Background: an optimization exercise with open tools, aiming at small area, a short achievable clock period and few clock cycles. Do not read the settings as production practice. The RTL was checked by simulation tests, not by an equivalence proof against the original design.

==> flow/design.v <==
module booth2Encoder(
  input  [3:0] input_multiplier,
  output [1:0] output_X2,
  output [1:0] output_inv,
  output [1:0] output_set0
);
  wire [4:0] multiplier2 = {input_multiplier,1'h0};  
  wire [2:0] bits_0 = multiplier2[2:0];  
  wire [2:0] bits_1 = multiplier2[4:2];  
  wire  X2Bools_0 = ~(bits_0[0] ^ bits_0[1]);  
  wire  invBools_0 = bits_0[2];  
  wire [2:0] _set0Bools_0_T_1 = ~bits_0;  
  wire  set0Bools_0 = &bits_0 | &_set0Bools_0_T_1;  
  wire  X2Bools_1 = ~(bits_1[0] ^ bits_1[1]);  
  wire  invBools_1 = bits_1[2];  
  wire [2:0] _set0Bools_1_T_1 = ~bits_1;  
  wire  set0Bools_1 = &bits_1 | &_set0Bools_1_T_1;  
  assign output_X2 = {X2Bools_1,X2Bools_0};  
  assign output_inv = {invBools_1,invBools_0};  
  assign output_set0 = {set0Bools_1,set0Bools_0};  
endmodule
module ppGenerator(
  input        clock,
  input        reset,
  input  [3:0] inputData_multiplicand,
  input  [1:0] inputCtrl_X2,
  input  [1:0] inputCtrl_inv,
  input  [1:0] inputCtrl_Set0,
  output [7:0] outputData_pp_out_0,
  output [7:0] outputData_pp_out_1,
  output [7:0] outputData_sig_out
);
  reg [7:0] pp_0;  
  reg [7:0] pp_1;  
  reg [7:0] sign_com;  
  wire [4:0] _pp_X2_0_T_1 = {inputData_multiplicand,1'h0};  
  wire [4:0] _pp_X2_0_T_3 = {inputData_multiplicand[3],inputData_multiplicand};  
  wire [4:0] pp_X2_0 = inputCtrl_X2[0] ? _pp_X2_0_T_1 : _pp_X2_0_T_3;  
  wire [4:0] pp_set_0 = inputCtrl_Set0[0] ? 5'h0 : pp_X2_0;  
  wire [4:0] _pp_inv_0_T_1 = ~pp_set_0;  
  wire [4:0] pp_inv_0 = inputCtrl_inv[0] ? _pp_inv_0_T_1 : pp_set_0;  
  wire  E_inv_0 = inputCtrl_Set0[0] ? inputCtrl_inv[0] : inputCtrl_inv[0] ^ inputData_multiplicand[3];  
  wire  E_0 = ~E_inv_0;  
  wire [7:0] pp_temp_0 = {E_0,E_inv_0,E_inv_0,pp_inv_0};  
  wire [4:0] pp_X2_1 = inputCtrl_X2[1] ? _pp_X2_0_T_1 : _pp_X2_0_T_3;  
  wire [4:0] pp_set_1 = inputCtrl_Set0[1] ? 5'h0 : pp_X2_1;  
  wire [4:0] _pp_inv_1_T_1 = ~pp_set_1;  
  wire [4:0] pp_inv_1 = inputCtrl_inv[1] ? _pp_inv_1_T_1 : pp_set_1;  
  wire  E_inv_1 = inputCtrl_Set0[1] ? inputCtrl_inv[1] : inputCtrl_inv[1] ^ inputData_multiplicand[3];  
  wire  E_1 = ~E_inv_1;  
  wire [7:0] pp_temp_1 = {2'h1,E_1,pp_inv_1};  
  wire [7:0] _pp_1_T_2 = {pp_temp_1[5:0],1'h0,inputCtrl_inv[0]};  
  wire [3:0] _sign_com_T_1 = {1'h0,inputCtrl_inv[1],2'h0};  
  assign outputData_pp_out_0 = pp_0;  
  assign outputData_pp_out_1 = pp_1;  
  assign outputData_sig_out = sign_com;  
  always @(posedge clock) begin
    if (reset) begin  
      pp_0 <= 8'h0;  
    end else begin
      pp_0 <= pp_temp_0;  
    end
    if (reset) begin  
      pp_1 <= 8'h0;  
    end else begin
      pp_1 <= _pp_1_T_2;  
    end
    if (reset) begin  
      sign_com <= 8'h0;  
    end else begin
      sign_com <= {{4'd0}, _sign_com_T_1};  
    end
  end
endmodule
module RCA(
  input  [7:0] input_a_in,
  input  [7:0] input_b_in,
  output [7:0] output_S
);
  wire  g_comb_0 = input_a_in[0] & input_b_in[0];  
  wire  p_comb_0 = input_a_in[0] ^ input_b_in[0];  
  wire  g_comb_1 = input_a_in[1] & input_b_in[1];  
  wire  p_comb_1 = input_a_in[1] ^ input_b_in[1];  
  wire  s_comb_1 = p_comb_1 ^ g_comb_0;  
  wire  c_comb_2 = g_comb_0 & p_comb_1 | g_comb_1;  
  wire  g_comb_2 = input_a_in[2] & input_b_in[2];  
  wire  p_comb_2 = input_a_in[2] ^ input_b_in[2];  
  wire  s_comb_2 = p_comb_2 ^ c_comb_2;  
  wire  c_comb_3 = c_comb_2 & p_comb_2 | g_comb_2;  
  wire  g_comb_3 = input_a_in[3] & input_b_in[3];  
  wire  p_comb_3 = input_a_in[3] ^ input_b_in[3];  
  wire  s_comb_3 = p_comb_3 ^ c_comb_3;  
  wire  c_comb_4 = c_comb_3 & p_comb_3 | g_comb_3;  
  wire  g_comb_4 = input_a_in[4] & input_b_in[4];  
  wire  p_comb_4 = input_a_in[4] ^ input_b_in[4];  
  wire  s_comb_4 = p_comb_4 ^ c_comb_4;  
  wire  c_comb_5 = c_comb_4 & p_comb_4 | g_comb_4;  
  wire  g_comb_5 = input_a_in[5] & input_b_in[5];  
  wire  p_comb_5 = input_a_in[5] ^ input_b_in[5];  
  wire  s_comb_5 = p_comb_5 ^ c_comb_5;  
  wire  c_comb_6 = c_comb_5 & p_comb_5 | g_comb_5;  
  wire  g_comb_6 = input_a_in[6] & input_b_in[6];  
  wire  p_comb_6 = input_a_in[6] ^ input_b_in[6];  
  wire  s_comb_6 = p_comb_6 ^ c_comb_6;  
  wire  c_comb_7 = c_comb_6 & p_comb_6 | g_comb_6;  
  wire  p_comb_7 = input_a_in[7] ^ input_b_in[7];  
  wire  s_comb_7 = p_comb_7 ^ c_comb_7;  
  wire [3:0] output_S_lo = {s_comb_3,s_comb_2,s_comb_1,p_comb_0};  
  wire [3:0] output_S_hi = {s_comb_7,s_comb_6,s_comb_5,s_comb_4};  
  assign output_S = {output_S_hi,output_S_lo};  
endmodule
module pp_compressor3_2(
  input  [7:0] input_pp0_in,
  input  [7:0] input_pp1_in,
  input  [7:0] input_pp2_in,
  output [7:0] output_S,
  output [7:0] output_C
);
  wire  g_comb_0 = input_pp0_in[0] & input_pp1_in[0];  
  wire  p_comb_0 = input_pp0_in[0] ^ input_pp1_in[0];  
  wire  s_comb_0 = p_comb_0 ^ input_pp2_in[0];  
  wire  c_comb_0 = input_pp2_in[0] & p_comb_0 | g_comb_0;  
  wire  g_comb_1 = input_pp0_in[1] & input_pp1_in[1];  
  wire  p_comb_1 = input_pp0_in[1] ^ input_pp1_in[1];  
  wire  s_comb_1 = p_comb_1 ^ input_pp2_in[1];  
  wire  c_comb_1 = input_pp2_in[1] & p_comb_1 | g_comb_1;  
  wire  g_comb_2 = input_pp0_in[2] & input_pp1_in[2];  
  wire  p_comb_2 = input_pp0_in[2] ^ input_pp1_in[2];  
  wire  s_comb_2 = p_comb_2 ^ input_pp2_in[2];  
  wire  c_comb_2 = input_pp2_in[2] & p_comb_2 | g_comb_2;  
  wire  g_comb_3 = input_pp0_in[3] & input_pp1_in[3];  
  wire  p_comb_3 = input_pp0_in[3] ^ input_pp1_in[3];  
  wire  s_comb_3 = p_comb_3 ^ input_pp2_in[3];  
  wire  c_comb_3 = input_pp2_in[3] & p_comb_3 | g_comb_3;  
  wire  g_comb_4 = input_pp0_in[4] & input_pp1_in[4];  
  wire  p_comb_4 = input_pp0_in[4] ^ input_pp1_in[4];  
  wire  s_comb_4 = p_comb_4 ^ input_pp2_in[4];  
  wire  c_comb_4 = input_pp2_in[4] & p_comb_4 | g_comb_4;  
  wire  g_comb_5 = input_pp0_in[5] & input_pp1_in[5];  
  wire  p_comb_5 = input_pp0_in[5] ^ input_pp1_in[5];  
  wire  s_comb_5 = p_comb_5 ^ input_pp2_in[5];  
  wire  c_comb_5 = input_pp2_in[5] & p_comb_5 | g_comb_5;  
  wire  g_comb_6 = input_pp0_in[6] & input_pp1_in[6];  
  wire  p_comb_6 = input_pp0_in[6] ^ input_pp1_in[6];  
  wire  s_comb_6 = p_comb_6 ^ input_pp2_in[6];  
  wire  c_comb_6 = input_pp2_in[6] & p_comb_6 | g_comb_6;  
  wire  g_comb_7 = input_pp0_in[7] & input_pp1_in[7];  
  wire  p_comb_7 = input_pp0_in[7] ^ input_pp1_in[7];  
  wire  s_comb_7 = p_comb_7 ^ input_pp2_in[7];  
  wire  c_comb_7 = input_pp2_in[7] & p_comb_7 | g_comb_7;  
  wire [3:0] output_S_lo = {s_comb_3,s_comb_2,s_comb_1,s_comb_0};  
  wire [3:0] output_S_hi = {s_comb_7,s_comb_6,s_comb_5,s_comb_4};  
  wire [7:0] _output_C_T = {c_comb_7,c_comb_6,c_comb_5,c_comb_4,c_comb_3,c_comb_2,c_comb_1,c_comb_0};  
  assign output_S = {output_S_hi,output_S_lo};  
  assign output_C = {_output_C_T[6:0],1'h0};  
endmodule
module wallaceTree(
  input  [7:0] io_data_i_0,
  input  [7:0] io_data_i_1,
  input  [7:0] io_data_i_2,
  output [7:0] io_data_o
);
  wire [7:0] rca_input_a_in;  
  wire [7:0] rca_input_b_in;  
  wire [7:0] rca_output_S;  
  wire [7:0] layer1CSA_0_input_pp0_in;  
  wire [7:0] layer1CSA_0_input_pp1_in;  
  wire [7:0] layer1CSA_0_input_pp2_in;  
  wire [7:0] layer1CSA_0_output_S;  
  wire [7:0] layer1CSA_0_output_C;  
  RCA rca (  
    .input_a_in(rca_input_a_in),
    .input_b_in(rca_input_b_in),
    .output_S(rca_output_S)
  );
  pp_compressor3_2 layer1CSA_0 (  
    .input_pp0_in(layer1CSA_0_input_pp0_in),
    .input_pp1_in(layer1CSA_0_input_pp1_in),
    .input_pp2_in(layer1CSA_0_input_pp2_in),
    .output_S(layer1CSA_0_output_S),
    .output_C(layer1CSA_0_output_C)
  );
  assign io_data_o = rca_output_S;  
  assign rca_input_a_in = layer1CSA_0_output_S;  
  assign rca_input_b_in = layer1CSA_0_output_C;  
  assign layer1CSA_0_input_pp0_in = io_data_i_0;  
  assign layer1CSA_0_input_pp1_in = io_data_i_1;  
  assign layer1CSA_0_input_pp2_in = io_data_i_2;  
endmodule
module Multiplier(
  input        clock,
  input        reset,
  input  [3:0] input_multiplicand,
  input  [3:0] input_multiplier,
  output [7:0] output_product
);
  wire [3:0] booth2_encoder_input_multiplier;  
  wire [1:0] booth2_encoder_output_X2;  
  wire [1:0] booth2_encoder_output_inv;  
  wire [1:0] booth2_encoder_output_set0;  
  wire  pp_generator_clock;  
  wire  pp_generator_reset;  
  wire [3:0] pp_generator_inputData_multiplicand;  
  wire [1:0] pp_generator_inputCtrl_X2;  
  wire [1:0] pp_generator_inputCtrl_inv;  
  wire [1:0] pp_generator_inputCtrl_Set0;  
  wire [7:0] pp_generator_outputData_pp_out_0;  
  wire [7:0] pp_generator_outputData_pp_out_1;  
  wire [7:0] pp_generator_outputData_sig_out;  
  wire [7:0] wallace_tree_io_data_i_0;  
  wire [7:0] wallace_tree_io_data_i_1;  
  wire [7:0] wallace_tree_io_data_i_2;  
  wire [7:0] wallace_tree_io_data_o;  
  booth2Encoder booth2_encoder (  
    .input_multiplier(booth2_encoder_input_multiplier),
    .output_X2(booth2_encoder_output_X2),
    .output_inv(booth2_encoder_output_inv),
    .output_set0(booth2_encoder_output_set0)
  );
  ppGenerator pp_generator (  
    .clock(pp_generator_clock),
    .reset(pp_generator_reset),
    .inputData_multiplicand(pp_generator_inputData_multiplicand),
    .inputCtrl_X2(pp_generator_inputCtrl_X2),
    .inputCtrl_inv(pp_generator_inputCtrl_inv),
    .inputCtrl_Set0(pp_generator_inputCtrl_Set0),
    .outputData_pp_out_0(pp_generator_outputData_pp_out_0),
    .outputData_pp_out_1(pp_generator_outputData_pp_out_1),
    .outputData_sig_out(pp_generator_outputData_sig_out)
  );
  wallaceTree wallace_tree (  
    .io_data_i_0(wallace_tree_io_data_i_0),
    .io_data_i_1(wallace_tree_io_data_i_1),
    .io_data_i_2(wallace_tree_io_data_i_2),
    .io_data_o(wallace_tree_io_data_o)
  );
  assign output_product = wallace_tree_io_data_o;  
  assign booth2_encoder_input_multiplier = input_multiplier;  
  assign pp_generator_clock = clock;
  assign pp_generator_reset = reset;
  assign pp_generator_inputData_multiplicand = input_multiplicand;  
  assign pp_generator_inputCtrl_X2 = booth2_encoder_output_X2;  
  assign pp_generator_inputCtrl_inv = booth2_encoder_output_inv;  
  assign pp_generator_inputCtrl_Set0 = booth2_encoder_output_set0;  
  assign wallace_tree_io_data_i_0 = pp_generator_outputData_pp_out_0;  
  assign wallace_tree_io_data_i_1 = pp_generator_outputData_pp_out_1;  
  assign wallace_tree_io_data_i_2 = pp_generator_outputData_sig_out;  
endmodule
module RCA_1(
  input  [15:0] input_a_in,
  input  [15:0] input_b_in,
  output [15:0] output_S
);
  wire  g_comb_0 = input_a_in[0] & input_b_in[0];  
  wire  p_comb_0 = input_a_in[0] ^ input_b_in[0];  
  wire  g_comb_1 = input_a_in[1] & input_b_in[1];  
  wire  p_comb_1 = input_a_in[1] ^ input_b_in[1];  
  wire  s_comb_1 = p_comb_1 ^ g_comb_0;  
  wire  c_comb_2 = g_comb_0 & p_comb_1 | g_comb_1;  
  wire  g_comb_2 = input_a_in[2] & input_b_in[2];  
  wire  p_comb_2 = input_a_in[2] ^ input_b_in[2];  
  wire  s_comb_2 = p_comb_2 ^ c_comb_2;  
  wire  c_comb_3 = c_comb_2 & p_comb_2 | g_comb_2;  
  wire  g_comb_3 = input_a_in[3] & input_b_in[3];  
  wire  p_comb_3 = input_a_in[3] ^ input_b_in[3];  
  wire  s_comb_3 = p_comb_3 ^ c_comb_3;  
  wire  c_comb_4 = c_comb_3 & p_comb_3 | g_comb_3;  
  wire  g_comb_4 = input_a_in[4] & input_b_in[4];  
  wire  p_comb_4 = input_a_in[4] ^ input_b_in[4];  
  wire  s_comb_4 = p_comb_4 ^ c_comb_4;  
  wire  c_comb_5 = c_comb_4 & p_comb_4 | g_comb_4;  
  wire  g_comb_5 = input_a_in[5] & input_b_in[5];  
  wire  p_comb_5 = input_a_in[5] ^ input_b_in[5];  
  wire  s_comb_5 = p_comb_5 ^ c_comb_5;  
  wire  c_comb_6 = c_comb_5 & p_comb_5 | g_comb_5;  
  wire  g_comb_6 = input_a_in[6] & input_b_in[6];  
  wire  p_comb_6 = input_a_in[6] ^ input_b_in[6];  
  wire  s_comb_6 = p_comb_6 ^ c_comb_6;  
  wire  c_comb_7 = c_comb_6 & p_comb_6 | g_comb_6;  
  wire  g_comb_7 = input_a_in[7] & input_b_in[7];  
  wire  p_comb_7 = input_a_in[7] ^ input_b_in[7];  
  wire  s_comb_7 = p_comb_7 ^ c_comb_7;  
  wire  c_comb_8 = c_comb_7 & p_comb_7 | g_comb_7;  
  wire  g_comb_8 = input_a_in[8] & input_b_in[8];  
  wire  p_comb_8 = input_a_in[8] ^ input_b_in[8];  
  wire  s_comb_8 = p_comb_8 ^ c_comb_8;  
  wire  c_comb_9 = c_comb_8 & p_comb_8 | g_comb_8;  
  wire  g_comb_9 = input_a_in[9] & input_b_in[9];  
  wire  p_comb_9 = input_a_in[9] ^ input_b_in[9];  
  wire  s_comb_9 = p_comb_9 ^ c_comb_9;  
  wire  c_comb_10 = c_comb_9 & p_comb_9 | g_comb_9;  
  wire  g_comb_10 = input_a_in[10] & input_b_in[10];  
  wire  p_comb_10 = input_a_in[10] ^ input_b_in[10];  
  wire  s_comb_10 = p_comb_10 ^ c_comb_10;  
  wire  c_comb_11 = c_comb_10 & p_comb_10 | g_comb_10;  
  wire  g_comb_11 = input_a_in[11] & input_b_in[11];  
  wire  p_comb_11 = input_a_in[11] ^ input_b_in[11];  
  wire  s_comb_11 = p_comb_11 ^ c_comb_11;  
  wire  c_comb_12 = c_comb_11 & p_comb_11 | g_comb_11;  
  wire  g_comb_12 = input_a_in[12] & input_b_in[12];  
  wire  p_comb_12 = input_a_in[12] ^ input_b_in[12];  
  wire  s_comb_12 = p_comb_12 ^ c_comb_12;  
  wire  c_comb_13 = c_comb_12 & p_comb_12 | g_comb_12;  
  wire  g_comb_13 = input_a_in[13] & input_b_in[13];  
  wire  p_comb_13 = input_a_in[13] ^ input_b_in[13];  
  wire  s_comb_13 = p_comb_13 ^ c_comb_13;  
  wire  c_comb_14 = c_comb_13 & p_comb_13 | g_comb_13;  
  wire  g_comb_14 = input_a_in[14] & input_b_in[14];  
  wire  p_comb_14 = input_a_in[14] ^ input_b_in[14];  
  wire  s_comb_14 = p_comb_14 ^ c_comb_14;  
  wire  c_comb_15 = c_comb_14 & p_comb_14 | g_comb_14;  
  wire  p_comb_15 = input_a_in[15] ^ input_b_in[15];  
  wire  s_comb_15 = p_comb_15 ^ c_comb_15;  
  wire [7:0] output_S_lo = {s_comb_7,s_comb_6,s_comb_5,s_comb_4,s_comb_3,s_comb_2,s_comb_1,p_comb_0};  
  wire [7:0] output_S_hi = {s_comb_15,s_comb_14,s_comb_13,s_comb_12,s_comb_11,s_comb_10,s_comb_9,s_comb_8};  
  assign output_S = {output_S_hi,output_S_lo};  
endmodule
module MacUnit(
  input         clock,
  input         reset,
  input  [3:0]  io_in_a,
  input  [3:0]  io_in_b,
  input  [15:0] io_in_c,
  output [15:0] io_out_c
);
  wire  mul_clock;  
  wire  mul_reset;  
  wire [3:0] mul_input_multiplicand;  
  wire [3:0] mul_input_multiplier;  
  wire [7:0] mul_output_product;  
  wire [15:0] rca_input_a_in;  
  wire [15:0] rca_input_b_in;  
  wire [15:0] rca_output_S;  
  wire [7:0] _rca_input_a_in_T_2 = mul_output_product[7] ? 8'hff : 8'h0;  
  Multiplier mul (  
    .clock(mul_clock),
    .reset(mul_reset),
    .input_multiplicand(mul_input_multiplicand),
    .input_multiplier(mul_input_multiplier),
    .output_product(mul_output_product)
  );
  RCA_1 rca (  
    .input_a_in(rca_input_a_in),
    .input_b_in(rca_input_b_in),
    .output_S(rca_output_S)
  );
  assign io_out_c = rca_output_S;  
  assign mul_clock = clock;
  assign mul_reset = reset;
  assign mul_input_multiplicand = io_in_a;  
  assign mul_input_multiplier = io_in_b;  
  assign rca_input_a_in = {_rca_input_a_in_T_2,mul_output_product};  
  assign rca_input_b_in = io_in_c;  
endmodule
module PE(
  input         clock,
  input         reset,
  input         io_in_control_done,
  input  [3:0]  io_in_a,
  input  [3:0]  io_in_b,
  input  [15:0] io_in_c,
  output        io_out_control_done,
  output [3:0]  io_out_a,
  output [3:0]  io_out_b,
  output [15:0] io_out_c
);
  wire  mac_clock;  
  wire  mac_reset;  
  wire [3:0] mac_io_in_a;  
  wire [3:0] mac_io_in_b;  
  wire [15:0] mac_io_in_c;  
  wire [15:0] mac_io_out_c;  
  reg [3:0] a_reg;  
  reg [3:0] b_reg;  
  reg [15:0] c_reg;  
  MacUnit mac (  
    .clock(mac_clock),
    .reset(mac_reset),
    .io_in_a(mac_io_in_a),
    .io_in_b(mac_io_in_b),
    .io_in_c(mac_io_in_c),
    .io_out_c(mac_io_out_c)
  );
  assign io_out_control_done = io_in_control_done;  
  assign io_out_a = a_reg;  
  assign io_out_b = b_reg;  
  assign io_out_c = c_reg;  
  assign mac_clock = clock;
  assign mac_reset = reset;
  assign mac_io_in_a = io_in_a;  
  assign mac_io_in_b = io_in_b;  
  assign mac_io_in_c = c_reg;  
  always @(posedge clock) begin
    if (reset) begin  
      a_reg <= 4'h0;  
    end else begin
      a_reg <= io_in_a;  
    end
    if (reset) begin  
      b_reg <= 4'h0;  
    end else begin
      b_reg <= io_in_b;  
    end
    if (reset) begin  
      c_reg <= 16'h0;  
    end else if (io_in_control_done) begin  
      c_reg <= io_in_c;
    end else begin
      c_reg <= mac_io_out_c;
    end
  end
endmodule
module PE_2(
  input         clock,
  input         reset,
  input         io_in_control_done,
  input  [3:0]  io_in_a,
  input  [3:0]  io_in_b,
  input  [15:0] io_in_c,
  output [3:0]  io_out_a,
  output [15:0] io_out_c
);
  wire  mac_clock;  
  wire  mac_reset;  
  wire [3:0] mac_io_in_a;  
  wire [3:0] mac_io_in_b;  
  wire [15:0] mac_io_in_c;  
  wire [15:0] mac_io_out_c;  
  reg [3:0] a_reg;  
  reg [15:0] c_reg;  
  MacUnit mac (  
    .clock(mac_clock),
    .reset(mac_reset),
    .io_in_a(mac_io_in_a),
    .io_in_b(mac_io_in_b),
    .io_in_c(mac_io_in_c),
    .io_out_c(mac_io_out_c)
  );
  assign io_out_a = a_reg;  
  assign io_out_c = c_reg;  
  assign mac_clock = clock;
  assign mac_reset = reset;
  assign mac_io_in_a = io_in_a;  
  assign mac_io_in_b = io_in_b;  
  assign mac_io_in_c = c_reg;  
  always @(posedge clock) begin
    if (reset) begin  
      a_reg <= 4'h0;  
    end else begin
      a_reg <= io_in_a;  
    end
    if (reset) begin  
      c_reg <= 16'h0;  
    end else if (io_in_control_done) begin  
      c_reg <= io_in_c;
    end else begin
      c_reg <= mac_io_out_c;
    end
  end
endmodule
module SystolicArray(
  input         clock,
  input         reset,
  input         io_in_control_0_done,
  input         io_in_control_1_done,
  input  [3:0]  io_in_a_0,
  input  [3:0]  io_in_a_1,
  input  [3:0]  io_in_b_0,
  input  [3:0]  io_in_b_1,
  input  [15:0] io_in_c_0,
  input  [15:0] io_in_c_1,
  output [15:0] io_out_c_0,
  output [15:0] io_out_c_1
);
  wire  sa_0_0_clock;  
  wire  sa_0_0_reset;  
  wire  sa_0_0_io_in_control_done;  
  wire [3:0] sa_0_0_io_in_a;  
  wire [3:0] sa_0_0_io_in_b;  
  wire [15:0] sa_0_0_io_in_c;  
  wire  sa_0_0_io_out_control_done;  
  wire [3:0] sa_0_0_io_out_a;  
  wire [3:0] sa_0_0_io_out_b;  
  wire [15:0] sa_0_0_io_out_c;  
  wire  sa_0_1_clock;  
  wire  sa_0_1_reset;  
  wire  sa_0_1_io_in_control_done;  
  wire [3:0] sa_0_1_io_in_a;  
  wire [3:0] sa_0_1_io_in_b;  
  wire [15:0] sa_0_1_io_in_c;  
  wire  sa_0_1_io_out_control_done;  
  wire [3:0] sa_0_1_io_out_a;  
  wire [3:0] sa_0_1_io_out_b;  
  wire [15:0] sa_0_1_io_out_c;  
  wire  sa_1_0_clock;  
  wire  sa_1_0_reset;  
  wire  sa_1_0_io_in_control_done;  
  wire [3:0] sa_1_0_io_in_a;  
  wire [3:0] sa_1_0_io_in_b;  
  wire [15:0] sa_1_0_io_in_c;  
  wire [3:0] sa_1_0_io_out_a;  
  wire [15:0] sa_1_0_io_out_c;  
  wire  sa_1_1_clock;  
  wire  sa_1_1_reset;  
  wire  sa_1_1_io_in_control_done;  
  wire [3:0] sa_1_1_io_in_a;  
  wire [3:0] sa_1_1_io_in_b;  
  wire [15:0] sa_1_1_io_in_c;  
  wire [3:0] sa_1_1_io_out_a;  
  wire [15:0] sa_1_1_io_out_c;  
  PE sa_0_0 (  
    .clock(sa_0_0_clock),
    .reset(sa_0_0_reset),
    .io_in_control_done(sa_0_0_io_in_control_done),
    .io_in_a(sa_0_0_io_in_a),
    .io_in_b(sa_0_0_io_in_b),
    .io_in_c(sa_0_0_io_in_c),
    .io_out_control_done(sa_0_0_io_out_control_done),
    .io_out_a(sa_0_0_io_out_a),
    .io_out_b(sa_0_0_io_out_b),
    .io_out_c(sa_0_0_io_out_c)
  );
  PE sa_0_1 (  
    .clock(sa_0_1_clock),
    .reset(sa_0_1_reset),
    .io_in_control_done(sa_0_1_io_in_control_done),
    .io_in_a(sa_0_1_io_in_a),
    .io_in_b(sa_0_1_io_in_b),
    .io_in_c(sa_0_1_io_in_c),
    .io_out_control_done(sa_0_1_io_out_control_done),
    .io_out_a(sa_0_1_io_out_a),
    .io_out_b(sa_0_1_io_out_b),
    .io_out_c(sa_0_1_io_out_c)
  );
  PE_2 sa_1_0 (  
    .clock(sa_1_0_clock),
    .reset(sa_1_0_reset),
    .io_in_control_done(sa_1_0_io_in_control_done),
    .io_in_a(sa_1_0_io_in_a),
    .io_in_b(sa_1_0_io_in_b),
    .io_in_c(sa_1_0_io_in_c),
    .io_out_a(sa_1_0_io_out_a),
    .io_out_c(sa_1_0_io_out_c)
  );
  PE_2 sa_1_1 (  
    .clock(sa_1_1_clock),
    .reset(sa_1_1_reset),
    .io_in_control_done(sa_1_1_io_in_control_done),
    .io_in_a(sa_1_1_io_in_a),
    .io_in_b(sa_1_1_io_in_b),
    .io_in_c(sa_1_1_io_in_c),
    .io_out_a(sa_1_1_io_out_a),
    .io_out_c(sa_1_1_io_out_c)
  );
  assign io_out_c_0 = sa_1_0_io_out_c;  
  assign io_out_c_1 = sa_1_1_io_out_c;  
  assign sa_0_0_clock = clock;
  assign sa_0_0_reset = reset;
  assign sa_0_0_io_in_control_done = io_in_control_0_done;  
  assign sa_0_0_io_in_a = io_in_a_0;  
  assign sa_0_0_io_in_b = io_in_b_0;  
  assign sa_0_0_io_in_c = io_in_c_0;  
  assign sa_0_1_clock = clock;
  assign sa_0_1_reset = reset;
  assign sa_0_1_io_in_control_done = io_in_control_1_done;  
  assign sa_0_1_io_in_a = sa_0_0_io_out_a;  
  assign sa_0_1_io_in_b = io_in_b_1;  
  assign sa_0_1_io_in_c = io_in_c_1;  
  assign sa_1_0_clock = clock;
  assign sa_1_0_reset = reset;
  assign sa_1_0_io_in_control_done = sa_0_0_io_out_control_done;  
  assign sa_1_0_io_in_a = io_in_a_1;  
  assign sa_1_0_io_in_b = sa_0_0_io_out_b;  
  assign sa_1_0_io_in_c = sa_0_0_io_out_c;  
  assign sa_1_1_clock = clock;
  assign sa_1_1_reset = reset;
  assign sa_1_1_io_in_control_done = sa_0_1_io_out_control_done;  
  assign sa_1_1_io_in_a = sa_1_0_io_out_a;  
  assign sa_1_1_io_in_b = sa_0_1_io_out_b;  
  assign sa_1_1_io_in_c = sa_0_1_io_out_c;  
endmodule
module GlobalCounter(
  input   clock,
  input   reset,
  input   io_start,
  output  io_tick
);
  reg [2:0] count;  
  wire  tick = count == 3'h4;  
  reg  enable;  
  wire  _GEN_0 = tick ? 1'h0 : enable;  
  wire  _GEN_1 = io_start | _GEN_0;  
  wire [2:0] _count_T_1 = count + 3'h1;  
  assign io_tick = count == 3'h4;  
  always @(posedge clock) begin
    if (reset) begin  
      count <= 3'h0;  
    end else if (enable) begin  
      if (count != 3'h4) begin  
        count <= _count_T_1;  
      end else begin
        count <= 3'h0;  
      end
    end
    if (reset) begin  
      enable <= 1'h0;  
    end else begin
      enable <= _GEN_1;
    end
  end
endmodule
module GlobalCounter_1(
  input   clock,
  input   reset,
  input   io_start,
  output  io_tick
);
  reg  count;  
  reg  enable;  
  wire  _GEN_0 = count ? 1'h0 : enable;  
  wire  _GEN_1 = io_start | _GEN_0;  
  wire  _GEN_2 = ~count & count + 1'h1;  
  assign io_tick = count;  
  always @(posedge clock) begin
    if (reset) begin  
      count <= 1'h0;  
    end else if (enable) begin  
      count <= _GEN_2;
    end
    if (reset) begin  
      enable <= 1'h0;  
    end else begin
      enable <= _GEN_1;
    end
  end
endmodule
module Controller(
  input   clock,
  input   reset,
  input   io_ctrl_cal_start,
  input   io_ctrl_in_done,
  input   io_ctrl_ibh_full,
  input   io_ctrl_ibv_full,
  input   io_ctrl_ibh_empty,
  input   io_ctrl_ibv_empty,
  input   io_ctrl_pre_valid,
  input   io_ctrl_post_ready,
  input   io_ctrl_ob_empty,
  output  io_ctrl_pre_ready,
  output  io_ctrl_post_valid,
  output  io_ctrl_ib_data_in,
  output  io_ctrl_ib_data_out,
  output  io_ctrl_cal_done,
  output  io_ctrl_ob_ready
);
  wire  cal_gc_clock;  
  wire  cal_gc_reset;  
  wire  cal_gc_io_start;  
  wire  cal_gc_io_tick;  
  wire  out_gc_clock;  
  wire  out_gc_reset;  
  wire  out_gc_io_start;  
  wire  out_gc_io_tick;  
  reg [1:0] state;  
  reg  in_done_r;  
  reg  isIdle;  
  reg  delay_ctrl_ib_data_in;  
  reg  delay_ctrl_ib_data_out;  
  reg  cal_done_r;  
  reg  out_done_r;  
  wire  ctrl_ib_data_in_w = io_ctrl_ibh_empty & io_ctrl_ibv_empty & io_ctrl_pre_valid;  
  wire  _GEN_0 = io_ctrl_ib_data_out ? 1'h0 : in_done_r;  
  wire  _GEN_1 = io_ctrl_in_done | _GEN_0;  
  wire  ctrl_ib_data_out_w = in_done_r & isIdle & io_ctrl_ob_empty;  
  wire  _GEN_2 = cal_gc_io_tick | cal_done_r;  
  wire  _GEN_3 = out_gc_io_tick | out_done_r;  
  wire  _GEN_5 = io_ctrl_cal_start ? 1'h0 : isIdle;  
  wire [1:0] _GEN_7 = io_ctrl_post_ready ? 2'h0 : state;  
  wire  _GEN_8 = io_ctrl_post_ready | isIdle;  
  wire  _GEN_9 = io_ctrl_post_ready ? 1'h0 : _GEN_2;  
  wire  _GEN_10 = io_ctrl_post_ready ? 1'h0 : _GEN_3;  
  wire [1:0] _GEN_11 = out_done_r ? _GEN_7 : state;  
  wire  _GEN_12 = out_done_r ? _GEN_8 : isIdle;  
  wire  _GEN_13 = out_done_r ? _GEN_9 : _GEN_2;  
  wire  _GEN_14 = out_done_r ? _GEN_10 : _GEN_3;  
  wire  _GEN_16 = state == 2'h2 ? _GEN_12 : isIdle;  
  wire  _GEN_20 = state == 2'h1 ? isIdle : _GEN_16;  
  wire  _GEN_24 = state == 2'h0 ? _GEN_5 : _GEN_20;  
  GlobalCounter cal_gc (  
    .clock(cal_gc_clock),
    .reset(cal_gc_reset),
    .io_start(cal_gc_io_start),
    .io_tick(cal_gc_io_tick)
  );
  GlobalCounter_1 out_gc (  
    .clock(out_gc_clock),
    .reset(out_gc_reset),
    .io_start(out_gc_io_start),
    .io_tick(out_gc_io_tick)
  );
  assign io_ctrl_pre_ready = ~io_ctrl_ibh_full & ~io_ctrl_ibv_full;  
  assign io_ctrl_post_valid = ~io_ctrl_ob_empty;  
  assign io_ctrl_ib_data_in = ~delay_ctrl_ib_data_in & ctrl_ib_data_in_w;  
  assign io_ctrl_ib_data_out = ~delay_ctrl_ib_data_out & ctrl_ib_data_out_w;  
  assign io_ctrl_cal_done = cal_done_r;  
  assign io_ctrl_ob_ready = cal_done_r & ~out_done_r;  
  assign cal_gc_clock = clock;
  assign cal_gc_reset = reset;
  assign cal_gc_io_start = io_ctrl_cal_start;  
  assign out_gc_clock = clock;
  assign out_gc_reset = reset;
  assign out_gc_io_start = cal_gc_io_tick;  
  always @(posedge clock) begin
    if (reset) begin  
      state <= 2'h0;  
    end else if (state == 2'h0) begin  
      if (io_ctrl_cal_start) begin  
        state <= 2'h1;  
      end
    end else if (state == 2'h1) begin  
      if (cal_done_r) begin  
        state <= 2'h2;  
      end
    end else if (state == 2'h2) begin  
      state <= _GEN_11;
    end
    if (reset) begin  
      in_done_r <= 1'h0;  
    end else begin
      in_done_r <= _GEN_1;
    end
    isIdle <= reset | _GEN_24;  
    if (reset) begin  
      delay_ctrl_ib_data_in <= 1'h0;  
    end else begin
      delay_ctrl_ib_data_in <= ctrl_ib_data_in_w;  
    end
    if (reset) begin  
      delay_ctrl_ib_data_out <= 1'h0;  
    end else begin
      delay_ctrl_ib_data_out <= ctrl_ib_data_out_w;  
    end
    if (reset) begin  
      cal_done_r <= 1'h0;  
    end else if (state == 2'h0) begin  
      cal_done_r <= _GEN_2;
    end else if (state == 2'h1) begin  
      cal_done_r <= _GEN_2;
    end else if (state == 2'h2) begin  
      cal_done_r <= _GEN_13;
    end else begin
      cal_done_r <= _GEN_2;
    end
    if (reset) begin  
      out_done_r <= 1'h0;  
    end else if (state == 2'h0) begin  
      out_done_r <= _GEN_3;
    end else if (state == 2'h1) begin  
      out_done_r <= _GEN_3;
    end else if (state == 2'h2) begin  
      out_done_r <= _GEN_14;
    end else begin
      out_done_r <= _GEN_3;
    end
  end
endmodule
module SyncFIFO(
  input        clock,
  input        reset,
  input        io_enq,
  input        io_deq,
  input  [3:0] io_enqData,
  output [3:0] io_deqData,
  output       io_full,
  output       io_empty
);
  reg [3:0] mem_0;  
  reg [3:0] mem_1;  
  reg [1:0] readPtr;  
  reg [1:0] writePtr;  
  wire  isEmpty = readPtr == writePtr;  
  wire  _isFull_T_1 = ~writePtr[1];  
  wire [1:0] _isFull_T_3 = {_isFull_T_1,writePtr[0]};  
  wire  isFull = readPtr == _isFull_T_3;  
  wire [1:0] _writePtr_T_1 = writePtr + 2'h1;  
  wire [1:0] _readPtr_T_1 = readPtr + 2'h1;  
  wire [3:0] _GEN_6 = readPtr[0] ? mem_1 : mem_0;  
  assign io_deqData = io_deq & ~isEmpty ? _GEN_6 : 4'h0;  
  assign io_full = readPtr == _isFull_T_3;  
  assign io_empty = readPtr == writePtr;  
  always @(posedge clock) begin
    if (reset) begin  
      mem_0 <= 4'h0;  
    end else if (io_enq & ~isFull) begin  
      if (~writePtr[0]) begin  
        mem_0 <= io_enqData;  
      end
    end
    if (reset) begin  
      mem_1 <= 4'h0;  
    end else if (io_enq & ~isFull) begin  
      if (writePtr[0]) begin  
        mem_1 <= io_enqData;  
      end
    end
    if (reset) begin  
      readPtr <= 2'h0;  
    end else if (io_deq & ~isEmpty) begin  
      readPtr <= _readPtr_T_1;  
    end
    if (reset) begin  
      writePtr <= 2'h0;  
    end else if (io_enq & ~isFull) begin  
      writePtr <= _writePtr_T_1;  
    end
  end
endmodule
module InputBuffer(
  input        clock,
  input        reset,
  input        io_ctrl_data_in,
  input        io_ctrl_data_out,
  input        io_ctrl_data_valid,
  input  [3:0] io_data_in_0,
  input  [3:0] io_data_in_1,
  output [3:0] io_data_out_0,
  output [3:0] io_data_out_1,
  output       io_all_full,
  output       io_all_empty,
  output       io_data_in_done,
  output       io_cal_start
);
  wire  data_queue_0_clock;  
  wire  data_queue_0_reset;  
  wire  data_queue_0_io_enq;  
  wire  data_queue_0_io_deq;  
  wire [3:0] data_queue_0_io_enqData;  
  wire [3:0] data_queue_0_io_deqData;  
  wire  data_queue_0_io_full;  
  wire  data_queue_0_io_empty;  
  wire  data_queue_1_clock;  
  wire  data_queue_1_reset;  
  wire  data_queue_1_io_enq;  
  wire  data_queue_1_io_deq;  
  wire [3:0] data_queue_1_io_enqData;  
  wire [3:0] data_queue_1_io_deqData;  
  wire  data_queue_1_io_full;  
  wire  data_queue_1_io_empty;  
  reg  delay_count_0;  
  reg  delay_count_1;  
  reg [1:0] deq_count_0;  
  reg [1:0] deq_count_1;  
  reg [1:0] state;  
  reg  cal_start_r;  
  wire  _data_queue_0_io_enq_T = state == 2'h0;  
  wire  _data_queue_0_io_enq_T_2 = state == 2'h1;  
  wire  _data_queue_0_io_deq_T_3 = deq_count_0 != 2'h0;  
  wire  _data_queue_1_io_deq_T_3 = deq_count_1 != 2'h0;  
  wire  allFull = data_queue_0_io_full & data_queue_1_io_full;  
  wire  allEmpty = data_queue_0_io_empty & data_queue_1_io_empty;  
  wire [1:0] _state_T = io_ctrl_data_out ? 2'h2 : 2'h0;  
  wire [1:0] _deq_count_0_T_1 = deq_count_0 - 2'h1;  
  wire [1:0] _deq_count_1_T_1 = deq_count_1 - 2'h1;  
  wire  _GEN_10 = delay_count_1 ? delay_count_1 - 1'h1 : delay_count_1;  
  wire  _GEN_12 = _data_queue_0_io_enq_T_2 & allFull;  
  wire  _GEN_17 = _data_queue_0_io_enq_T_2 ? delay_count_1 : _GEN_10;  
  SyncFIFO data_queue_0 (  
    .clock(data_queue_0_clock),
    .reset(data_queue_0_reset),
    .io_enq(data_queue_0_io_enq),
    .io_deq(data_queue_0_io_deq),
    .io_enqData(data_queue_0_io_enqData),
    .io_deqData(data_queue_0_io_deqData),
    .io_full(data_queue_0_io_full),
    .io_empty(data_queue_0_io_empty)
  );
  SyncFIFO data_queue_1 (  
    .clock(data_queue_1_clock),
    .reset(data_queue_1_reset),
    .io_enq(data_queue_1_io_enq),
    .io_deq(data_queue_1_io_deq),
    .io_enqData(data_queue_1_io_enqData),
    .io_deqData(data_queue_1_io_deqData),
    .io_full(data_queue_1_io_full),
    .io_empty(data_queue_1_io_empty)
  );
  assign io_data_out_0 = data_queue_0_io_deqData;  
  assign io_data_out_1 = data_queue_1_io_deqData;  
  assign io_all_full = data_queue_0_io_full & data_queue_1_io_full;  
  assign io_all_empty = data_queue_0_io_empty & data_queue_1_io_empty;  
  assign io_data_in_done = _data_queue_0_io_enq_T ? 1'h0 : _GEN_12;  
  assign io_cal_start = cal_start_r;  
  assign data_queue_0_clock = clock;
  assign data_queue_0_reset = reset;
  assign data_queue_0_io_enq = (state == 2'h0 & io_ctrl_data_in | state == 2'h1) & io_ctrl_data_valid;  
  assign data_queue_0_io_deq = state == 2'h2 & ~delay_count_0 & deq_count_0 != 2'h0;  
  assign data_queue_0_io_enqData = io_data_in_0;  
  assign data_queue_1_clock = clock;
  assign data_queue_1_reset = reset;
  assign data_queue_1_io_enq = (state == 2'h0 & io_ctrl_data_in | state == 2'h1) & io_ctrl_data_valid;  
  assign data_queue_1_io_deq = state == 2'h2 & ~delay_count_1 & deq_count_1 != 2'h0;  
  assign data_queue_1_io_enqData = io_data_in_1;  
  always @(posedge clock) begin
    if (_data_queue_0_io_enq_T) begin  
      delay_count_0 <= 1'h0;  
    end else if (!(_data_queue_0_io_enq_T_2)) begin  
      if (delay_count_0) begin  
        delay_count_0 <= delay_count_0 - 1'h1;  
      end
    end
    delay_count_1 <= _data_queue_0_io_enq_T | _GEN_17;  
    if (_data_queue_0_io_enq_T) begin  
      deq_count_0 <= 2'h2;  
    end else if (!(_data_queue_0_io_enq_T_2)) begin  
      if (!(delay_count_0)) begin  
        if (_data_queue_0_io_deq_T_3) begin  
          deq_count_0 <= _deq_count_0_T_1;  
        end
      end
    end
    if (_data_queue_0_io_enq_T) begin  
      deq_count_1 <= 2'h2;  
    end else if (!(_data_queue_0_io_enq_T_2)) begin  
      if (!(delay_count_1)) begin  
        if (_data_queue_1_io_deq_T_3) begin  
          deq_count_1 <= _deq_count_1_T_1;  
        end
      end
    end
    if (reset) begin  
      state <= 2'h0;  
    end else if (_data_queue_0_io_enq_T) begin  
      if (io_ctrl_data_in) begin  
        state <= 2'h1;  
      end else if (io_ctrl_data_out) begin  
        state <= 2'h2;  
      end
    end else if (_data_queue_0_io_enq_T_2) begin  
      if (allFull) begin  
        state <= _state_T;  
      end
    end else if (allEmpty) begin  
      state <= 2'h0;  
    end
    if (reset) begin  
      cal_start_r <= 1'h0;  
    end else begin
      cal_start_r <= io_ctrl_data_out;  
    end
  end
endmodule
module SyncFIFO_4(
  input         clock,
  input         reset,
  input         io_enq,
  input         io_deq,
  input  [15:0] io_enqData,
  output [15:0] io_deqData,
  output        io_empty
);
  reg [15:0] mem_0;  
  reg [15:0] mem_1;  
  reg [1:0] readPtr;  
  reg [1:0] writePtr;  
  wire  isEmpty = readPtr == writePtr;  
  wire  _isFull_T_1 = ~writePtr[1];  
  wire [1:0] _isFull_T_3 = {_isFull_T_1,writePtr[0]};  
  wire  isFull = readPtr == _isFull_T_3;  
  wire [1:0] _writePtr_T_1 = writePtr + 2'h1;  
  wire [1:0] _readPtr_T_1 = readPtr + 2'h1;  
  wire [15:0] _GEN_6 = readPtr[0] ? mem_1 : mem_0;  
  assign io_deqData = io_deq & ~isEmpty ? _GEN_6 : 16'h0;  
  assign io_empty = readPtr == writePtr;  
  always @(posedge clock) begin
    if (reset) begin  
      mem_0 <= 16'h0;  
    end else if (io_enq & ~isFull) begin  
      if (~writePtr[0]) begin  
        mem_0 <= io_enqData;  
      end
    end
    if (reset) begin  
      mem_1 <= 16'h0;  
    end else if (io_enq & ~isFull) begin  
      if (writePtr[0]) begin  
        mem_1 <= io_enqData;  
      end
    end
    if (reset) begin  
      readPtr <= 2'h0;  
    end else if (io_deq & ~isEmpty) begin  
      readPtr <= _readPtr_T_1;  
    end
    if (reset) begin  
      writePtr <= 2'h0;  
    end else if (io_enq & ~isFull) begin  
      writePtr <= _writePtr_T_1;  
    end
  end
endmodule
module OutputBuffer(
  input         clock,
  input         reset,
  input         io_ctrl_valid,
  input         io_ctrl_ready,
  input         io_ctrl_ob_ready,
  input  [15:0] io_data_in_0,
  input  [15:0] io_data_in_1,
  output [15:0] io_data_out_0,
  output [15:0] io_data_out_1,
  output        io_all_empty
);
  wire  data_queue_0_clock;  
  wire  data_queue_0_reset;  
  wire  data_queue_0_io_enq;  
  wire  data_queue_0_io_deq;  
  wire [15:0] data_queue_0_io_enqData;  
  wire [15:0] data_queue_0_io_deqData;  
  wire  data_queue_0_io_empty;  
  wire  data_queue_1_clock;  
  wire  data_queue_1_reset;  
  wire  data_queue_1_io_enq;  
  wire  data_queue_1_io_deq;  
  wire [15:0] data_queue_1_io_enqData;  
  wire [15:0] data_queue_1_io_deqData;  
  wire  data_queue_1_io_empty;  
  SyncFIFO_4 data_queue_0 (  
    .clock(data_queue_0_clock),
    .reset(data_queue_0_reset),
    .io_enq(data_queue_0_io_enq),
    .io_deq(data_queue_0_io_deq),
    .io_enqData(data_queue_0_io_enqData),
    .io_deqData(data_queue_0_io_deqData),
    .io_empty(data_queue_0_io_empty)
  );
  SyncFIFO_4 data_queue_1 (  
    .clock(data_queue_1_clock),
    .reset(data_queue_1_reset),
    .io_enq(data_queue_1_io_enq),
    .io_deq(data_queue_1_io_deq),
    .io_enqData(data_queue_1_io_enqData),
    .io_deqData(data_queue_1_io_deqData),
    .io_empty(data_queue_1_io_empty)
  );
  assign io_data_out_0 = data_queue_0_io_deqData;  
  assign io_data_out_1 = data_queue_1_io_deqData;  
  assign io_all_empty = data_queue_0_io_empty & data_queue_1_io_empty;  
  assign data_queue_0_clock = clock;
  assign data_queue_0_reset = reset;
  assign data_queue_0_io_enq = io_ctrl_ob_ready;  
  assign data_queue_0_io_deq = io_ctrl_valid & io_ctrl_ready;  
  assign data_queue_0_io_enqData = io_data_in_0;  
  assign data_queue_1_clock = clock;
  assign data_queue_1_reset = reset;
  assign data_queue_1_io_enq = io_ctrl_ob_ready;  
  assign data_queue_1_io_deq = io_ctrl_valid & io_ctrl_ready;  
  assign data_queue_1_io_enqData = io_data_in_1;  
endmodule
module top(
  input         clock,
  input         reset,
  input         io_in_valid,
  input         io_in_ready,
  input  [3:0]  io_in_a_0,
  input  [3:0]  io_in_a_1,
  input  [3:0]  io_in_b_0,
  input  [3:0]  io_in_b_1,
  input  [15:0] io_in_c_0,
  input  [15:0] io_in_c_1,
  output        io_out_valid,
  output        io_out_ready,
  output [15:0] io_out_c_0,
  output [15:0] io_out_c_1
);
  wire  sa_clock;  
  wire  sa_reset;  
  wire  sa_io_in_control_0_done;  
  wire  sa_io_in_control_1_done;  
  wire [3:0] sa_io_in_a_0;  
  wire [3:0] sa_io_in_a_1;  
  wire [3:0] sa_io_in_b_0;  
  wire [3:0] sa_io_in_b_1;  
  wire [15:0] sa_io_in_c_0;  
  wire [15:0] sa_io_in_c_1;  
  wire [15:0] sa_io_out_c_0;  
  wire [15:0] sa_io_out_c_1;  
  wire  controller_clock;  
  wire  controller_reset;  
  wire  controller_io_ctrl_cal_start;  
  wire  controller_io_ctrl_in_done;  
  wire  controller_io_ctrl_ibh_full;  
  wire  controller_io_ctrl_ibv_full;  
  wire  controller_io_ctrl_ibh_empty;  
  wire  controller_io_ctrl_ibv_empty;  
  wire  controller_io_ctrl_pre_valid;  
  wire  controller_io_ctrl_post_ready;  
  wire  controller_io_ctrl_ob_empty;  
  wire  controller_io_ctrl_pre_ready;  
  wire  controller_io_ctrl_post_valid;  
  wire  controller_io_ctrl_ib_data_in;  
  wire  controller_io_ctrl_ib_data_out;  
  wire  controller_io_ctrl_cal_done;  
  wire  controller_io_ctrl_ob_ready;  
  wire  inBuffer_h_clock;  
  wire  inBuffer_h_reset;  
  wire  inBuffer_h_io_ctrl_data_in;  
  wire  inBuffer_h_io_ctrl_data_out;  
  wire  inBuffer_h_io_ctrl_data_valid;  
  wire [3:0] inBuffer_h_io_data_in_0;  
  wire [3:0] inBuffer_h_io_data_in_1;  
  wire [3:0] inBuffer_h_io_data_out_0;  
  wire [3:0] inBuffer_h_io_data_out_1;  
  wire  inBuffer_h_io_all_full;  
  wire  inBuffer_h_io_all_empty;  
  wire  inBuffer_h_io_data_in_done;  
  wire  inBuffer_h_io_cal_start;  
  wire  inBuffer_v_clock;  
  wire  inBuffer_v_reset;  
  wire  inBuffer_v_io_ctrl_data_in;  
  wire  inBuffer_v_io_ctrl_data_out;  
  wire  inBuffer_v_io_ctrl_data_valid;  
  wire [3:0] inBuffer_v_io_data_in_0;  
  wire [3:0] inBuffer_v_io_data_in_1;  
  wire [3:0] inBuffer_v_io_data_out_0;  
  wire [3:0] inBuffer_v_io_data_out_1;  
  wire  inBuffer_v_io_all_full;  
  wire  inBuffer_v_io_all_empty;  
  wire  inBuffer_v_io_data_in_done;  
  wire  inBuffer_v_io_cal_start;  
  wire  outBuffer_clock;  
  wire  outBuffer_reset;  
  wire  outBuffer_io_ctrl_valid;  
  wire  outBuffer_io_ctrl_ready;  
  wire  outBuffer_io_ctrl_ob_ready;  
  wire [15:0] outBuffer_io_data_in_0;  
  wire [15:0] outBuffer_io_data_in_1;  
  wire [15:0] outBuffer_io_data_out_0;  
  wire [15:0] outBuffer_io_data_out_1;  
  wire  outBuffer_io_all_empty;  
  SystolicArray sa (  
    .clock(sa_clock),
    .reset(sa_reset),
    .io_in_control_0_done(sa_io_in_control_0_done),
    .io_in_control_1_done(sa_io_in_control_1_done),
    .io_in_a_0(sa_io_in_a_0),
    .io_in_a_1(sa_io_in_a_1),
    .io_in_b_0(sa_io_in_b_0),
    .io_in_b_1(sa_io_in_b_1),
    .io_in_c_0(sa_io_in_c_0),
    .io_in_c_1(sa_io_in_c_1),
    .io_out_c_0(sa_io_out_c_0),
    .io_out_c_1(sa_io_out_c_1)
  );
  Controller controller (  
    .clock(controller_clock),
    .reset(controller_reset),
    .io_ctrl_cal_start(controller_io_ctrl_cal_start),
    .io_ctrl_in_done(controller_io_ctrl_in_done),
    .io_ctrl_ibh_full(controller_io_ctrl_ibh_full),
    .io_ctrl_ibv_full(controller_io_ctrl_ibv_full),
    .io_ctrl_ibh_empty(controller_io_ctrl_ibh_empty),
    .io_ctrl_ibv_empty(controller_io_ctrl_ibv_empty),
    .io_ctrl_pre_valid(controller_io_ctrl_pre_valid),
    .io_ctrl_post_ready(controller_io_ctrl_post_ready),
    .io_ctrl_ob_empty(controller_io_ctrl_ob_empty),
    .io_ctrl_pre_ready(controller_io_ctrl_pre_ready),
    .io_ctrl_post_valid(controller_io_ctrl_post_valid),
    .io_ctrl_ib_data_in(controller_io_ctrl_ib_data_in),
    .io_ctrl_ib_data_out(controller_io_ctrl_ib_data_out),
    .io_ctrl_cal_done(controller_io_ctrl_cal_done),
    .io_ctrl_ob_ready(controller_io_ctrl_ob_ready)
  );
  InputBuffer inBuffer_h (  
    .clock(inBuffer_h_clock),
    .reset(inBuffer_h_reset),
    .io_ctrl_data_in(inBuffer_h_io_ctrl_data_in),
    .io_ctrl_data_out(inBuffer_h_io_ctrl_data_out),
    .io_ctrl_data_valid(inBuffer_h_io_ctrl_data_valid),
    .io_data_in_0(inBuffer_h_io_data_in_0),
    .io_data_in_1(inBuffer_h_io_data_in_1),
    .io_data_out_0(inBuffer_h_io_data_out_0),
    .io_data_out_1(inBuffer_h_io_data_out_1),
    .io_all_full(inBuffer_h_io_all_full),
    .io_all_empty(inBuffer_h_io_all_empty),
    .io_data_in_done(inBuffer_h_io_data_in_done),
    .io_cal_start(inBuffer_h_io_cal_start)
  );
  InputBuffer inBuffer_v (  
    .clock(inBuffer_v_clock),
    .reset(inBuffer_v_reset),
    .io_ctrl_data_in(inBuffer_v_io_ctrl_data_in),
    .io_ctrl_data_out(inBuffer_v_io_ctrl_data_out),
    .io_ctrl_data_valid(inBuffer_v_io_ctrl_data_valid),
    .io_data_in_0(inBuffer_v_io_data_in_0),
    .io_data_in_1(inBuffer_v_io_data_in_1),
    .io_data_out_0(inBuffer_v_io_data_out_0),
    .io_data_out_1(inBuffer_v_io_data_out_1),
    .io_all_full(inBuffer_v_io_all_full),
    .io_all_empty(inBuffer_v_io_all_empty),
    .io_data_in_done(inBuffer_v_io_data_in_done),
    .io_cal_start(inBuffer_v_io_cal_start)
  );
  OutputBuffer outBuffer (  
    .clock(outBuffer_clock),
    .reset(outBuffer_reset),
    .io_ctrl_valid(outBuffer_io_ctrl_valid),
    .io_ctrl_ready(outBuffer_io_ctrl_ready),
    .io_ctrl_ob_ready(outBuffer_io_ctrl_ob_ready),
    .io_data_in_0(outBuffer_io_data_in_0),
    .io_data_in_1(outBuffer_io_data_in_1),
    .io_data_out_0(outBuffer_io_data_out_0),
    .io_data_out_1(outBuffer_io_data_out_1),
    .io_all_empty(outBuffer_io_all_empty)
  );
  assign io_out_valid = controller_io_ctrl_post_valid;  
  assign io_out_ready = controller_io_ctrl_pre_ready;  
  assign io_out_c_0 = outBuffer_io_data_out_0;  
  assign io_out_c_1 = outBuffer_io_data_out_1;  
  assign sa_clock = clock;
  assign sa_reset = reset;
  assign sa_io_in_control_0_done = controller_io_ctrl_cal_done;  
  assign sa_io_in_control_1_done = controller_io_ctrl_cal_done;  
  assign sa_io_in_a_0 = inBuffer_h_io_data_out_0;  
  assign sa_io_in_a_1 = inBuffer_h_io_data_out_1;  
  assign sa_io_in_b_0 = inBuffer_v_io_data_out_0;  
  assign sa_io_in_b_1 = inBuffer_v_io_data_out_1;  
  assign sa_io_in_c_0 = io_in_c_0;  
  assign sa_io_in_c_1 = io_in_c_1;  
  assign controller_clock = clock;
  assign controller_reset = reset;
  assign controller_io_ctrl_cal_start = inBuffer_h_io_cal_start & inBuffer_v_io_cal_start;  
  assign controller_io_ctrl_in_done = inBuffer_h_io_data_in_done & inBuffer_v_io_data_in_done;  
  assign controller_io_ctrl_ibh_full = inBuffer_h_io_all_full;  
  assign controller_io_ctrl_ibv_full = inBuffer_v_io_all_full;  
  assign controller_io_ctrl_ibh_empty = inBuffer_h_io_all_empty;  
  assign controller_io_ctrl_ibv_empty = inBuffer_v_io_all_empty;  
  assign controller_io_ctrl_pre_valid = io_in_valid;  
  assign controller_io_ctrl_post_ready = io_in_ready;  
  assign controller_io_ctrl_ob_empty = outBuffer_io_all_empty;  
  assign inBuffer_h_clock = clock;
  assign inBuffer_h_reset = reset;
  assign inBuffer_h_io_ctrl_data_in = controller_io_ctrl_ib_data_in;  
  assign inBuffer_h_io_ctrl_data_out = controller_io_ctrl_ib_data_out;  
  assign inBuffer_h_io_ctrl_data_valid = io_in_valid;  
  assign inBuffer_h_io_data_in_0 = io_in_a_0;  
  assign inBuffer_h_io_data_in_1 = io_in_a_1;  
  assign inBuffer_v_clock = clock;
  assign inBuffer_v_reset = reset;
  assign inBuffer_v_io_ctrl_data_in = controller_io_ctrl_ib_data_in;  
  assign inBuffer_v_io_ctrl_data_out = controller_io_ctrl_ib_data_out;  
  assign inBuffer_v_io_ctrl_data_valid = io_in_valid;  
  assign inBuffer_v_io_data_in_0 = io_in_b_0;  
  assign inBuffer_v_io_data_in_1 = io_in_b_1;  
  assign outBuffer_clock = clock;
  assign outBuffer_reset = reset;
  assign outBuffer_io_ctrl_valid = controller_io_ctrl_post_valid;  
  assign outBuffer_io_ctrl_ready = controller_io_ctrl_post_ready;  
  assign outBuffer_io_ctrl_ob_ready = controller_io_ctrl_ob_ready;  
  assign outBuffer_io_data_in_0 = sa_io_out_c_0;  
  assign outBuffer_io_data_in_1 = sa_io_out_c_1;  
endmodule
module axis_matmul2x2(
    input                       clk             ,
    input                       rst             ,
    input                       s_axis_tvalid   ,
    input     [31 : 0]          s_axis_tdata    ,
    input                       s_axis_tlast    ,
    output                      s_axis_tready   ,
    output                      m_axis_tvalid   ,
    output    [31 : 0]          m_axis_tdata    ,
    output                      m_axis_tlast    ,
    input                       m_axis_tready   
);
    wire [3:0]  io_in_a_0;
    wire [3:0]  io_in_a_1;
    wire [3:0]  io_in_b_0;
    wire [3:0]  io_in_b_1;
    wire [15:0] io_out_c_0;
    wire [15:0] io_out_c_1;
    assign io_in_a_0 = s_axis_tdata[00+:4];
    assign io_in_a_1 = s_axis_tdata[08+:4];
    assign io_in_b_0 = s_axis_tdata[16+:4];
    assign io_in_b_1 = s_axis_tdata[24+:4];
    assign m_axis_tdata = {io_out_c_1,io_out_c_0};
    assign m_axis_tlast = m_axis_tvalid;
    top u_top(
        .clock        (clk              ),
        .reset        (rst              ),
        .io_in_valid  (s_axis_tvalid    ),
        .io_out_ready (s_axis_tready    ),
        .io_in_a_0    (io_in_a_0        ),
        .io_in_a_1    (io_in_a_1        ),
        .io_in_b_0    (io_in_b_0        ),
        .io_in_b_1    (io_in_b_1        ),
        .io_in_c_0    (16'b0            ),
        .io_in_c_1    (16'b0            ),
        .io_out_valid (m_axis_tvalid    ),
        .io_in_ready  (m_axis_tready    ),
        .io_out_c_0   (io_out_c_0       ),
        .io_out_c_1   (io_out_c_1       )
    );
endmodule
==> flow/run.sh <==
#!/bin/bash
# synth_recipe.tcl (not shown) runs the flow's synth.tcl, then flattens the netlist and writes it again
# the make line also repeats each setting of config.mk as NAME=value (left out here)
make -C /OpenROAD-flow-scripts/flow DESIGN_CONFIG=/design/flow/config.mk WORK_HOME=/design/flow/orfs CLKGATE_MAP_FILE= SYNTH_SCRIPT=/design/flow/synth_recipe.tcl finish
==> flow/config.mk <==
export PLATFORM = sky130hd
export DESIGN_NAME = axis_matmul2x2
export DESIGN_NICKNAME = axis_matmul2x2
export VERILOG_FILES = /design/flow/design.v
export SDC_FILE = /design/flow/constraint.sdc
export NUM_CORES = 4
export LEC_CHECK = 0
export CAP_MARGIN = 20
export CORE_MARGIN = 2
export CORE_UTILIZATION = 40
export SLEW_MARGIN = 20
==> flow/constraint.sdc <==
create_clock -name core_clock -period 7.5 [get_ports {clk}]
set_input_delay 1.5000 -clock core_clock [delete_from_list [all_inputs] [get_ports {clk}]]
set_output_delay 1.5000 -clock core_clock [all_outputs]
set_load 0.01 [all_outputs]
==> flow_summary.json <==
{
  "final_cell_mix": "284 x sky130_fd_sc_hd__dfxtp_1, 274 x sky130_fd_sc_hd__nor2_1, 140 x sky130_fd_sc_hd__mux2i_1, 130 x sky130_fd_sc_hd__inv_1, 95 x sky130_fd_sc_hd__a21oi_1",
  "firstDrtPassIters": 5,
  "use_met3_pct": 2.154,
  "dpl.cell_count": 1969,
  "grt_first_pass_wirelength_um": 47660,
  "power_switching_share_pct": 30.02,
  "viasPerCell": 4.988,
  "grt_util_met1_pct": 21.30,
  "finish.net_count": 1700,
  "cts.repair_timing.setup_buffer_count": 0,
  "end_kind": "flip-flop",
  "period_share_pct": 95.31,
  "critical_path_required_ns": 7.98,
  "synth-seq-area-share_pct": 39.88,
  "final_layout_size_suffix_gt1_share_pct": 6.266,
  "unrepaired_setup_endpoints_after_global_routing": "false",
  "syn_nets": 1683,
  "ys_async_sr_fraction_pct": 0,
  "core_region_area_um2": 35400,
  "total_power_uw": 4217,
  "htreeDepth": 1,
  "worstSetupPathType": "flip-flop to flip-flop",
  "clock-root-buffer": "sky130_fd_sc_hd__clkbuf_16",
  "clk_transition_reported_paths_ns": 0.06,
  "cellInternalPower_uw": 2951,
  "clock.fmax_mhz": 139.9,
  "cts-hold-fix-buffers": 0,
  "groute.usage.overall_pct": 15.40,
  "hold_viol": 0,
  "tritoncts": "yes",
  "finalWeightedCongestion": 0.8250,
  "cts_buffer_depth": 3,
  "cts_buffers": 31,
  "seq_power_share_pct": 43.1,
  "global_route.peak_usage_layer": "met2",
  "final_cells": 2025,
  "grt.overflow.total": 0,
  "cts.sink_count": 285,
  "synth_edf_count": 0,
  "yosysWarningCount": 9,
  "worstHoldPathType": "flip-flop to flip-flop",
  "maxCapViolCount": 0,
  "starting_density_of_the_core_pct": 40.41,
  "crit_arrival_ns": 7.63,
  "critical_path.startpoint_type": "flip-flop",
  "mappedNetlistArea_um2": 14300,
  "worst-slew-pin-transition_ns": 1.053,
  "synth.ff_latch_count": 285,
  "antenna_cells": 0,
  "syn-instance-count": 1524,
  "drt_iter0_drc": 424,
  "max-slew-margin-rel_pct": 29.80,
  "route.antenna.remaining_nets": 0,
  "grt_antenna_before_repair": 0,
  "clockPowerShare_pct": 35.5,
  "leakage_uw": 0.006248,
  "grt_pass1_vias": 9655,
  "synthDominantCellAreaShare_pct": 39.88,
  "portBuffers": 54,
  "placement_rows": 69,
  "post_cts_resize_count": 0,
  "comb_power_share_pct": 21.4,
  "grt_max_degree": 102,
  "synthDominantAreaCellType": "sky130_fd_sc_hd__dfxtp_1",
  "final_max_slew_viol_count": 0,
  "netlist-cell-type-count": 74,
  "layout_commonest_cell": "sky130_fd_sc_hd__dfxtp_1",
  "post-route-drc-count": 0,
  "boundaryPins": 72,
  "fin_worst_skew_ns": 0.02852,
  "yosys-top-cells-area": "sky130_fd_sc_hd__dfxtp_1 40%, sky130_fd_sc_hd__fa_1 11%, sky130_fd_sc_hd__mux2i_1 9.8%, sky130_fd_sc_hd__nor2_1 7.2%, sky130_fd_sc_hd__ha_1 4.0%",
  "finalSetupViolCount": 0,
  "power.density_cell_area_nw_per_um2": 260.2,
  "netSwitchingPower_uw": 1266,
  "worst-path-max-fanout": 1,
  "period_minus_slack_ns": 7.148,
  "ir_worst_vdd_mv": 0.1558,
  "floorplan.die.height_um": 193.1,
  "clkLatencyLatePin_ns": 0.56,
  "fp.dieArea_um2": 37290,
  "status": "complete, no violations",
  "finalHoldWorstSlack_ns": 0.4578,
  "ys_dominant_reg_cell": "sky130_fd_sc_hd__dfxtp_1",
  "die_span_x_um": 193.1,
  "setup_total_negative_slack_ns": 0,
  "dp_hpwl_um": 19720,
  "post_synth.cell_area_avg_um2": 9.386
}
Testbench counts, summed over its fixed seeds: cycles 35,992.
[cells by family (layout without fill, tap and decap cells)]
kind of cell    after synthesis  count (layout)  share of synthesized area [%]
simple gates                472             472                          14.94
flops                       285             285                          39.88
compound gates              221             221                          9.980
buf+inv                     217             257                          6.026
mux                         148             148                          10.43
fa+ha+maj                   122             122                          14.66
xor+xnor                     59              59                          4.085
[metrics by stage]
step | setup slack [ns] | cell area [um^2]
final | 0.3516 | 16210
after global routing | 0.02859 | 16210
after floorplan | 0.6597 | 14310
after global placement | 0.3517 | 15170
after CTS | 0.3106 | 16180
after detailed placement | 0.3545 | 15170
[path summary, 6_finish.rpt]
kind,start,to,slack (ns),depth (start not counted)
worst max register to register,u_top.sa.sa_1_1.mac.mul.pp_generator.pp_0[0],u_top.sa.sa_1_1.c_reg[15],0.35,21
worst min register to register,u_top.inBuffer_h.data_queue_0.mem_0[2],u_top.inBuffer_h.data_queue_0.mem_0[2],0.46,2
worst max-delay path,u_top.sa.sa_1_1.mac.mul.pp_generator.pp_0[0],u_top.sa.sa_1_1.c_reg[15],0.35,21
worst min-delay path,u_top.inBuffer_h.data_queue_0.mem_0[2],u_top.inBuffer_h.data_queue_0.mem_0[2],0.46,2
[worst max-delay path, stage by stage, from the launching register on]
cell and delay [ns]:
sky130_fd_sc_hd__dfxtp_1 0.30, sky130_fd_sc_hd__ha_1 0.19, sky130_fd_sc_hd__ha_1 0.27, sky130_fd_sc_hd__inv_1 0.05
sky130_fd_sc_hd__fa_1 0.42, sky130_fd_sc_hd__fa_1 0.42, sky130_fd_sc_hd__fa_1 0.43, sky130_fd_sc_hd__fa_1 0.43
sky130_fd_sc_hd__fa_1 0.42, sky130_fd_sc_hd__fa_1 0.44, sky130_fd_sc_hd__fa_1 0.43, sky130_fd_sc_hd__fa_1 0.42
sky130_fd_sc_hd__fa_1 0.39, sky130_fd_sc_hd__fa_1 0.40, sky130_fd_sc_hd__fa_1 0.39, sky130_fd_sc_hd__fa_1 0.40
sky130_fd_sc_hd__fa_1 0.39, sky130_fd_sc_hd__fa_1 0.38, sky130_fd_sc_hd__xnor2_1 0.18, sky130_fd_sc_hd__xnor2_1 0.14
sky130_fd_sc_hd__nand2_1 0.07, sky130_fd_sc_hd__a21oi_1 0.13
[per-layer routing]
| layer | vias up | routed length (um) |
|---|---|---|
| li1 | 5120 | - |
| met1 | 4788 | 13940 |
| met3 | 50 | 1031 |
| met4 | 0 | 634 |
| met5 | - | 0 |
| met2 | 142 | 12670 |
[synthesized netlist by cell type (9+ instances only)]
cell,n
sky130_fd_sc_hd__a21oi_1,95
sky130_fd_sc_hd__and3_1,22
sky130_fd_sc_hd__buf_2,17
sky130_fd_sc_hd__clkbuf_1,59
sky130_fd_sc_hd__dfxtp_1,285
sky130_fd_sc_hd__fa_1,76
sky130_fd_sc_hd__ha_1,46
sky130_fd_sc_hd__inv_1,131
sky130_fd_sc_hd__mux2i_1,140
sky130_fd_sc_hd__nand2_1,67
sky130_fd_sc_hd__nand2b_1,18
sky130_fd_sc_hd__nand3_1,9
sky130_fd_sc_hd__nand4_1,11
sky130_fd_sc_hd__nor2_1,274
sky130_fd_sc_hd__nor3_1,11
sky130_fd_sc_hd__o211ai_1,13
sky130_fd_sc_hd__o21ai_0,30
sky130_fd_sc_hd__o311ai_0,9
sky130_fd_sc_hd__or3_1,10
sky130_fd_sc_hd__xnor2_1,34
sky130_fd_sc_hd__xor2_1,19
[power by group through the flow]
stage                     combinational, uW  sequential (uW)  clock [uW]
final                                   903             1820        1500
after global routing                   1040             1840        1590
after CTS                               907             1820        1530
after detailed placement                899             1850           0
after global placement                  872             1840           0
after floorplan                         768             1780           0
[final cells by class]
class | instances | area, um^2
clock inverters | 8 | 90.09
fillers | 3381 | 19190
repair buffers | 69 | 651.9
well taps | 461 | 576.8
flip-flops and latches | 285 | 5709
multi-input cells | 1022 | 7762
clock buffers | 48 | 919.6
inverters | 132 | 495.5
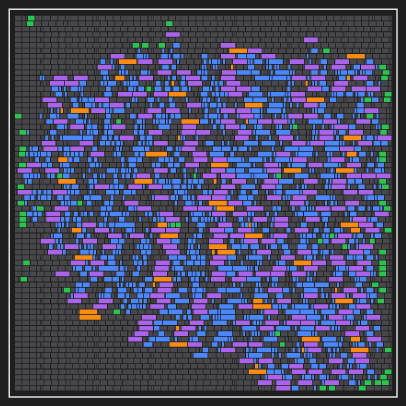
*Cells colored by class*
Drawn at 2 px/um. Fill, decap, tap and diode cells in gray.
Key: orange = clock drivers and dummy loads [cells 56]; purple = flops [cells 285]; blue = combinational and other logic [cells 1154]; green = other buffers and delay cells [cells 69]
fraction of area in registers: 35.23%
utilization after layout: 45.78%

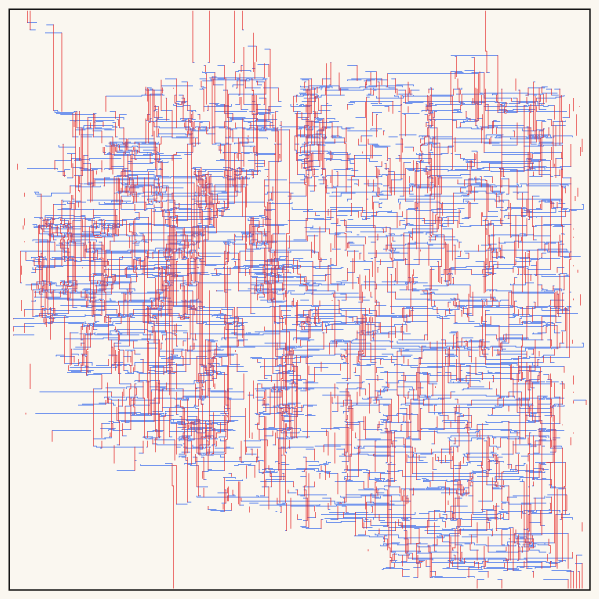
*Wiring by layer*
Drawn at 3 px/um. Two of the layers only.
Key: blue = metal 1 [wire length 13900 um]; red = metal 2 [wire length 12700 um]

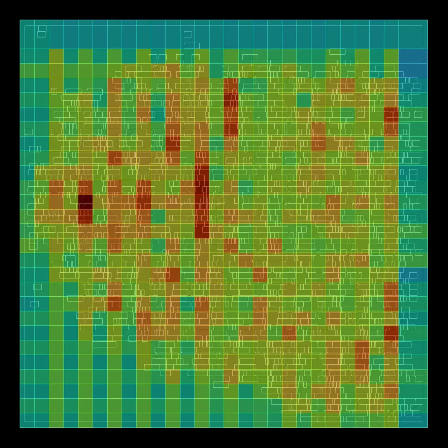
*Congestion heat map*
average detailed-routed wire length per instance: 13.96 um
global-route met2 utilization: 25.34%

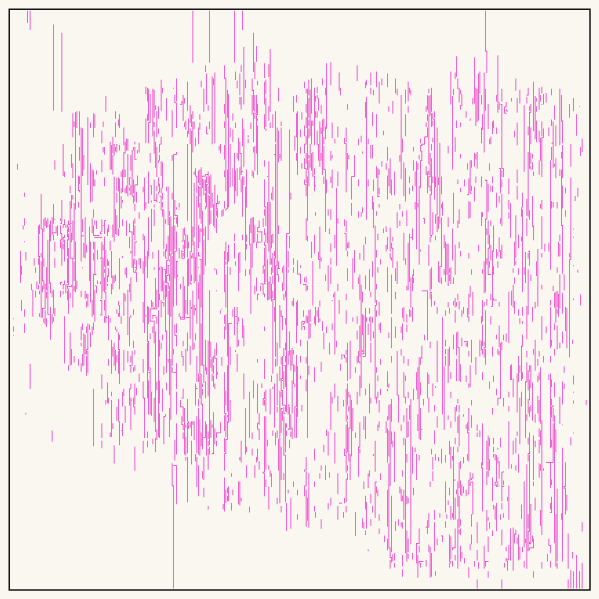
*Metal 2*
Drawn at 3 px/um.
1351 nets have wire on it. The layer carries 12700 um of wire. The wires run mostly vertical. The layer holds 45% of the routed length.
number of vias in the routed layout: 10100
DRT Wirelength: 28270 um

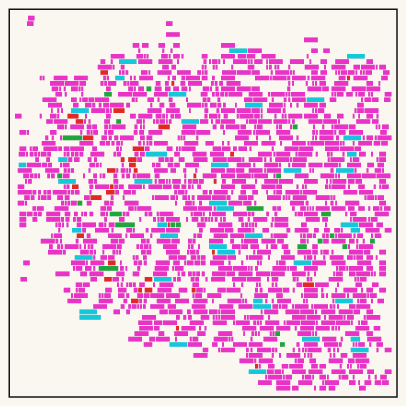
*Drive-strength map*
Drawn at 2 px/um.
Key: green = _3 and _4 cells [cells 22, share 1.4%, most used buf_4]; red = _2 cells [cells 34, share 2.2%, most used mux2_2]; magenta = _0 and _1 cells [cells 1466, share 94%, most used dfxtp_1]; cyan = _6 and larger [cells 42, share 2.7%, most used clkbuf_16]
buffer count excluding the clock tree in the final layout: 69
layout overhead on the synthesized area: 13.29%

re-timing with driven ports:
No port has a modelled driver above. Below, the same layout with a new extraction and two added sets of constraints.
Step 1 assumes that a clkbuf_16 drives the clock port and a buf_2 every other input.
Step 2 times the ports against the registers' clock, not the clock port: input delays grow and output delays shrink by t, the midpoint of the rising clock arrivals with the driver on.
a / b / c = no drivers / after step 1 / after step 2; a / b = the first two.
t (ns): 0.598
slack for setup (ns): 0.352 / 0.352 / 0.352
hold slack, ns: 0.458 / 0.458 / 0.458
latest minus earliest clock arrival (ns): 0.030 / 0.030
After both steps setup and hold are still met in this run. For this run, drivers alone change the setup slack by 0.000 ns; drivers and shift together by 0.000 ns.
